What follows belongs to an exercise in optimizing a design on an open flow for a short achievable clock period and few clock cycles; a production flow would make more cautious choices.
Only simulation tests tie the RTL to the original design; equivalence was not proved.
Not every run is shown, and edits may drop behaviour that the tests do not exercise.
Power and IR drop assume default switching activity.

==> flow/design.v <==
`timescale 1ns / 1ps
module Program_counter (
    input clk,
    input rst,
    input [31:0] nextPC,
    output reg [31:0] PC
);
  always @(posedge clk) begin
    if (rst) PC <= 32'b0;
    else PC <= nextPC;
  end
endmodule
`timescale 1ns / 1ps
module Next_pc (
    input [31:0] PC,
    input [31:0] instruction,
    input jump_or_not,
    input Branch,
    input not_eq,
    input zero,
    output reg [31:0] nextPC
);
  reg [31:0] sign_ext;
  reg [31:0] old_alter;   
  reg [31:0] jump;   
  reg zero_alter;
  always @(PC) begin
    old_alter = PC + 4;
  end
  always @(zero, not_eq) begin
    zero_alter = zero;
    if (not_eq == 1) begin
      zero_alter = !zero_alter;
    end
  end
  always @(instruction, old_alter) begin
    jump = {old_alter[31:28], instruction[25:0], 2'b0};
    if (instruction[15] == 1'b0) begin
      sign_ext = {16'b0, instruction[15:0]};
    end else begin
      sign_ext = {{16{1'b1}}, instruction[15:0]};
    end
    sign_ext = {sign_ext[29:0], 2'b0};   
  end
  always @(old_alter, sign_ext, jump, Branch, zero_alter, jump_or_not) begin
    if (Branch == 1 & zero_alter == 1) begin
      nextPC = old_alter + sign_ext;
    end else begin
      nextPC = old_alter;
    end
    if (jump_or_not == 1) begin
      nextPC = jump;
    end
  end
endmodule
`timescale 1ns / 1ps
module instruction_memory (address,imem_addr,imem_data,control,func,instruction);
  input [31:0] address;
  output [31:0] imem_addr;
  input [31:0] imem_data;
  output reg [31:0] instruction;
  output reg [5:0] func,control;
  assign imem_addr = address;
  always @(imem_data) begin
    instruction = imem_data;
    control = instruction[31:26];
    func = instruction[5:0];
  end
endmodule
`timescale 1ns / 1ps
module Register (
    input clk,
    input [31:0] instruction, 
    input WriteEnable,
    input destination,
    input [31:0] WriteData,
    output [31:0] ReadData1,
    output [31:0] ReadData2
);
  wire [4:0] dest_for_imm,dest_for_reg;
  assign dest_for_imm = instruction[20:16];
  assign dest_for_reg = instruction[15:11];
  reg [31:0] RegData[31:0];
  assign ReadData1 = RegData[instruction[25:21]];
  assign ReadData2 = RegData[instruction[20:16]];
  always @(posedge clk) begin
    if (WriteEnable == 1'b1 ) begin
        if(destination==1'b0)RegData[dest_for_imm] <= WriteData;  
		    else RegData[dest_for_reg] <= WriteData;  
    end
  end
endmodule
`timescale 1ns / 1ps
module ALU (data1, read2, instruction, source, ctrl_alu, zero, ALUresult);
input[31:0] data1, read2, instruction;
input source;
input [ 3:0] ctrl_alu;
output reg zero;
output reg [31:0] ALUresult;
  reg [31:0] data2;
  always @(source, read2, instruction) begin
    if (source == 0) begin
      data2 = read2;
    end else begin
      if (instruction[15] == 1'b0) begin
        data2 = {16'b0, instruction[15:0]};
      end else begin
        data2 = {{16{1'b1}}, instruction[15:0]};
      end
    end
  end
 always @(data1, data2, ctrl_alu) begin
  if (ctrl_alu == 4'b0000) begin
    ALUresult = data1 & data2;   
  end else if (ctrl_alu == 4'b0001) begin
    ALUresult = data1 | data2;   
  end else if (ctrl_alu == 4'b0010) begin
    ALUresult = data1 + data2;   
  end else if (ctrl_alu == 4'b0110) begin
    ALUresult = data1 - data2;   
  end else if (ctrl_alu == 4'b0111) begin
    ALUresult = (data1 < data2) ? 1 : 0;   
  end else if (ctrl_alu == 4'b1100) begin
    ALUresult = data1 | ~data2;   
  end else if (ctrl_alu == 4'b0101) begin
    ALUresult = data1 - data2;   
  end else if (ctrl_alu == 4'b0011) begin
    ALUresult = data1 ^ data2;   
  end else begin
    ALUresult = 32'b0;
  end
    if (ALUresult == 0) begin
      zero = 1;
    end else begin
      zero = 0;
    end
  end
endmodule
`timescale 1ns / 1ps
module ALU_control (
    input [1:0] Operation,
    input [5:0] instruction,
    output reg [3:0] ctrl_alu
);
  always @(Operation, instruction) begin
    if (Operation == 2'b00) begin
      ctrl_alu = 4'b0010;
    end else if (Operation == 2'b01) begin
      ctrl_alu = 4'b0110;
    end else if (Operation == 2'b10) begin
      if (instruction[5:0] == 6'b100000) begin
        ctrl_alu = 4'b0010;
      end else if (instruction[5:0] == 6'b100001) begin
        ctrl_alu = 4'b0010;
      end else if (instruction[5:0] == 6'b100010) begin
        ctrl_alu = 4'b0110;
      end else if (instruction[5:0] == 6'b100011) begin
        ctrl_alu = 4'b0101;
      end else if (instruction[5:0] == 6'b100100) begin
        ctrl_alu = 4'b0000;
      end else if (instruction[5:0] == 6'b100101) begin
        ctrl_alu = 4'b0001;
      end else if (instruction[5:0] == 6'b100110) begin
        ctrl_alu = 4'b0011;
      end else if (instruction[5:0] == 6'b100111) begin
        ctrl_alu = 4'b1100;
      end else if (instruction[5:0] == 6'b101010) begin
        ctrl_alu = 4'b0111;
      end else if (instruction[5:0] == 6'b101011) begin
        ctrl_alu = 4'b0111;
      end else begin
        ctrl_alu = 4'b0000;
      end
    end else begin
      ctrl_alu = 4'b0000;
    end
  end
endmodule
`timescale 1ns / 1ps
module Control (instruction, destination, jump_or_not, Branch, not_eq, read_memory, memory_to_register, Operation, write_memory, source, write_register);
    input [31:0] instruction;
    output reg destination, jump_or_not, Branch, not_eq, read_memory, memory_to_register, write_memory, source, write_register;
    output reg [1:0] Operation;
  always @(instruction) begin
    if (instruction[31:26] == 6'b000000) begin 
        destination = 1;
        source = 0;
        memory_to_register = 0;
        write_register = 1;
        read_memory = 0;
        write_memory = 0;
        Branch = 0;
        not_eq = 0;
        Operation = 2'b10;
        jump_or_not = 0;
    end
    else if (instruction[31:26] == 6'b001000) begin
        destination = 0;
        source = 1;
        memory_to_register = 0;
        write_register = 1;
        read_memory = 0;
        write_memory = 0;
        Branch = 0;
        not_eq = 0;
        Operation = 2'b00;
        jump_or_not = 0;
    end
    else if (instruction[31:26] == 6'b001100) begin
        destination = 0;
        source = 1;
        memory_to_register = 0;
        write_register = 1;
        read_memory = 0;
        write_memory = 0;
        Branch = 0;
        not_eq = 0;
        Operation = 2'b11;
        jump_or_not = 0;
    end
    else if (instruction[31:26] == 6'b000100) begin
        destination = 0;
        source = 0;
        memory_to_register = 0;
        write_register = 0;
        read_memory = 0;
        write_memory = 0;
        Branch = 1;
        not_eq = 0;
        Operation = 2'b01;
        jump_or_not = 0;
    end
    else if (instruction[31:26] == 6'b000101) begin
        destination = 0;
        source = 0;
        memory_to_register = 0;
        write_register = 0;
        read_memory = 0;
        write_memory = 0;
        Branch = 1;
        not_eq = 1;
        Operation = 2'b01;
        jump_or_not = 0;
    end
    else if (instruction[31:26] == 6'b100011) begin
        destination = 0;
        source = 1;
        memory_to_register = 1;
        write_register = 1;
        read_memory = 1;
        write_memory = 0;
        Branch = 0;
        not_eq = 0;
        Operation = 2'b00;
        jump_or_not = 0;
    end
    else if (instruction[31:26] == 6'b101011) begin
        destination = 0;
        source = 1;
        memory_to_register = 0;
        write_register = 0;
        read_memory = 0;
        write_memory = 1;
        Branch = 0;
        not_eq = 0;
        Operation = 2'b00;
        jump_or_not = 0;
    end
    else if (instruction[31:26] == 6'b000010) begin
        destination = 0;
        source = 0;
        memory_to_register = 0;
        write_register = 0;
        read_memory = 0;
        write_memory = 0;
        Branch = 0;
        not_eq = 0;
        Operation = 2'b01;
        jump_or_not = 1;
    end
    else begin
        destination = 0;
        source = 0;
        memory_to_register = 0;
        write_register = 0;
        read_memory = 0;
        write_memory = 0;
        Branch = 0;
        not_eq = 0;
        Operation = 2'b00;
        jump_or_not = 0;
    end
  end 
endmodule
`timescale 1ns / 1ps
module data_memory (clk,address,writeData,result,write_memory,read_memory,memory_to_register,readData);
    input clk;
    input [31:0] address,writeData,result;
    input write_memory,read_memory,memory_to_register;
    output reg [31:0] readData;
    reg [31:0] memory_data[31:0]; 
  always @(posedge clk) begin
    if (write_memory) begin
      memory_data[address[4:0]] <= writeData;
    end
  end
  always @(address,read_memory,memory_to_register,result) begin
    if (read_memory) begin
      if (memory_to_register) readData = memory_data[address[4:0]];
	  else readData = result;  
    end 
	else readData = result;
  end
endmodule
`timescale 1ns / 1ps
module top (
    input         clk,
    input         rst,
    output [31:0] imem_addr,
    input  [31:0] imem_data,
    output        reg_we,
    output [ 4:0] reg_waddr,
    output [31:0] reg_wdata,
    output        mem_we,
    output [ 4:0] mem_addr,
    output [31:0] mem_wdata
);
    wire Result_zero, dstRegister, Jumpcontrol, Branchcontrol, Branchnotequal, readmemory, memorytoregister, writememory, Src_ALU, writeRegister;
    wire [1:0] final_op;
    wire [3:0] controlALU;
    wire [ 5:0] control_mem, function_memory;
    wire [31:0] in, out, instruction_memory,register_data,read_data1, read_data2, final_result;
    wire reg_write_en = writeRegister & ~rst;
    wire mem_write_en = writememory & ~rst;
  Program_counter t1 (
      .clk   (clk),
      .rst   (rst),
      .nextPC(in),
      .PC    (out)
  );
  instruction_memory t2 (
      .address    (out),
      .imem_addr  (imem_addr),
      .imem_data  (imem_data),
      .control    (control_mem),
      .func       (function_memory),
      .instruction(instruction_memory)
  );
  Register reg1 (
      .clk        (clk),
      .instruction(instruction_memory),
      .WriteEnable(reg_write_en),
      .destination(dstRegister),
      .WriteData  (register_data),
      .ReadData1  (read_data1),
      .ReadData2  (read_data2)
  );
  ALU t4 (
      .data1      (read_data1),
      .read2      (read_data2),
      .instruction(instruction_memory),
      .source     (Src_ALU),
      .ctrl_alu (controlALU),
      .zero       (Result_zero),
      .ALUresult  (final_result)
  );
  ALU_control t5 (
      .Operation      (final_op),
      .instruction(function_memory),
      .ctrl_alu (controlALU)
  );
  Control t6 (
      .instruction(instruction_memory),
      .destination     (dstRegister),
      .jump_or_not       (Jumpcontrol),
      .Branch     (Branchcontrol),
      .not_eq        (Branchnotequal),
      .read_memory    (readmemory),
      .memory_to_register   (memorytoregister),
      .Operation      (final_op),
      .write_memory   (writememory),
      .source     (Src_ALU),
      .write_register   (writeRegister)
  );
  data_memory mem (
      .clk      (clk),
      .address  (final_result),
      .writeData(read_data2),
      .result   (final_result),
      .write_memory (mem_write_en),
      .read_memory  (readmemory),
      .memory_to_register (memorytoregister),
      .readData (register_data)
  );
  Next_pc t8 (
      .PC         (out),
      .instruction(instruction_memory),
      .jump_or_not       (Jumpcontrol),
      .Branch     (Branchcontrol),
      .not_eq        (Branchnotequal),
      .zero       (Result_zero),
      .nextPC     (in)
  );
  assign reg_we    = reg_write_en;
  assign reg_waddr = dstRegister ? instruction_memory[15:11] : instruction_memory[20:16];
  assign reg_wdata = register_data;
  assign mem_we    = mem_write_en;
  assign mem_addr  = final_result[4:0];
  assign mem_wdata = read_data2;
endmodule
==> flow/run.sh <==
#!/bin/bash
# synth_recipe.tcl (not shown) runs the flow's synth.tcl, then flattens the netlist and writes it again
# the make line also repeats each setting of config.mk as NAME=value (left out here)
make -C /OpenROAD-flow-scripts/flow DESIGN_CONFIG=/design/flow/config.mk WORK_HOME=/design/flow/orfs CLKGATE_MAP_FILE= SYNTH_SCRIPT=/design/flow/synth_recipe.tcl finish
==> flow/config.mk <==
export PLATFORM = sky130hd
export DESIGN_NAME = top
export DESIGN_NICKNAME = top
export VERILOG_FILES = /design/flow/design.v
export SDC_FILE = /design/flow/constraint.sdc
export NUM_CORES = 4
export LEC_CHECK = 0
export CAP_MARGIN = 20
export CORE_MARGIN = 2
export CORE_UTILIZATION = 40
export PLACE_DENSITY = 0.6
export SLEW_MARGIN = 20
==> flow/constraint.sdc <==
create_clock -name core_clock -period 11.0 [get_ports {clk}]
set_input_delay 2.2000 -clock core_clock [delete_from_list [all_inputs] [get_ports {clk}]]
set_output_delay 2.2000 -clock core_clock [all_outputs]
set_load 0.01 [all_outputs]
==> flow_summary_export.csv, run 1 <==
group,metric,value,unit
logic_synthesis,async_reset_ff_share,0,%
logic_synthesis,synth_cells,6751,
logic_synthesis,ys_seq_area_share,63.7,%
place,gp_congestion,0.970,
sta,finalSetupViolations,0,
logic_synthesis,synth_common_cells,"edfxtp_1 (2048), nand2_1 (1412), a21oi_1 (643)",
global_route,track_usage,25.1,%
logic_synthesis,synthAdderAreaFrac,2.09,%
place,pre_cts_ws,-1.02,ns
layout,register_area,62100,µm²
layout,syn_to_final_growth,19.1,%
sta,final.period_utilization,98.2,%
setup_path,required,8.80,ns
floorplan,taps,3202,
setup_path,critPathLaunchType,"input pin",
sta,rsz0062_at_grt,"true",
power,p_leak,40.1,nW
sta,maxSlewViolCount,0,
power,power_frac_clock,31.5,%
clock_tree,cts_max_path_buffers,3,
detailed_routing,wl_per_cell,29.3,µm
clock_tree,numClockSinks,2078,
logic_synthesis,syn_area_per_cell,14.4,µm²
layout,clkbuf_count,249,
setup_path,crit_fanout,22,
layout,drive_above_1_share,25.0,%
detailed_routing,routed_via_density,5.94,
logic_synthesis,synth_edf_count,2048,
logic_synthesis,synthDistinctLibCells,89,
power,p_int,15.8,mW
logic_synthesis,synthSimpleGateAreaFrac,8.16,%
setup_path,r2r_slack,3.67,ns
layout,nets,7558,
layout,layout.nonclk_buf_share,7.02,%
power,power_frac_comb,27.7,%
clock_tree,h-tree-depth,4,
run_status,status,"no timing/DRC/antenna violations",
setup_path,critPathLaunch,"imem_data[16]",
clock_tree,cts_tree,"built",
place,place_hpwl,198,mm
layout,stdcell_count,10800,
power,powerSeq,9.41,mW
logic_synthesis,ys_seq_elements,2078,
clock_tree,holdBufCountCts,0,
layout,diodes,1,
sta,fin_ws,0.203,ns
logic_synthesis,yosys-top-cells-area,"edfxtp_1 (63%), mux4_2 (15%), nand2_1 (5.4%)",
layout,inverters,131,
detailed_routing,vias,63800,
power,power.net_switching,7.32,mW
logic_synthesis,synth.most_common_cell,"edfxtp_1",
detailed_routing,drc_errors,0,
global_route,antenna_found_initial,7,
logic_synthesis,synth_top_family_by_area,"multiplexers",
logic_synthesis,synth_top_area_cell,"edfxtp_1",
sta,tightest_slew,1.14,ns
setup_path,critPathKind,"input pin to output pin",
floorplan,die_area,248000,µm²
place,portBuffers,139,
setup_path,crit_top_cell,"buf_12",
setup_path,critical_path.endpoint,"reg_wdata[1]",
logic_synthesis,synth_xor_area_share,0.773,%
layout,multi_input_area_share,29.5,%
sta,fmax,92.6,MHz
clock_tree,cts_buffers,213,
global_route,grt_pass1_wl,451,mm
power,p_sw_share,31.7,%
sta,fin_setup_tns,0,ns
detailed_routing,wl,316,mm
logic_synthesis,synthFlopType,"edfxtp_1",
sta,period_minus_slack,10.80,ns
clock_tree,clk_pin_slew,0.06,ns
hold_path,hp-start,"t1.PC[31]$_SDFF_PP0_",
logic_synthesis,netlist_area,97400,µm²
power,peakVddDrop,0.159,mV
layout,clk_share,6.09,%
clock_tree,cts-root-buf,"clkbuf_16",
setup_path,crit_path_end_kind,"output pin",
logic_synthesis,synth_compound_area_share,6.97,%
sta,hold_ws,0.669,ns
setup_path,r2r_end,"t1.PC[24]$_SDFF_PP0_",
detailed_routing,ant_nets,0,
layout,multi_input_area,34200,µm²
global_route,grt_pass1_vias,62800,
layout,largest_class,"sequential cells",
detailed_routing,drt_first_pass_iters,6,
setup_path,slowest_delay,0.52,ns
clock_tree,insertion_delay,0.89,ns
power,power_leader,"registers",
logic_synthesis,synth_top_area_share,63.1,%
hold_path,hold_depth,3,
floorplan,io-pin-count,142,
power,p_seq_share,40.8,%
Testbench counts for the RTL of run 1, summed over its fixed seeds: cycles 103,332.
[run 1: placed cells by master, fill, tap and decap left out, drive strengths merged, types with 14 or more instances in the layout]
master / instances
ha: 158
mux4: 640
clkbuf: 253
o21ai: 104
or3: 15
and3: 21
inv: 143
nor2: 242
o22ai: 149
clkdlybuf4s50: 100
or4: 15
nor4: 35
mux2: 29
a21oi: 643
buf: 724
nor3: 38
xor2: 23
edfxtp: 2048
mux2i: 82
o211ai: 14
dfxtp: 30
nand3: 53
bufinv: 20
clkinv: 111
a31oi: 21
a21o: 30
nand2b: 22
xnor2: 63
o31ai: 17
nand2: 1412
nor2b: 16
nor3b: 15
o21a: 28
a211oi: 45
[run 1: metal layers]
metal / up-vias / share of wire (%) / track usage (%)
li1: 27300 / - / -
met1: 32800 / 39 / 33.6
met2: 3127 / 48 / 41.4
met3: 592 / 8.7 / 4.33
met4: 6 / 3.6 / 8.59
met5: - / 0.013 / 0
[run 1: critical path, delay by kind of cell]
kind	cells	cell delay (ns)
buffers and inverters	13	2.41
AOI/OAI and AO/OA	11	1.70
muxes	3	1.29
and+or+nand+nor	2	0.75
adders and majority gates	1	0.18
Figure 1. Floorplan with the power grid (run 1).
Scale: 1 px per µm. Pins as bars on the die edge. Tap cells in grey.
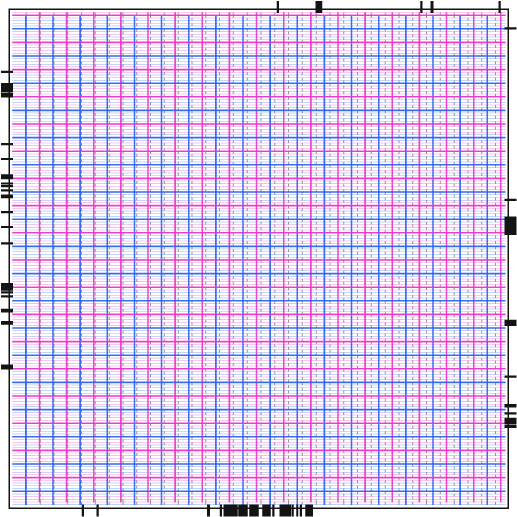
[magenta] VDD
[blue] VSS
rows: 181
met5 straps: 36
die extent in x: 497 µm
CORE AREA: 243000 µm²
die height: 497 µm

Figure 2. Placement by cell class (run 1).
Scale: 1 px per µm. Fill, decap, tap and diode cells in grey.
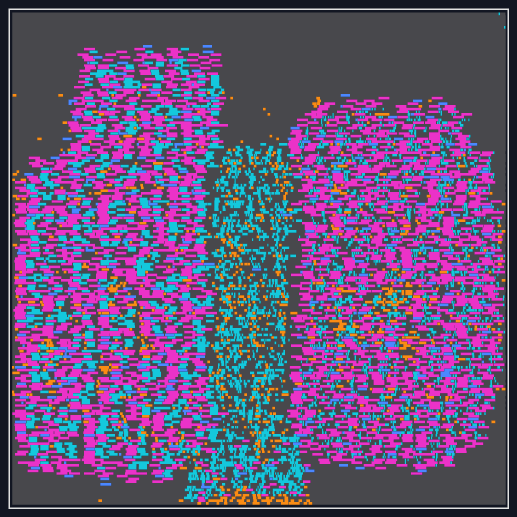
[cyan] combinational and other logic | cells: 4226 | share of their area: 31%
[magenta] flops | cells: 2078 | share of their area: 55%
[orange] other buffers and delay cells | cells: 844 | share of their area: 7.3%
[blue] clock drivers and dummy loads | cells: 402 | share of their area: 6.3%
Seq area share: 53.5%
# rows: 181
final instance area: 116000 µm²
fin util: 47.8%

Figure 3. Clock network drawn from the DEF (run 1).
Scale: 1 px per µm.
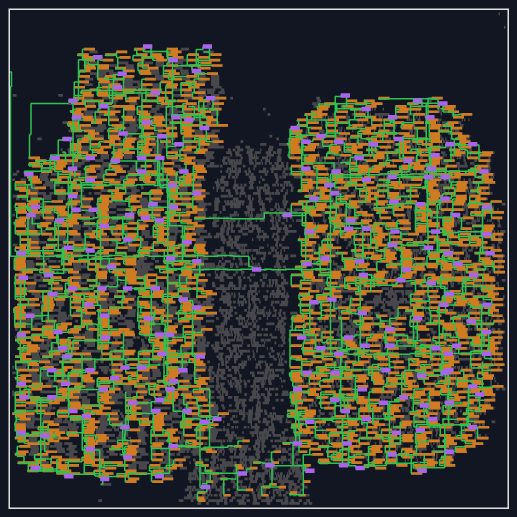
[green] clock wires | length: 24.4 mm
[orange] flip-flops | count: 2078
[purple] clock drivers | count: 213
routed clock nets: 214
flops lie: spread over the die
Power Clock: 7.27 mW
Clock Skews: 0.0683 ns

Figure 4. Routed metal, one colour a layer (run 1).
Scale: 1 px per µm. Two of the layers only.
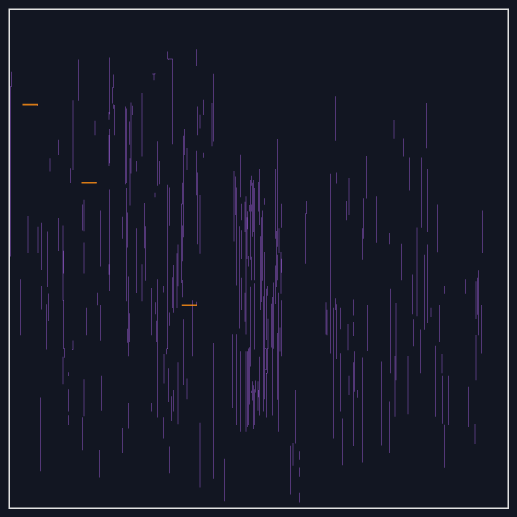

==> run 2: changes to the inputs <==
==> flow/design.v (replaced) <==
`timescale 1ns / 1ps
module top (
    input         clk,
    input         rst,
    output [31:0] imem_addr,
    input  [31:0] imem_data,
    output        reg_we,
    output [ 4:0] reg_waddr,
    output [31:0] reg_wdata,
    output        mem_we,
    output [ 4:0] mem_addr,
    output [31:0] mem_wdata
);
  reg [31:0] pc;
  reg [31:0] rf[0:31];
  reg [31:0] dm[0:31];
  wire [31:0] ir = imem_data;
  wire [5:0] op = ir[31:26];
  wire [4:0] rs = ir[25:21];
  wire [4:0] rt = ir[20:16];
  wire [4:0] rd = ir[15:11];
  wire [5:0] fn = ir[5:0];
  wire [31:0] simm = {{16{ir[15]}}, ir[15:0]};
  wire is_r    = (op == 6'b000000);
  wire is_addi = (op == 6'b001000);
  wire is_andi = (op == 6'b001100);
  wire is_lw   = (op == 6'b100011);
  wire is_sw   = (op == 6'b101011);
  wire is_beq  = (op == 6'b000100);
  wire is_bne  = (op == 6'b000101);
  wire is_j    = (op == 6'b000010);
  reg        s2_rwe;      
  reg        s2_mwe;      
  reg        s2_ld;       
  reg [4:0]  s2_dst;
  reg [31:0] s2_a, s2_b, s2_sd;
  reg [4:0]  s2_maddr;    
  reg        s2_add, s2_sub, s2_and, s2_or, s2_xor, s2_nor, s2_slt;
  wire [31:0] s2_res;
  wire byp_a = s2_rwe && (s2_dst == rs);
  wire byp_b = s2_rwe && (s2_dst == rt);
  wire [31:0] rA = byp_a ? s2_res : rf[rs];
  wire [31:0] rB = byp_b ? s2_res : rf[rt];
  wire [31:0] pc4 = pc + 32'd4;
  wire [31:0] br_tgt = pc4 + {simm[29:0], 2'b00};
  wire [31:0] j_tgt = {pc4[31:28], ir[25:0], 2'b00};
  wire eq = (rA == rB);
  wire taken = (is_beq && eq) || (is_bne && !eq);
  wire [31:0] seq_pc = rst ? 32'd0 : (is_j ? j_tgt : pc4);
  wire [31:0] next_pc = (taken && !rst) ? br_tgt : seq_pc;
  always @(posedge clk) pc <= next_pc;
  reg d_add, d_sub, d_and, d_or, d_xor, d_nor, d_slt;
  always @* begin
    {d_add, d_sub, d_and, d_or, d_xor, d_nor, d_slt} = 7'b0;
    if (is_r) begin
      case (fn)
        6'b100000, 6'b100001: d_add = 1'b1;
        6'b100010, 6'b100011: d_sub = 1'b1;
        6'b100101: d_or = 1'b1;
        6'b100110: d_xor = 1'b1;
        6'b100111: d_nor = 1'b1;
        6'b101010, 6'b101011: d_slt = 1'b1;
        default: d_and = 1'b1;
      endcase
    end else if (is_andi) d_and = 1'b1;
    else d_add = 1'b1;
  end
  always @(posedge clk) begin
    s2_rwe <= !rst && (is_r || is_addi || is_andi || is_lw);
    s2_mwe <= !rst && is_sw;
    s2_ld <= is_lw;
    s2_dst <= is_r ? rd : rt;
    s2_a <= rA;
    s2_b <= is_r ? rB : simm;
    s2_sd <= rB;
    s2_maddr <= rA[4:0] + ir[4:0];
    {s2_add, s2_sub, s2_and, s2_or, s2_xor, s2_nor, s2_slt} <=
        {d_add, d_sub, d_and, d_or, d_xor, d_nor, d_slt};
  end
  wire [32:0] diff = {1'b0, s2_a} - {1'b0, s2_b};
  wire [31:0] alu = ({32{s2_add}} & (s2_a + s2_b)) |
                    ({32{s2_sub}} & diff[31:0]) |
                    ({32{s2_and}} & (s2_a & s2_b)) |
                    ({32{s2_or}}  & (s2_a | s2_b)) |
                    ({32{s2_xor}} & (s2_a ^ s2_b)) |
                    ({32{s2_nor}} & (s2_a | ~s2_b)) |
                    ({31'b0, s2_slt & diff[32]});
  assign s2_res = s2_ld ? dm[s2_maddr] : alu;
  always @(posedge clk) begin
    if (s2_rwe) rf[s2_dst] <= s2_res;
    if (s2_mwe) dm[s2_maddr] <= s2_sd;
  end
  reg        o_rwe, o_mwe;
  reg [4:0]  o_rwaddr, o_maddr;
  reg [31:0] o_rwdata, o_mwdata;
  always @(posedge clk) begin
    o_rwe <= s2_rwe && !rst;
    o_mwe <= s2_mwe && !rst;
    o_rwaddr <= s2_dst;
    o_rwdata <= s2_res;
    o_maddr <= s2_maddr;
    o_mwdata <= s2_sd;
  end
  assign imem_addr = pc;
  assign reg_we    = o_rwe & ~rst;
  assign reg_waddr = o_rwaddr;
  assign reg_wdata = o_rwdata;
  assign mem_we    = o_mwe & ~rst;
  assign mem_addr  = o_maddr;
  assign mem_wdata = o_mwdata;
endmodule
--- a/flow/config.mk
+++ b/flow/config.mk
@@ -6,7 +6,9 @@
 export NUM_CORES = 4
 export LEC_CHECK = 0
+export ABC_CLOCK_PERIOD_IN_PS = 4000
 export CAP_MARGIN = 20
 export CORE_MARGIN = 2
 export CORE_UTILIZATION = 40
 export PLACE_DENSITY = 0.6
+export SETUP_SLACK_MARGIN = 5
 export SLEW_MARGIN = 20
Figure 5. Routed metal, one colour a layer (run 2).
Scale: 1 px per µm. Two of the layers only.
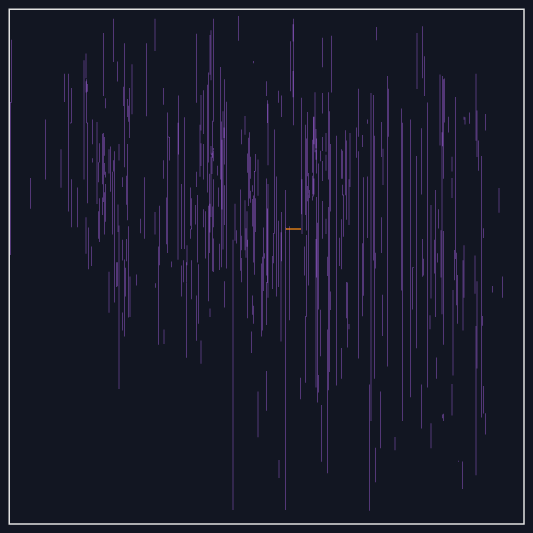
[orange] metal 5 | wire length: 13.8 µm
[purple] metal 4 | wire length: 19200 µm
Post-Route WL: 369 mm
wire length per cell: 36.0 µm
via count: 66.2k
gr usage total: 27.5%

Figure 6. Clock network drawn from the DEF (run 2).
Scale: 1 px per µm.
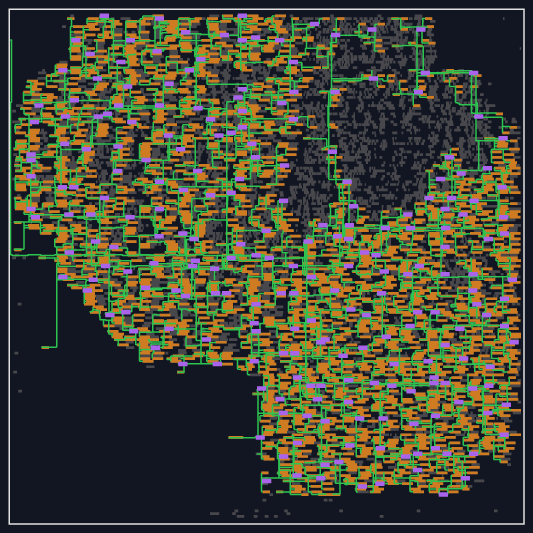
[green] clock wires | length: 26.8 mm
[purple] clock drivers | count: 231
[orange] flip-flops | count: 2270
flops lie: spread over the die
Clock Skews: 0.125 ns
Clk Latency, worst-skew pair: 0.92 ns
Power Clock: 8.28 mW

==> run 2 against run 1 <==
  * Clock power is 14% higher
  * Clock skew is 0.056 ns higher
  * Synthesized cell count is 6.2% lower
  * Critical path depth is 12 lower
  * Register-to-register slack better by 1.1 ns
  * Die area is 6.4% higher
  * Utilization is 0.77 points lower
  * Cell area is 4.3% higher
  * Combinational power is 37% lower
  * Highest routed layer unchanged
==> flow_summary_export.csv, run 2 <==
group,metric,value,unit
run_status,status,"no timing/DRC/antenna violations",
setup_path,critPathLaunchType,"input pin",
setup_path,required,11.71,ns
detailed_routing,wl_met1,142,mm
logic_synthesis,synth_top_area_cell,"edfxtp_1",
logic_synthesis,yosys-top-cells-area,"edfxtp_1 (59%), mux4_2 (14%), mux2i_1 (4.5%)",
logic_synthesis,syn_area_per_cell,16.4,µm²
setup_path,critPathKind,"input pin to register",
hold_path,hold_depth,0,
detailed_routing,ant_nets,0,
global_route,grt_pass1_vias,63900,
sta,fin_ws,4.76,ns
sta,tightest_slew,1.22,ns
power,p_leak,40.9,nW
clock_tree,cts-root-buf,"clkbuf_16",
detailed_routing,drc_errors,0,
global_route,met3_usage,5.71,%
layout,drive_above_1_share,24.7,%
logic_synthesis,ys_seq_elements,2270,
global_route,busiest_layer,"met2",
global_route,grt_util_met1,37.5,%
sta,final.period_utilization,56.7,%
hold_path,hp-start,"s2_maddr[3]$_DFF_P_",
detailed_routing,routed.top_layer,"met5",
detailed_routing,drt_first_pass_iters,8,
setup_path,r2r_slack,4.81,ns
clock_tree,clk_pin_slew,0.06,ns
floorplan,die_area,263000,µm²
setup_path,critical_path.endpoint,"pc[14]$_DFF_P_",
logic_synthesis,synthSimpleGateAreaFrac,5.21,%
logic_synthesis,synthDistinctLibCells,109,
layout,layout_commonest_cell,"edfxtp_1",
logic_synthesis,async_reset_ff_share,0,%
logic_synthesis,synth_top_area_share,59.3,%
place,portBuffers,139,
sta,period_minus_slack,6.24,ns
power,peakVddDrop,0.185,mV
logic_synthesis,synthAdderAreaFrac,2.14,%
setup_path,r2r_end,"pc[14]$_DFF_P_",
sta,finalSetupViolations,0,
place,gp_congestion,0.951,
logic_synthesis,synth.most_common_cell,"edfxtp_1",
setup_path,path_depth,18,
logic_synthesis,synth_common_cells,"edfxtp_1 (2048), mux4_2 (631), mux2i_1 (469)",
clock_tree,cts_max_path_buffers,3,
setup_path,crit_path_end_kind,"register",
logic_synthesis,netlist_area,104000,µm²
place,place_hpwl,220,mm
setup_path,crit_fanout,6,
setup_path,slowest_delay,0.59,ns
Testbench counts for the RTL of run 2, summed over its fixed seeds: cycles 103,492.
Figure 7. Floorplan with the power grid (run 2).
Scale: 1 px per µm. Pins as bars on the die edge. Tap cells in grey.
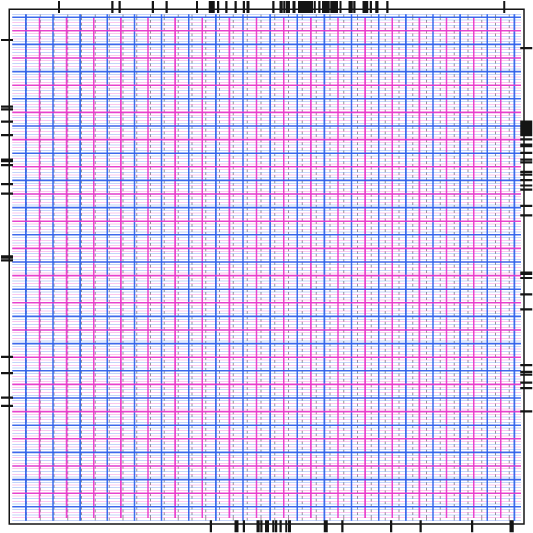
[magenta] VDD
[blue] VSS
rows: 186
met1 rails: 187
met5 straps: 37
tap cells: 3384
signal pins: 142
die height: 513 µm
die extent in x: 513 µm
CORE AREA: 257000 µm²

[run 2: cell types whose count changed after synthesis, moves of 40 or more]
| cell | previous run | this run |
|---|---|---|
| a21oi_1 | 643 | 192 |
| a221oi_1 | 2 | 50 |
| a22oi_1 | 6 | 158 |
| buf_2 | 17 | 81 |
| buf_4 | 3 | 62 |
| clkbuf_1 | 349 | 169 |
| dfxtp_1 | 30 | 222 |
| mux2i_1 | 82 | 469 |
| nand2_1 | 1412 | 269 |
| nand3_1 | 53 | 124 |
| nor2_1 | 242 | 308 |
| nor3_1 | 38 | 78 |
| o22ai_1 | 149 | 32 |
[run 2: cell type report]
class                   instances  area, µm²
clock buffers                 304       6240
repair buffers                478       5590
diodes                         18       45.0
flip-flops and latches       2270      66000
well taps                    3384       4230
repair inverters                1       5.00
clock inverters               134       1810
inverters                     150        596
fillers                     21700     136000
multi-input cells            3527      36500
[run 2: repair_timing]
action                                  in CTS  in global routing
setup buffers                               73                 15
cloned                                      43                  1
pin swaps                                   24                  9
endpoints found under the setup margin      31                 29
resized for setup                          233                 33
[run 2: where the power goes]
part | switching (mW) | internal, mW
logic | 2.62 | 1.40
clock network | 3.52 | 4.76
registers | 0.245 | 9.99
Figure 8. Routing congestion map (run 2).
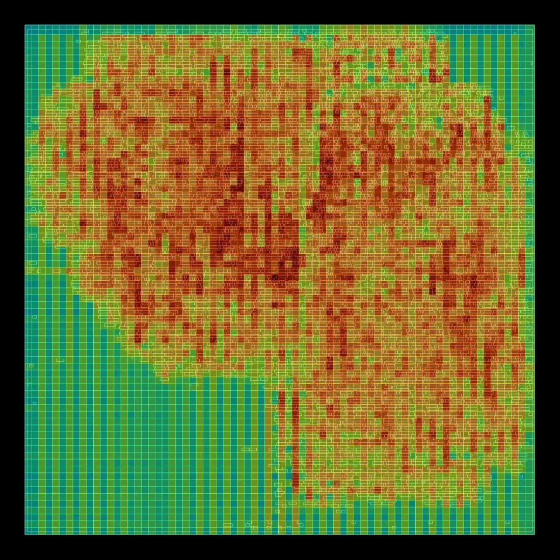

==> run 3: changes to the inputs <==
--- a/flow/design.v
+++ b/flow/design.v
@@ -35,5 +35,5 @@
   reg [4:0]  s2_dst;
   reg [31:0] s2_a, s2_b, s2_sd;
-  reg [4:0]  s2_maddr;    
+  reg [4:0]  s2_imm;      
   reg        s2_add, s2_sub, s2_and, s2_or, s2_xor, s2_nor, s2_slt;
   wire [31:0] s2_res;
@@ -45,8 +45,21 @@
   wire [31:0] br_tgt = pc4 + {simm[29:0], 2'b00};
   wire [31:0] j_tgt = {pc4[31:28], ir[25:0], 2'b00};
-  wire eq = (rA == rB);
-  wire taken = (is_beq && eq) || (is_bne && !eq);
-  wire [31:0] seq_pc = rst ? 32'd0 : (is_j ? j_tgt : pc4);
-  wire [31:0] next_pc = (taken && !rst) ? br_tgt : seq_pc;
+  wire is_br = is_beq || is_bne;
+  wire pred_t = is_br && ((rs == rt) ? is_beq : ir[15]);
+  reg        s2_br, s2_bne, s2_pred;
+  reg [31:0] s2_alt;        
+  wire s2_eq = (s2_a == s2_sd);
+  wire mispredict = s2_br && ((s2_bne ^ s2_eq) != s2_pred);
+  wire [31:0] next_pc = rst ? 32'd0 :
+                        mispredict ? s2_alt :
+                        is_j ? j_tgt :
+                        pred_t ? br_tgt : pc4;
+  wire v1 = !rst && !mispredict;    
+  always @(posedge clk) begin
+    s2_br <= v1 && is_br;
+    s2_bne <= is_bne;
+    s2_pred <= pred_t;
+    s2_alt <= pred_t ? pc4 : br_tgt;
+  end
   always @(posedge clk) pc <= next_pc;
   reg d_add, d_sub, d_and, d_or, d_xor, d_nor, d_slt;
@@ -67,6 +80,6 @@
   end
   always @(posedge clk) begin
-    s2_rwe <= !rst && (is_r || is_addi || is_andi || is_lw);
-    s2_mwe <= !rst && is_sw;
+    s2_rwe <= v1 && (is_r || is_addi || is_andi || is_lw);
+    s2_mwe <= v1 && is_sw;
     s2_ld <= is_lw;
     s2_dst <= is_r ? rd : rt;
@@ -74,5 +87,5 @@
     s2_b <= is_r ? rB : simm;
     s2_sd <= rB;
-    s2_maddr <= rA[4:0] + ir[4:0];
+    s2_imm <= ir[4:0];
     {s2_add, s2_sub, s2_and, s2_or, s2_xor, s2_nor, s2_slt} <=
         {d_add, d_sub, d_and, d_or, d_xor, d_nor, d_slt};
@@ -86,4 +99,5 @@
                     ({32{s2_nor}} & (s2_a | ~s2_b)) |
                     ({31'b0, s2_slt & diff[32]});
+  wire [4:0] s2_maddr = s2_a[4:0] + s2_imm;
   assign s2_res = s2_ld ? dm[s2_maddr] : alu;
   always @(posedge clk) begin
Figure 9. Routing congestion map (run 3).
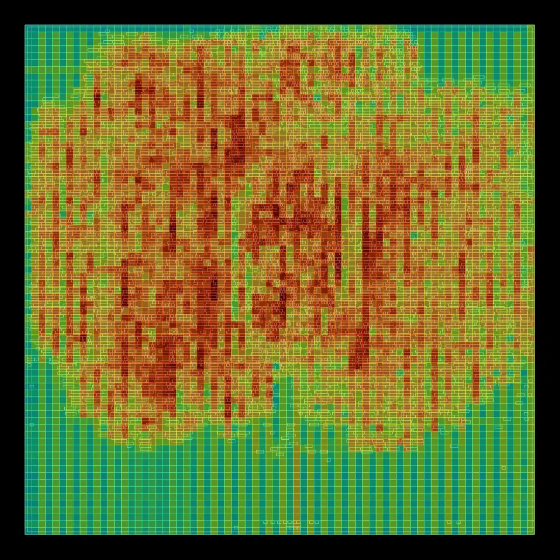
wire length per cell: 35.1 µm
met1 GRT Util: 35.3%
met3 Track Usage GR: 5.21%
GRT met2 Usage: 41.5%

Figure 10. Routed metal, one colour a layer (run 3).
Scale: 1 px per µm. Two of the layers only.
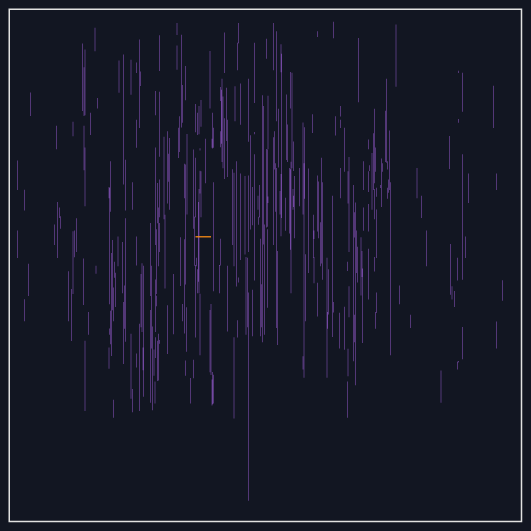
[purple] metal 4 | wire length: 15100 µm
[orange] metal 5 | wire length: 13.8 µm
gr usage total: 26.1%
Post-Route WL: 348 mm

Figure 11. Placement by cell class (run 3).
Scale: 1 px per µm. Fill, decap, tap and diode cells in grey.
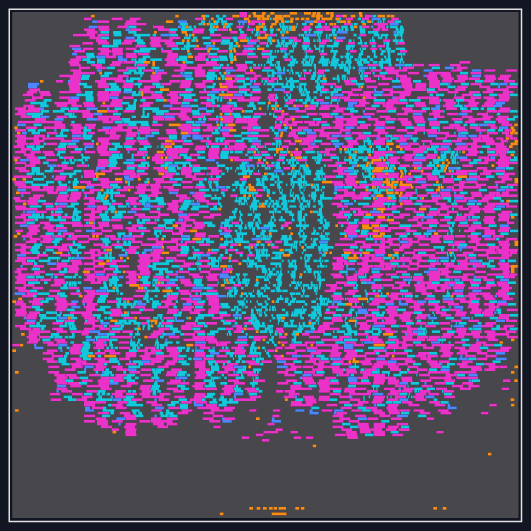
[cyan] combinational and other logic | cells: 3334 | share of their area: 31%
[orange] other buffers and delay cells | cells: 466 | share of their area: 4.3%
[blue] clock drivers and dummy loads | cells: 430 | share of their area: 6.6%
[magenta] flops | cells: 2280 | share of their area: 58%
# rows: 186
Seq area share: 55.5%
final instance area: 119000 µm²
fin util: 46.5%

==> run 3 against run 2 <==
  * Still clean on timing, DRC and antenna
  * Count of clock-buffer cells in the layout grew 12
  * Routed wire length shrank 5.9%
  * First-iteration DRC count shrank 7.0%
  * Sequential power is essentially flat
  * Die area shrank 0.96%
  * Largest power group unchanged
==> flow_summary_export.csv, run 3 <==
group,metric,value,unit
sta,finalSetupViolations,0,
setup_path,critPathLaunchType,"register",
sta,rsz0062_at_grt,"true",
place,portBuffers,141,
setup_path,r2r_slack,5.06,ns
global_route,antenna_found_initial,9,
run_status,status,"no timing/DRC/antenna violations",
setup_path,r2r_end,"s2_b[27]$_DFF_P_",
floorplan,die_area,261000,µm²
logic_synthesis,yosys_warnings,1,
logic_synthesis,synthDistinctLibCells,88,
clock_tree,clk_pin_slew,0.06,ns
sta,final.period_utilization,54.0,%
place,gp_congestion,0.911,
global_route,grt_pass1_wl,483,mm
setup_path,required,11.77,ns
detailed_routing,drt_iter0_drc,9006,
sta,maxSlewHeadroom,19.9,%
clock_tree,h-tree-depth,4,
clock_tree,cts_max_path_buffers,3,
sta,finalHoldViolCount,0,
setup_path,crit_path_end_kind,"register",
layout,final_cell_mix,"edfxtp_1 (2048), mux4_2 (774), nand2_1 (313)",
place,place_inst,9323,
global_route,overflow,0,
setup_path,slowest_delay,0.63,ns
logic_synthesis,synth_common_cells,"edfxtp_1 (2048), mux4_2 (774), nand2_1 (315)",
layout,stdcell_count,9900,
global_route,grt_max_degree,115,
floorplan,die_w,511,µm
clock_tree,cts-root-buf,"clkbuf_16",
sta,period_minus_slack,5.94,ns
floorplan,start_util,40.1,%
setup_path,critPathTopFamily,"compound AO/OA/AOI/OAI gates",
sta,finalClockSkew,0.0669,ns
detailed_routing,drc_errors,0,
logic_synthesis,async_reset_ff_share,0,%
setup_path,critPathKind,"register to register",
hold_path,hold_depth,0,
clock_tree,cts_tree,"built",
clock_tree,numClockSinks,2280,
layout,nets,6523,
logic_synthesis,synth_xor_area_share,1.04,%
logic_synthesis,yosys-top-cells-area,"edfxtp_1 (60%), mux4_2 (17%), dfxtp_1 (4.5%)",
floorplan,die_h,511,µm
detailed_routing,vias,63100,
logic_synthesis,synth_cells,5969,
logic_synthesis,synthSimpleGateAreaFrac,4.22,%
floorplan,io-pin-count,142,
logic_synthesis,synth_top_area_share,59.9,%
setup_path,reg2regPathDepth,17,
place,place_hpwl,205,mm
floorplan,fp.coreArea,256000,µm²
layout,syn_to_final_growth,16.0,%
place,placed_area,109000,µm²
logic_synthesis,synthFlopType,"edfxtp_1",
clock_tree,holdBufCountCts,0,
logic_synthesis,synth_top_family_by_area,"multiplexers",
detailed_routing,ant_nets,0,
setup_path,path_depth,17,
setup_path,cp_num_buf_inv,2,
power,p_leak,39.6,nW
layout,drive_above_1_share,26.5,%
setup_path,arrival,6.71,ns
logic_synthesis,synth.area.mux_share,19.9,%
detailed_routing,drt_first_pass_iters,8,
sta,fin_setup_tns,0,ns
logic_synthesis,synth_edf_count,2048,
setup_path,cp_cell_sequence,"buf_12, buf_12, mux4_2, a22o_1, a31oi_1, o211a_2, ha_1, a21oi_1, o21ai_0, a21oi_1, o21ai_0, and3_1, a2111oi_1, mux2i_1, o32a_2, o21a_1, a21o_1",
job,max_cap_violations,0,
logic_synthesis,ys_seq_elements,2280,
sta,fmax,168,MHz
sta,hold_ws,0.377,ns
sta,tightest_slew,1.19,ns
setup_path,crit_fanout,34,
logic_synthesis,synth_compound_area_share,5.92,%
clock_tree,cts_buffers,225,
clock_tree,post-cts-setup-buffer-count,68,
logic_synthesis,synth_top_area_cell,"edfxtp_1",
setup_path,cp_slowest_cell,"o32a_2",
global_route,grt_pass1_vias,61100,
clock_tree,insertion_delay,0.92,ns
power,peakVddDrop,0.172,mV
layout,layout_commonest_cell,"edfxtp_1",
clock_tree,cts.repair.resized,106,
logic_synthesis,synthAdderAreaFrac,2.25,%
power,cellPowerDensity,187,nW/µm²
hold_path,hp-start,"pc[0]$_SDFFE_PP0P_",
setup_path,critical_path.endpoint,"s2_b[27]$_DFF_P_",
logic_synthesis,netlist_area,103000,µm²
logic_synthesis,synth.most_common_cell,"edfxtp_1",
hold_path,hold_path_end,"s2_alt[0]$_DFF_P_",
sta,maxSlewViolCount,0,
logic_synthesis,ys_seq_area_share,64.4,%
logic_synthesis,syn_area_per_cell,17.2,µm²
detailed_routing,routed_via_density,6.37,
hold_path,hp-class,"register to register",
Testbench counts for the RTL of run 3, summed over its fixed seeds: cycles 108,398.
[run 3: layer usage]
layer	track usage, %	vias to the layer above	routed length, µm
met4	9.97	2	15100
met1	35.3	33300	133000
li1	-	25100	-
met2	41.5	3942	164000
met5	0	-	13
met3	5.21	692	35800
[run 3: per-stage QoR]
stage               power (mW)  setup slack, ns  utilization (%)
floorplan                 12.4             4.16                -
global placement          14.0             3.01             42.6
detailed placement        14.1             3.08             42.6
CTS                       22.1             4.81             46.2
global route              22.8             4.88             46.5
finish                    22.2             5.06             46.5
[run 3: power by group]
| group | switching (mW) | leakage (nW) | total [mW] | internal [mW] |
|---|---|---|---|---|
| Clock | 3.47 | 3.66 | 7.80 | 4.34 |
| Combinational | 2.76 | 15.6 | 4.26 | 1.50 |
| Sequential | 0.154 | 20.4 | 10.2 | 10.0 |
| Total | 6.38 | 39.6 | 22.2 | 15.8 |
[run 3: cell type report]
class,instances,area (µm²)
timing repair buffer,466,4980
antenna,6,15.0
clock buffer,316,6330
sequential,2280,66200
clock inverter,114,1230
fill,21600,137000
inverter,158,638
multi-input combinational,3166,35500
tap,3384,4230
timing repair inverter,10,75.1
Figure 12. Clock network drawn from the DEF (run 3).
Scale: 1 px per µm.
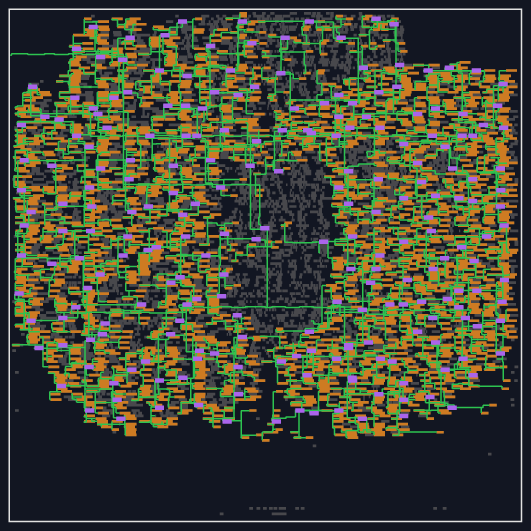

--- run 4 (changed files replaced; the others as in run 3) ---
removed: flow/run.sh
==> flow/design.v <==
`timescale 1ns / 1ps
module dec (
    input  [31:0] ir,
    output        rwe,       
    output        mwe,       
    output        ld,
    output        br,        
    output        bne,
    output        jmp,
    output        use_rs,
    output        use_rt,
    output [4:0]  dst,
    output [6:0]  aluop      
);
  wire [5:0] op = ir[31:26];
  wire [5:0] fn = ir[5:0];
  wire is_r    = (op == 6'b000000);
  wire is_addi = (op == 6'b001000);
  wire is_andi = (op == 6'b001100);
  wire is_lw   = (op == 6'b100011);
  wire is_sw   = (op == 6'b101011);
  wire is_beq  = (op == 6'b000100);
  wire is_bne  = (op == 6'b000101);
  assign jmp = (op == 6'b000010);
  assign rwe = is_r | is_addi | is_andi | is_lw;
  assign mwe = is_sw;
  assign ld  = is_lw;
  assign br  = is_beq | is_bne;
  assign bne = is_bne;
  assign use_rs = rwe | is_sw | br;
  assign use_rt = is_r | is_sw | br;
  assign dst = is_r ? ir[15:11] : ir[20:16];
  reg [6:0] a;
  always @* begin
    a = 7'b0;
    if (is_r) begin
      case (fn)
        6'b100000, 6'b100001: a[0] = 1'b1;
        6'b100010, 6'b100011: a[1] = 1'b1;
        6'b100101: a[3] = 1'b1;
        6'b100110: a[4] = 1'b1;
        6'b100111: a[5] = 1'b1;
        6'b101010, 6'b101011: a[6] = 1'b1;
        default: a[2] = 1'b1;
      endcase
    end else if (is_andi) a[2] = 1'b1;
    else a[0] = 1'b1;
  end
  assign aluop = a;
endmodule
module alu (
    input  [31:0] a,
    input  [31:0] b,
    input  [6:0]  op,
    output [31:0] y
);
  wire [32:0] diff = {1'b0, a} - {1'b0, b};
  assign y = ({32{op[0]}} & (a + b)) |
             ({32{op[1]}} & diff[31:0]) |
             ({32{op[2]}} & (a & b)) |
             ({32{op[3]}} & (a | b)) |
             ({32{op[4]}} & (a ^ b)) |
             ({32{op[5]}} & (a | ~b)) |
             ({31'b0, op[6] & diff[32]});
endmodule
module top (
    input         clk,
    input         rst,
    output [31:0] imem_addr,
    input  [31:0] imem_data,
    output        reg_we,
    output [ 4:0] reg_waddr,
    output [31:0] reg_wdata,
    output        mem_we,
    output [ 4:0] mem_addr,
    output [31:0] mem_wdata
);
  localparam QN = 3;   
  reg [31:0] pc;
  reg [31:0] rf[0:31];
  reg [31:0] dm[0:31];
  reg [31:0] ic_data[0:31];
  reg [24:0] ic_tag[0:31];
  reg [31:2] ic_tgt[0:31];
  reg [2:0]  ic_fl[0:31];    
  reg [31:0] ic_v;
  reg        vA, vB;             
  reg        rweA, rweB, mweA, mweB, ldA, ldB, brA, brB, bneA, bneB, prA, prB;
  reg [4:0]  dstA, dstB, immA, immB;
  reg [31:0] aA, bA, sdA, aB, bB, sdB, altA, altB;
  reg [6:0]  opA, opB;
  wire [31:0] resA, resB;
  wire [31:0] pc4 = pc + 32'd4;
  wire [31:0] pc8 = pc + 32'd8;
  wire [31:0] i0 = imem_data;
  wire [4:0] ic_idx = pc[6:2];
  wire [31:0] i1 = ic_data[ic_idx];
  wire hit1 = ic_v[ic_idx] && (ic_tag[ic_idx] == pc4[31:7]);
  wire [31:0] tgt1 = {ic_tgt[ic_idx], 2'b00};
  wire pt1 = ic_fl[ic_idx][2];
  wire c_rwe1 = ic_fl[ic_idx][1];
  wire c_mem1 = ic_fl[ic_idx][0];
  wire rwe0, mwe0, ld0, br0, bne0, j0, urs0, urt0;
  wire rwe1, mwe1, ld1, br1, bne1, j1, urs1, urt1;
  wire [4:0] dst0, dst1;
  wire [6:0] op0, op1;
  dec d0 (.ir(i0), .rwe(rwe0), .mwe(mwe0), .ld(ld0), .br(br0), .bne(bne0), .jmp(j0),
          .use_rs(urs0), .use_rt(urt0), .dst(dst0), .aluop(op0));
  dec d1 (.ir(i1), .rwe(rwe1), .mwe(mwe1), .ld(ld1), .br(br1), .bne(bne1), .jmp(j1),
          .use_rs(urs1), .use_rt(urt1), .dst(dst1), .aluop(op1));
  wire [4:0] rs0 = i0[25:21], rt0 = i0[20:16];
  wire [4:0] rs1 = i1[25:21], rt1 = i1[20:16];
  wire [31:0] simm0 = {{16{i0[15]}}, i0[15:0]};
  wire [31:0] simm1 = {{16{i1[15]}}, i1[15:0]};
  wire [31:0] r0a = (rweB && dstB == rs0) ? resB : (rweA && dstA == rs0) ? resA : rf[rs0];
  wire [31:0] r0b = (rweB && dstB == rt0) ? resB : (rweA && dstA == rt0) ? resA : rf[rt0];
  wire [31:0] r1a = (rweB && dstB == rs1) ? resB : (rweA && dstA == rs1) ? resA : rf[rs1];
  wire [31:0] r1b = (rweB && dstB == rt1) ? resB : (rweA && dstA == rt1) ? resA : rf[rt1];
  wire bt_0 = br0 && ((rs0 == rt0) ? !bne0 : i0[15]);    
  wire pt0 = j0 || bt_0;
  wire [31:0] bt0 = pc4 + {simm0[29:0], 2'b00};
  wire [31:0] jt0 = {pc4[31:28], i0[25:0], 2'b00};
  wire [31:0] tgt0 = j0 ? jt0 : bt0;
  reg [2:0] qn;                        
  wire [1:0] k2 = rweA + rweB;         
  wire [2:0] qsum = qn + k2;
  wire [2:0] qn_ub = (qsum == 0) ? 3'd0 : qsum - 3'd1;
  wire room2 = (qn_ub <= QN - 1);      
  wire dep = rwe0 && ((urs1 && rs1 == dst0) || (urt1 && rt1 == dst0));
  wire pair = hit1 && !pt0 && !dep && !((mwe0 | ld0) && c_mem1) &&
              (room2 || !(rwe0 && c_rwe1));
  wire eqA = (aA == sdA);
  wire eqB = (aB == sdB);
  wire mispA = vA && brA && ((bneA ^ eqA) != prA);
  wire mispB = vB && brB && ((bneB ^ eqB) != prB);
  wire misp = mispA || mispB;
  wire [31:0] alt = mispA ? altA : altB;
  wire okB = vB && !mispA;             
  wire [31:0] next_pc = rst ? 32'd0 :
                        misp ? alt :
                        pt0 ? tgt0 :
                        !pair ? pc4 :
                        pt1 ? tgt1 : pc8;
  wire go = !rst && !misp;
  always @(posedge clk) begin
    pc <= next_pc;
    vA <= go;
    rweA <= go && rwe0;
    mweA <= go && mwe0;
    brA <= go && br0;
    ldA <= ld0;
    bneA <= bne0;
    prA <= bt_0;
    altA <= bt_0 ? pc4 : bt0;
    dstA <= dst0;
    immA <= i0[4:0];
    aA <= r0a;
    bA <= (rwe0 && !ld0 && i0[31:26] != 6'b000000) ? simm0 : r0b;
    sdA <= r0b;
    opA <= op0;
    vB <= go && pair;
    rweB <= go && pair && rwe1;
    mweB <= go && pair && mwe1;
    brB <= go && pair && br1;
    ldB <= ld1;
    bneB <= bne1;
    prB <= pt1;
    altB <= pt1 ? pc8 : tgt1;
    dstB <= dst1;
    immB <= i1[4:0];
    aB <= r1a;
    bB <= (rwe1 && !ld1 && i1[31:26] != 6'b000000) ? simm1 : r1b;
    sdB <= r1b;
    opB <= op1;
  end
  wire [4:0] fidx = pc[6:2] - 5'd1;
  always @(posedge clk) begin
    if (rst) ic_v <= 32'b0;
    else ic_v[fidx] <= 1'b1;
    if (!rst) begin
      ic_data[fidx] <= i0;
      ic_tag[fidx] <= pc[31:7];
      ic_tgt[fidx] <= tgt0[31:2];
      ic_fl[fidx] <= {pt0, rwe0, mwe0 | ld0};
    end
  end
  wire [31:0] aluA, aluB;
  alu ua (.a(aA), .b(bA), .op(opA), .y(aluA));
  alu ub (.a(aB), .b(bB), .op(opB), .y(aluB));
  wire [4:0] maA = aA[4:0] + immA;
  wire [4:0] maB = aB[4:0] + immB;
  assign resA = ldA ? dm[maA] : aluA;
  assign resB = ldB ? dm[maB] : aluB;
  wire wA = rweA;
  wire wB = rweB && okB;
  wire sA = mweA;
  wire sB = mweB && okB;
  wire [4:0] st_addr = sA ? maA : maB;
  wire [31:0] st_data = sA ? sdA : sdB;
  always @(posedge clk) begin
    if (wA) rf[dstA] <= resA;
    if (wB) rf[dstB] <= resB;
    if (sA || sB) dm[st_addr] <= st_data;
  end
  reg        o_rwe;
  reg [36:0] o_r;
  reg [36:0] q[0:QN-1];
  wire [36:0] eA = {dstA, resA};
  wire [36:0] eB = {dstB, resB};
  wire [1:0] k = wA + wB;
  wire [2:0] tot = qn + k;             
  wire [36:0] eAB = wA ? eA : eB;
  wire [36:0] el0 = (qn > 0) ? q[0] : eAB;
  wire [36:0] el1 = (qn > 1) ? q[1] : (qn == 1) ? eAB : eB;
  wire [36:0] el2 = (qn > 2) ? q[2] : (qn == 2) ? eAB : eB;
  wire [36:0] el3 = (qn == 3) ? eAB : eB;
  always @(posedge clk) begin
    if (rst) begin
      o_rwe <= 1'b0;
      qn <= 3'd0;
    end else begin
      o_rwe <= (tot != 0);
      if (tot != 0) qn <= tot - 3'd1;
      else qn <= 3'd0;
    end
    o_r <= el0;
    q[0] <= el1;
    q[1] <= el2;
    q[2] <= el3;
  end
  reg        o_mwe;
  reg [4:0]  o_maddr;
  reg [31:0] o_mwdata;
  always @(posedge clk) begin
    o_mwe <= (sA || sB) && !rst;
    o_maddr <= st_addr;
    o_mwdata <= st_data;
  end
  assign imem_addr = pc;
  assign reg_we    = o_rwe & ~rst;
  assign reg_waddr = o_r[36:32];
  assign reg_wdata = o_r[31:0];
  assign mem_we    = o_mwe & ~rst;
  assign mem_addr  = o_maddr;
  assign mem_wdata = o_mwdata;
endmodule
==> flow/flow/run.sh <==
#!/bin/bash
# The standard layout, with timing repair aiming below the clock period:
# repair_timing works until the setup slack reaches the margin given here.
set -euo pipefail
bash standard.sh SETUP_SLACK_MARGIN=6.3 finish > make_finish.log 2>&1
==> flow/standard.sh <==
#!/bin/bash
# synth_recipe.tcl (not shown) runs the flow's synth.tcl, then flattens the netlist and writes it again
# the make line also repeats each setting of config.mk as NAME=value (left out here)
make -C /OpenROAD-flow-scripts/flow DESIGN_CONFIG=/design/flow/config.mk WORK_HOME=/design/flow/orfs CLKGATE_MAP_FILE= SYNTH_SCRIPT=/design/flow/synth_recipe.tcl "${@:-finish}"
==> flow/config.mk <==
export PLATFORM = sky130hd
export DESIGN_NAME = top
export DESIGN_NICKNAME = top
export VERILOG_FILES = /design/flow/design.v
export SDC_FILE = /design/flow/constraint.sdc
export NUM_CORES = 4
export LEC_CHECK = 0
export ABC_CLOCK_PERIOD_IN_PS = 3000
export CAP_MARGIN = 20
export CORE_MARGIN = 2
export CORE_UTILIZATION = 55
export PLACE_DENSITY = 0.65
export SETUP_SLACK_MARGIN = 5
export SLEW_MARGIN = 20
Figure 13. Clock network drawn from the DEF (run 4).
Scale: 1 px per µm.
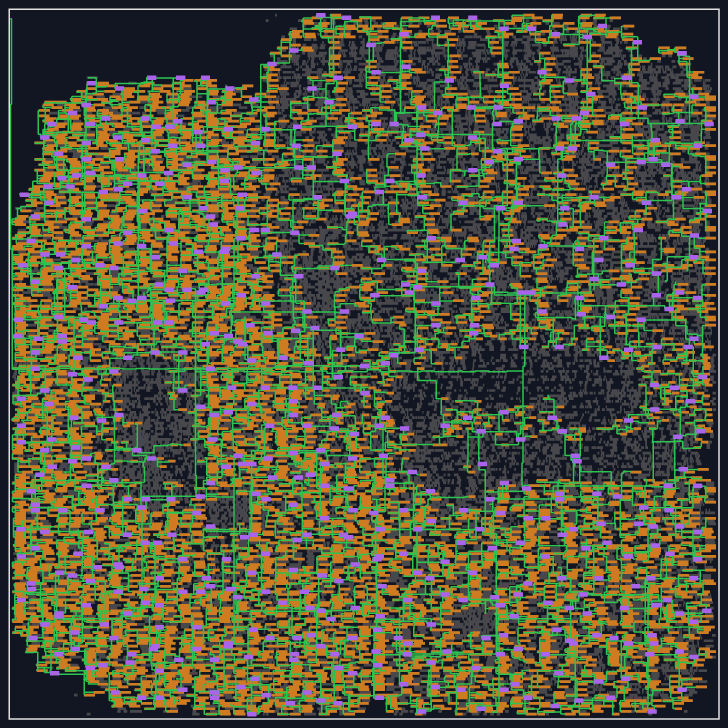
[orange] flip-flops | count: 5486
[green] clock wires | length: 66.1 mm
[purple] clock drivers | count: 586
routed clock nets: 587
flops lie: spread over the die
Power Clock: 19.8 mW
Clk Latency, worst-skew pair: 1.12 ns
clock network fraction of total power: 26.6%

Figure 14. Floorplan with the power grid (run 4).
Scale: 0.5 px per µm. Pins as bars on the die edge. Tap cells in grey.
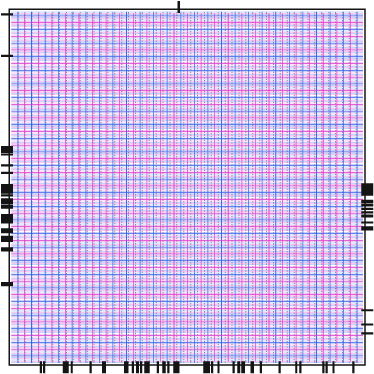
[magenta] VDD
[blue] VSS
met4 straps: 51
signal pins: 142
met1 rails: 259
tap cells: 6500
met5 straps: 51
Worst IR Drop VDD: 0.352 mV
die extent in x: 708 µm

Figure 15. Routing congestion map (run 4).
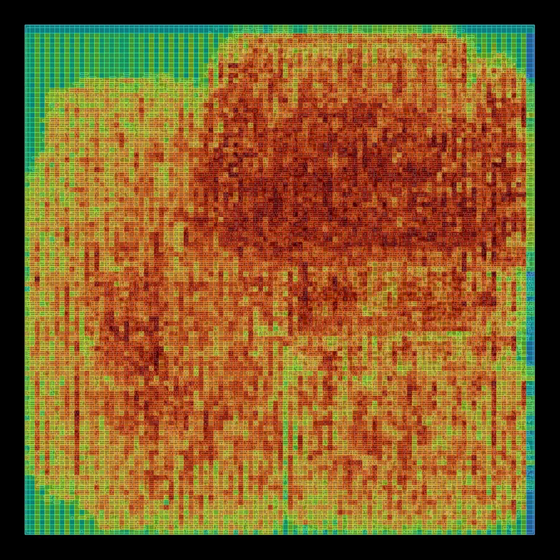
met1 GRT Util: 54.3%
met3 Track Usage GR: 14.3%
fin util: 63.3%
GRT met2 Usage: 60.4%

==> run 4 against run 3 <==
  * Worst setup slack improved by 0.88 ns
  * Critical endpoint is now bA[8]$_DFF_P_
  * Sequential share of layout area down 4.6 points
  * Largest cell class unchanged
  * Sequential power increased to 2.5 times the previous value
  * Area after synthesis increased to 2.7 times the previous value
  * Critical path depth is 7 lower
  * Routed wire length rose to 3.1 times the previous value
  * Synthesized cell count grew to 3.2 times the previous value
  * Clock power rose to 2.5 times the previous value
  * Flip-flop and latch count grew 3206
  * Die area increased by 92%
  * Non-clock buffer count increased by 681
==> flow_summary_export.csv, run 4 <==
group,metric,value,unit
detailed_routing,wl_met1,367,mm
setup_path,required,11.95,ns
sta,fin_setup_tns,0,ns
place,place_hpwl,594,mm
sta,period_minus_slack,5.06,ns
detailed_routing,wl_per_cell,41.4,µm
floorplan,die_area,502000,µm²
place,pre_cts_ws,4.03,ns
setup_path,critPathLaunchType,"input pin",
setup_path,crit_fanout,61,
layout,largest_class,"sequential cells",
layout,final_cell_mix,"edfxtp_1 (4928), nand2_1 (3165), mux4_2 (1976)",
setup_path,arrival,6.01,ns
detailed_routing,drc_errors,0,
logic_synthesis,synth_edf_count,4928,
layout,multi_input_area,111000,µm²
clock_tree,clk_pin_slew,0.06,ns
global_route,grt_pass1_wl,1470,mm
hold_path,hold_depth,2,
logic_synthesis,yosys_warnings,3,
clock_tree,cts_buffers,586,
logic_synthesis,synth_top_area_cell,"edfxtp_1",
layout,layout.nonclk_buf_share,4.68,%
sta,finalClockSkew,0.0804,ns
clock_tree,cts-root-buf,"clkbuf_16",
layout,layout_commonest_cell,"edfxtp_1",
power,cellPowerDensity,238,nW/µm²
global_route,track_usage,42.1,%
detailed_routing,drt_first_pass_iters,11,
layout,buffers,1147,
detailed_routing,wl,1090,mm
run_status,status,"no timing/DRC/antenna violations",
logic_synthesis,ys_seq_elements,5486,
clock_tree,cts_max_path_buffers,4,
sta,finalHoldViolCount,0,
detailed_routing,routed_via_density,7.45,
layout,stdcell_count,26400,
layout,final_area,313000,µm²
sta,fin_ws,5.94,ns
detailed_routing,drt_iter0_drc,35400,
setup_path,crit_path_end_kind,"register",
clock_tree,cts_tree,"built",
sta,maxSlewHeadroom,9.02,%
layout,inverters,285,
place,place_inst,24800,
Testbench counts for the RTL of run 4, summed over its fixed seeds: cycles 86,259.
-- run 4: final timing paths --
check	endpoint	startpoint
worst max-delay path	bA[8]$_DFF_P_	imem_data[17]
worst min-delay path	q[0][26]$_DFF_P_	q[1][26]$_DFF_P_
worst max register to register	rf[18][1]$_DFFE_PP_	aA[24]$_DFF_P_
worst min register to register	q[0][26]$_DFF_P_	q[1][26]$_DFF_P_
-- run 4: cells by family (layout without fill, tap and decap cells) --
family | after synthesis | in the layout | synth area share [%]
other cells | 0 | 65 | 0
mux | 3480 | 3486 | 22.0
simple gates | 5270 | 5287 | 8.37
fa+ha+maj | 315 | 315 | 1.47
buf+inv | 1951 | 2502 | 2.89
compound gates | 2439 | 2445 | 6.12
flops | 5486 | 5486 | 58.3
xor+xnor | 263 | 264 | 0.844
-- run 4: power breakdown --
part           internal [mW]  total [mW]  switching (mW)
combinational           9.71        29.0            19.3
clock                   11.1        19.8            8.62
sequential              24.8        25.6           0.823
total                   45.7        74.4            28.8
-- run 4: worst max-delay path: stages --
cell and delay [ns]:
buf_12 0.27, buf_6 0.43, buf_6 0.47, mux4_2 0.40, mux4_2 0.53, mux2i_4 0.73, nand2_1 0.14, nand3_1 0.11
o21ai_0 0.14, mux2_2 0.32
Figure 16. Placement by cell class (run 4).
Scale: 1 px per µm. Fill, decap, tap and diode cells in grey.
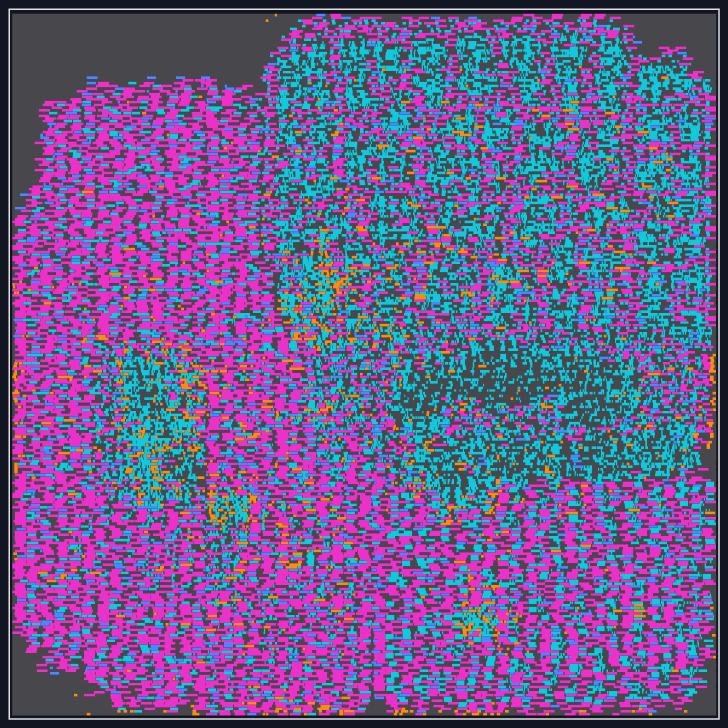

==> run 5: a larger rewrite; changed files in full <==
==> flow/design.v <==
`timescale 1ns / 1ps
module dec (
    input  [31:0] ir,
    output        rwe,       
    output        mwe,       
    output        ld,
    output        br,        
    output        bne,
    output        jmp,
    output        use_rs,
    output        use_rt,
    output [4:0]  dst,
    output [6:0]  aluop      
);
  wire [5:0] op = ir[31:26];
  wire [5:0] fn = ir[5:0];
  wire is_r    = (op == 6'b000000);
  wire is_addi = (op == 6'b001000);
  wire is_andi = (op == 6'b001100);
  wire is_lw   = (op == 6'b100011);
  wire is_sw   = (op == 6'b101011);
  wire is_beq  = (op == 6'b000100);
  wire is_bne  = (op == 6'b000101);
  assign jmp = (op == 6'b000010);
  assign rwe = is_r | is_addi | is_andi | is_lw;
  assign mwe = is_sw;
  assign ld  = is_lw;
  assign br  = is_beq | is_bne;
  assign bne = is_bne;
  assign use_rs = rwe | is_sw | br;
  assign use_rt = is_r | is_sw | br;
  assign dst = is_r ? ir[15:11] : ir[20:16];
  reg [6:0] a;
  always @* begin
    a = 7'b0;
    if (is_r) begin
      case (fn)
        6'b100000, 6'b100001: a[0] = 1'b1;
        6'b100010, 6'b100011: a[1] = 1'b1;
        6'b100101: a[3] = 1'b1;
        6'b100110: a[4] = 1'b1;
        6'b100111: a[5] = 1'b1;
        6'b101010, 6'b101011: a[6] = 1'b1;
        default: a[2] = 1'b1;
      endcase
    end else if (is_andi) a[2] = 1'b1;
    else a[0] = 1'b1;
  end
  assign aluop = a;
endmodule
module alu (
    input  [31:0] a,
    input  [31:0] b,
    input  [6:0]  op,
    output [31:0] y
);
  wire [32:0] diff = {1'b0, a} - {1'b0, b};
  assign y = ({32{op[0]}} & (a + b)) |
             ({32{op[1]}} & diff[31:0]) |
             ({32{op[2]}} & (a & b)) |
             ({32{op[3]}} & (a | b)) |
             ({32{op[4]}} & (a ^ b)) |
             ({32{op[5]}} & (a | ~b)) |
             ({31'b0, op[6] & diff[32]});
endmodule
module top (
    input         clk,
    input         rst,
    output [31:0] imem_addr,
    input  [31:0] imem_data,
    output        reg_we,
    output [ 4:0] reg_waddr,
    output [31:0] reg_wdata,
    output        mem_we,
    output [ 4:0] mem_addr,
    output [31:0] mem_wdata
);
  localparam QN = 24;   
  reg [31:0] pc;
  reg [31:0] rf[0:31];
  reg [31:0] dm[0:31];
  reg [31:0] ic_data[0:31];
  reg [31:2] ic_n[0:31];     
  reg [31:2] ic_tgt[0:31];
  reg [1:0]  ic_fl[0:31];    
  reg [31:0] ic_v;
  reg        vA, vB;             
  reg        rweA, rweB, mweA, mweB, ldA, ldB, brA, brB, bneA, bneB, prA, prB;
  reg [4:0]  dstA, dstB, immA, immB;
  reg [31:0] aA, bA, sdA, aB, bB, sdB, altA, altB;
  reg [6:0]  opA, opB;
  reg [4:0]  biA, biB;        
  reg        lateB, fLa, fLb;  
  wire [31:0] resA, resB;
  wire [31:0] pc4 = pc + 32'd4;
  wire [31:0] i0 = imem_data;
  wire [4:0] ic_idx = pc[6:2];
  wire [31:0] i1 = ic_data[ic_idx];
  wire tag1 = ic_v[ic_idx];
  wire [31:0] n1 = {ic_n[ic_idx], 2'b00};     
  wire [31:0] n1p4 = n1 + 32'd4;
  wire [31:0] tgt1 = {ic_tgt[ic_idx], 2'b00};
  wire c_rwe1 = ic_fl[ic_idx][1];
  wire c_mem1 = ic_fl[ic_idx][0];
  wire rwe0, mwe0, ld0, br0, bne0, j0, urs0, urt0;
  wire rwe1, mwe1, ld1, br1, bne1, j1, urs1, urt1;
  wire [4:0] dst0, dst1;
  wire [6:0] op0, op1;
  dec d0 (.ir(i0), .rwe(rwe0), .mwe(mwe0), .ld(ld0), .br(br0), .bne(bne0), .jmp(j0),
          .use_rs(urs0), .use_rt(urt0), .dst(dst0), .aluop(op0));
  dec d1 (.ir(i1), .rwe(rwe1), .mwe(mwe1), .ld(ld1), .br(br1), .bne(bne1), .jmp(j1),
          .use_rs(urs1), .use_rt(urt1), .dst(dst1), .aluop(op1));
  wire [4:0] rs0 = i0[25:21], rt0 = i0[20:16];
  wire [4:0] rs1 = i1[25:21], rt1 = i1[20:16];
  wire [31:0] simm0 = {{16{i0[15]}}, i0[15:0]};
  wire [31:0] simm1 = {{16{i1[15]}}, i1[15:0]};
  wire [31:0] r0a = (rweB && dstB == rs0) ? resB : (rweA && dstA == rs0) ? resA : rf[rs0];
  wire [31:0] r0b = (rweB && dstB == rt0) ? resB : (rweA && dstA == rt0) ? resA : rf[rt0];
  wire [31:0] r1a = (rweB && dstB == rs1) ? resB : (rweA && dstA == rs1) ? resA : rf[rs1];
  wire [31:0] r1b = (rweB && dstB == rt1) ? resB : (rweA && dstA == rt1) ? resA : rf[rt1];
  reg [1:0]  bc[0:31];
  reg [31:0] bv;
  wire [4:0] bi0 = pc[6:2];
  wire [4:0] bi1 = n1[6:2];
  wire bt_0 = br0 && ((rs0 == rt0) ? !bne0 : (bv[bi0] ? bc[bi0][1] : i0[15]));
  wire bt_1 = br1 && ((rs1 == rt1) ? !bne1 : (bv[bi1] ? bc[bi1][1] : i1[15]));
  wire pt1 = j1 || bt_1;
  wire pt0 = j0 || bt_0;
  wire [30:0] bsum = {pc[31:2], 1'b1} + {simm0[29:0], 1'b1};
  wire [31:0] bt0 = {bsum[30:1], 2'b00};
  wire [31:0] jt0 = {pc4[31:28], i0[25:0], 2'b00};
  wire [31:0] tgt0 = j0 ? jt0 : bt0;
  reg [4:0] qn;                        
  wire [1:0] k2 = rweA + rweB;         
  wire [5:0] qsum = qn + k2;
  wire [5:0] qn_ub = (qsum == 0) ? 6'd0 : qsum - 6'd1;
  wire room2 = (qn_ub <= QN - 1);      
  wire fla = rwe0 && urs1 && (rs1 == dst0);
  wire flb = rwe0 && urt1 && (rt1 == dst0);
  wire dep = (fla || flb) && !br1;
  wire [29:0] bx = pc[31:2], by = simm0[29:0], bs = n1[31:2];
  wire [29:0] cin = bx ^ by ^ bs;                        
  wire [29:0] cout = (bx & by) | ((bx | by) & cin);      
  wire n1_bt = cin[0] && (cin[29:1] == cout[28:0]);
  wire n1_jt = (n1 == jt0);
  wire hit1 = tag1 && (pt0 ? (j0 ? n1_jt : n1_bt) : (n1 == pc4));
  wire pair = hit1 && !dep && !(mwe0 && c_mem1) &&
              (room2 || !(rwe0 && c_rwe1));
  wire eqA = (aA == sdA);
  wire eqB = (aB == sdB);
  reg        lt_v, lt_bne, lt_pr;
  reg [31:0] lt_a, lt_b;
  reg [4:0]  lt_bi;
  reg [31:0] lt_alt;
  wire lt_tk = lt_bne ^ (lt_a == lt_b);
  wire kill2 = lt_v && (lt_tk != lt_pr);
  wire okA = vA && !kill2;             
  wire mispA = okA && brA && ((bneA ^ eqA) != prA);
  wire mispB = vB && !kill2 && brB && !lateB && ((bneB ^ eqB) != prB);
  wire misp = mispA || mispB;
  wire [31:0] alt = mispA ? altA : altB;
  wire okB = vB && !mispA && !kill2;   
  always @(posedge clk) begin
    lt_v <= !rst && okB && brB && lateB;
    lt_a <= fLa ? resA : aB;
    lt_b <= fLb ? resA : sdB;
    lt_bne <= bneB;
    lt_pr <= prB;
    lt_bi <= biB;
    lt_alt <= altB;
  end
  wire tkA = bneA ^ eqA;
  wire tkB = bneB ^ eqB;
  always @(posedge clk) begin
    if (rst) bv <= 32'b0;
    else begin
      if (lt_v) begin
        bv[lt_bi] <= 1'b1;
        if (!bv[lt_bi]) bc[lt_bi] <= lt_tk ? 2'b10 : 2'b01;
        else if (lt_tk && bc[lt_bi] != 2'b11) bc[lt_bi] <= bc[lt_bi] + 2'b01;
        else if (!lt_tk && bc[lt_bi] != 2'b00) bc[lt_bi] <= bc[lt_bi] - 2'b01;
      end
      if (okA && brA) begin
        bv[biA] <= 1'b1;
        if (!bv[biA]) bc[biA] <= tkA ? 2'b10 : 2'b01;
        else if (tkA && bc[biA] != 2'b11) bc[biA] <= bc[biA] + 2'b01;
        else if (!tkA && bc[biA] != 2'b00) bc[biA] <= bc[biA] - 2'b01;
      end
      if (okB && brB && !lateB) begin
        bv[biB] <= 1'b1;
        if (!bv[biB]) bc[biB] <= tkB ? 2'b10 : 2'b01;
        else if (tkB && bc[biB] != 2'b11) bc[biB] <= bc[biB] + 2'b01;
        else if (!tkB && bc[biB] != 2'b00) bc[biB] <= bc[biB] - 2'b01;
      end
    end
  end
  wire [31:0] next_pc = rst ? 32'd0 :
                        kill2 ? lt_alt :
                        misp ? alt :
                        pair ? (pt1 ? tgt1 : n1p4) :
                        pt0 ? tgt0 : pc4;
  wire go = !rst && !misp && !kill2;
  always @(posedge clk) begin
    pc <= next_pc;
    vA <= go;
    rweA <= go && rwe0;
    mweA <= go && mwe0;
    brA <= go && br0;
    ldA <= ld0;
    bneA <= bne0;
    prA <= bt_0;
    altA <= bt_0 ? pc4 : bt0;
    dstA <= dst0;
    immA <= i0[4:0];
    aA <= r0a;
    bA <= (rwe0 && !ld0 && i0[31:26] != 6'b000000) ? simm0 : r0b;
    sdA <= r0b;
    opA <= op0;
    vB <= go && pair;
    rweB <= go && pair && rwe1;
    mweB <= go && pair && mwe1;
    brB <= go && pair && br1;
    ldB <= ld1;
    bneB <= bne1;
    prB <= bt_1;
    biA <= bi0;
    lateB <= fla || flb;
    fLa <= fla;
    fLb <= flb;
    biB <= bi1;
    altB <= pt1 ? n1p4 : tgt1;
    dstB <= dst1;
    immB <= i1[4:0];
    aB <= r1a;
    bB <= (rwe1 && !ld1 && i1[31:26] != 6'b000000) ? simm1 : r1b;
    sdB <= r1b;
    opB <= op1;
  end
  reg        lastv;
  reg [31:0] last_pc;
  always @(posedge clk) begin
    lastv <= go;
    last_pc <= pair ? n1 : pc;
  end
  wire [4:0] fidx = last_pc[6:2];
  always @(posedge clk) begin
    if (rst) ic_v <= 32'b0;
    else if (lastv) ic_v[fidx] <= 1'b1;
    if (!rst && lastv) begin
      ic_data[fidx] <= i0;
      ic_n[fidx] <= pc[31:2];
      ic_tgt[fidx] <= tgt0[31:2];
      ic_fl[fidx] <= {rwe0, mwe0 | ld0};
    end
  end
  wire [31:0] aluA, aluB;
  alu ua (.a(aA), .b(bA), .op(opA), .y(aluA));
  alu ub (.a(aB), .b(bB), .op(opB), .y(aluB));
  wire [4:0] maA = aA[4:0] + immA;
  wire [4:0] maB = aB[4:0] + immB;
  assign resA = ldA ? dm[maA] : aluA;
  assign resB = ldB ? dm[maB] : aluB;
  wire wA = rweA && !kill2;
  wire wB = rweB && okB;
  wire sA = mweA && !kill2;
  wire sB = mweB && okB;
  wire [4:0] st_addr = sA ? maA : maB;
  wire [31:0] st_data = sA ? sdA : sdB;
  always @(posedge clk) begin
    if (wA) rf[dstA] <= resA;
    if (wB) rf[dstB] <= resB;
    if (sA || sB) dm[st_addr] <= st_data;
  end
  reg        o_rwe;
  reg [36:0] o_r;
  reg [36:0] q[0:QN-1];
  wire [36:0] eA = {dstA, resA};
  wire [36:0] eB = {dstB, resB};
  wire [1:0] k = wA + wB;
  wire [5:0] tot = qn + k;             
  wire [36:0] eAB = wA ? eA : eB;
  reg [36:0] el[0:QN];
  integer n;
  always @* begin
    for (n = 0; n < QN; n = n + 1)
      el[n] = (qn > n) ? q[n] : (qn == n) ? eAB : eB;
    el[QN] = (qn == QN) ? eAB : eB;
  end
  always @(posedge clk) begin
    if (rst) begin
      o_rwe <= 1'b0;
      qn <= 5'd0;
    end else begin
      o_rwe <= (tot != 0);
      if (tot != 0) qn <= tot - 6'd1;
      else qn <= 5'd0;
    end
    o_r <= el[0];
    for (n = 0; n < QN; n = n + 1) q[n] <= el[n + 1];
  end
  reg        o_mwe;
  reg [4:0]  o_maddr;
  reg [31:0] o_mwdata;
  always @(posedge clk) begin
    o_mwe <= (sA || sB) && !rst;
    o_maddr <= st_addr;
    o_mwdata <= st_data;
  end
  assign imem_addr = pc;
  assign reg_we    = o_rwe & ~rst;
  assign reg_waddr = o_r[36:32];
  assign reg_wdata = o_r[31:0];
  assign mem_we    = o_mwe & ~rst;
  assign mem_addr  = o_maddr;
  assign mem_wdata = o_mwdata;
endmodule
==> flow/flow/run.sh <==
#!/bin/bash
# The standard layout, with timing repair after placement aiming below the
# clock period: repair_timing works until the setup slack reaches the margin
# given here (none at floorplan, which sees no wires yet).
# Pin placement keeps rst beside reg_we and mem_we (flow/pins.tcl), and the
# port buffers are buf_8 rather than the tool's pick.
set -euo pipefail
bash standard.sh SETUP_SLACK_MARGIN=0 synth floorplan > make_floorplan.log 2>&1
bash standard.sh SETUP_SLACK_MARGIN=6.3 TNS_END_PERCENT=20 \
  PRE_IO_PLACEMENT_TCL="$PWD/flow/pins.tcl" \
  BUFFER_PORTS_ARGS="-buffer_cell sky130_fd_sc_hd__buf_8" finish > make_finish.log 2>&1
==> flow/flow/pins.tcl <==
# Keep the reset input next to the two write-enable outputs it gates, so
# the short rst -> reg_we / mem_we path does not cross the die.
set_io_pin_constraint -pin_names {reg_we rst mem_we} -group -order
==> flow/config.mk <==
export PLATFORM = sky130hd
export DESIGN_NAME = top
export DESIGN_NICKNAME = top
export VERILOG_FILES = /design/flow/design.v
export SDC_FILE = /design/flow/constraint.sdc
export NUM_CORES = 4
export LEC_CHECK = 0
export ABC_CLOCK_PERIOD_IN_PS = 3000
export CAP_MARGIN = 20
export CORE_MARGIN = 2
export CORE_UTILIZATION = 45
export PLACE_DENSITY = 0.6
export SETUP_SLACK_MARGIN = 5
export SLEW_MARGIN = 20
Figure 17. Placement by cell class (run 5).
Scale: 1 px per µm. Fill, decap, tap and diode cells in grey.
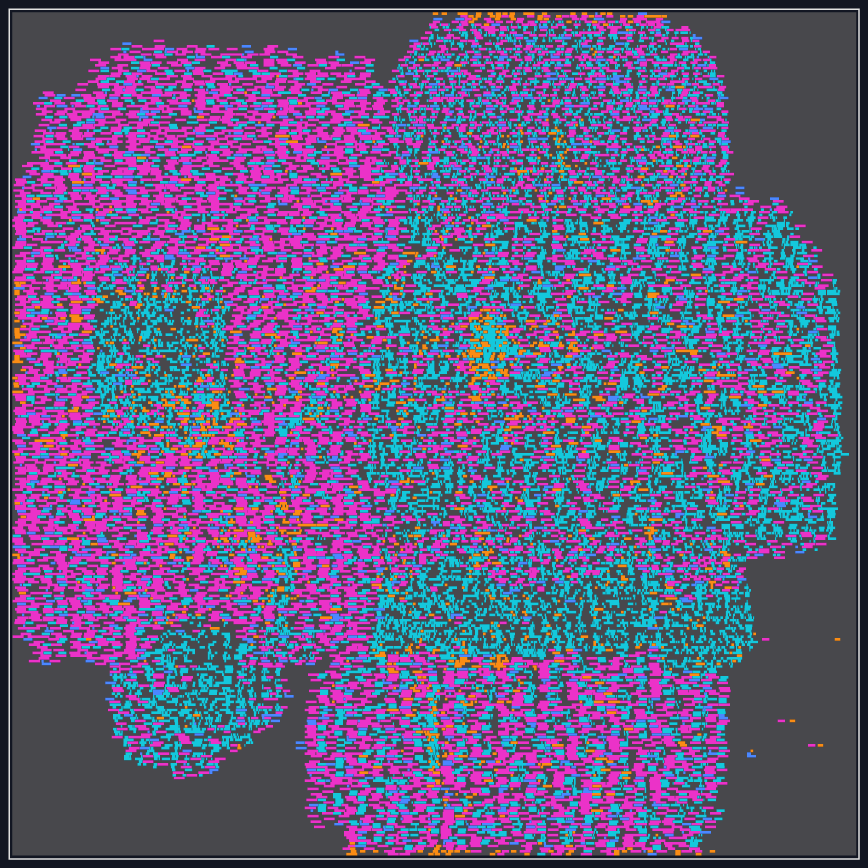
[magenta] flops | cells: 6607 | share of their area: 51%
[blue] clock drivers and dummy loads | cells: 1303 | share of their area: 6.4%
[orange] other buffers and delay cells | cells: 1511 | share of their area: 5.7%
[cyan] combinational and other logic | cells: 15013 | share of their area: 37%
final instance area: 374000 µm²
# rows: 310
CORE AREA: 711000 µm²

Figure 18. Routing congestion map (run 5).
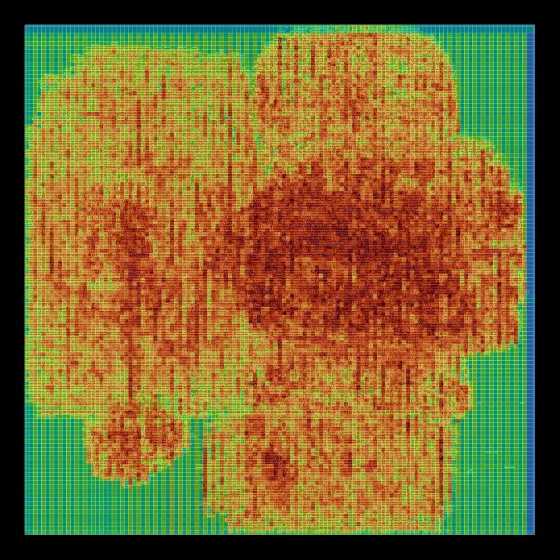
met3 Track Usage GR: 10.2%
GRT met2 Usage: 51.5%
wire length per cell: 38.9 µm
GR peak layer: met2

==> run 5 against run 4 <==
  * Die area up 43%
  * Synthesized cell count up 24%
  * Cell area up 20%
  * Routed wire length up 21%
  * Area after synthesis up 18%
  * Clock skew up 0.064 ns
  * Sequential share of layout area down 1.9 points
  * Critical path type unchanged
  * Count of clock-buffer cells in the layout up 208
  * Global-route usage down 7.5 points
  * Still clean on timing, DRC and antenna
  * Sequential power up 26%
  * Critical path depth up 5
  * Clock power up 22%
==> flow_summary_export.csv, run 5 <==
group,metric,value,unit
logic_synthesis,synth_cells,23800,
hold_path,hold_path_end,"lt_alt[10]$_DFF_P_",
floorplan,die_w,848,µm
clock_tree,numClockSinks,6607,
global_route,grt_util_met1,45.3,%
clock_tree,post-cts-setup-buffer-count,282,
sta,maxSlewViolCount,0,
place,portBuffers,141,
logic_synthesis,ys_seq_area_share,57.2,%
layout,stdcell_count,34000,
run_status,status,"no timing/DRC/antenna violations",
place,placed_area,334000,µm²
logic_synthesis,synthFlopType,"edfxtp_1",
sta,finalHoldViolCount,0,
power,power_frac_comb,45.7,%
sta,period_minus_slack,5.16,ns
setup_path,slowest_delay,0.58,ns
setup_path,arrival,6.14,ns
detailed_routing,ant_nets,0,
setup_path,cp_num_buf_inv,6,
floorplan,start_util,45.1,%
floorplan,io-pin-count,142,
power,power_leader,"combinational cells",
power,p_int,60.8,mW
layout,drive_above_1_share,23.3,%
setup_path,cp_cell_sequence,"buf_8, or4_4, nor3_4, buf_12, mux2i_2, clkinv_2, xnor2_1, or4_4, or4b_4, nand3_4, a211oi_4, buf_12, buf_4, buf_6, o21ai_0",
power,p_leak,132,nW
logic_synthesis,yosys-top-cells-area,"edfxtp_1 (48%), mux4_2 (14%), dfxtp_1 (9.3%)",
setup_path,reg2regPathDepth,23,
layout,post-route-util,52.6,%
power,p_seq_share,31.1,%
logic_synthesis,async_reset_ff_share,0,%
setup_path,critPathKind,"input pin to register",
detailed_routing,drt_iter0_drc,42300,
layout,syn_to_final_growth,16.7,%
sta,fmax,194,MHz
setup_path,required,11.98,ns
setup_path,crit_path_end_kind,"register",
detailed_routing,drt_first_pass_iters,21,
clock_tree,h-tree-depth,6,
detailed_routing,wl_met1,467,mm
place,pre_cts_ws,3.40,ns
power,powerSeq,32.3,mW
logic_synthesis,synth_common_cells,"edfxtp_1 (5120), nand2_1 (3508), mux4_2 (1977)",
global_route,grt_max_degree,99,
sta,hold_ws,0.342,ns
power,p_sw_share,41.4,%
Testbench counts for the RTL of run 5, summed over its fixed seeds: cycles 77,805.
Figure 19. Clock network drawn from the DEF (run 5).
Scale: 1 px per µm.
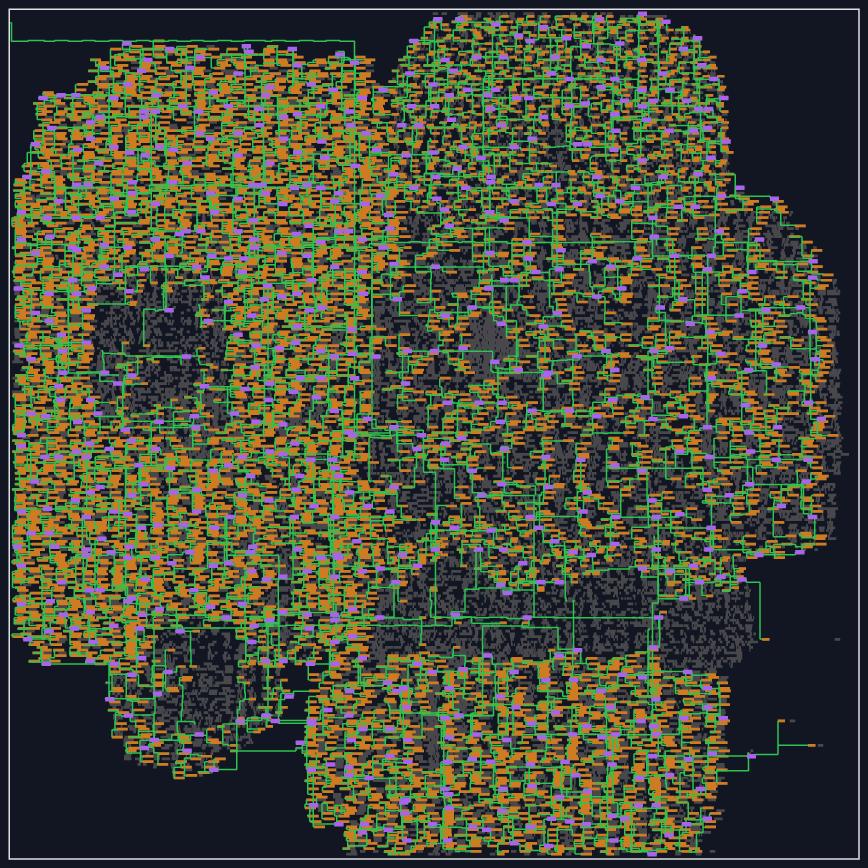
[green] clock wires | length: 82.2 mm
[purple] clock drivers | count: 698
[orange] flip-flops | count: 6607
flops lie: spread over the die
Clk Latency, worst-skew pair: 1.23 ns
Power Clock: 24.1 mW
Clock Skews: 0.145 ns

==> run 5: changes by cell type in the layout (fill, tap and decap cells not counted), moves of 265 or more <==
cell	delta
nand2_1	+267
dfxtp_1	+930
nand3_1	-302
and2_1	+265
o21ai_0	+399
a211oi_1	+360
nor2_1	+309
o221ai_1	+475
==> run 5: cell type report <==
type / instances / area, µm² / area share, %
Sequential cell: 6607 / 184000 / 49.0
Multi-Input combinational cell: 14600 / 133000 / 35.6
Timing Repair Buffer: 1511 / 20800 / 5.55
Clock buffer: 980 / 19400 / 5.17
Tap cell: 9516 / 11900 / 3.18
Clock inverter: 323 / 3680 / 0.983
Inverter: 362 / 1430 / 0.382
Antenna cell: 76 / 190 / 0.0508
Timing Repair inverter: 3 / 23.8 / 0.00635
==> run 5: cells by family (layout without fill, tap and decap cells) <==
group           Yosys count  in the layout  share of synthesized area [%]
simple gates           5958           5976                           8.08
flops                  6607           6607                           57.2
mux                    3483           3495                           19.2
fa+ha+maj               388            388                           1.60
buf+inv                2585           3179                           3.40
xor+xnor                403            403                           1.10
compound gates         4373           4386                           9.42
other cells               0             76                              0

## separate check: timing with driven ports
No port has a modelled driver above. Below, the same layouts with a new extraction and two added sets of constraints. Step 1, drivers: a clkbuf_16 drives clk and a buf_2 each remaining input, both assumed. Step 2 moves the port delays by t, midway between the first and last clock arrival at a register: inputs arrive t later, outputs are due t later. That takes back most of the time a late clock gives input paths. Slacks: ideal / step 1 / step 2; pairs: ideal / step 1.
run | shift t [ns] | setup WS [ns] | worst setup path after step 2 | clock arrival spread, ns
run 1 | 0.949 | 0.203 / 0.062 / 0.062 | input to output | 0.068 / 0.068
run 2 | 0.948 | 4.765 / 4.508 / 3.561 | input to register | 0.136 / 0.135
run 3 | 0.983 | 5.060 / 5.060 / 4.457 | input to register | 0.067 / 0.066
run 4 | 1.206 | 5.942 / 5.833 / 4.627 | input to register | 0.080 / 0.081
run 5 | 1.306 | 5.844 / 5.846 / 4.540 | input to register | 0.150 / 0.150
After both steps every run listed still meets setup and hold. The setup slack of run 4, which loses most, moves by -0.109 ns with the drivers and by -1.315 ns with both steps.
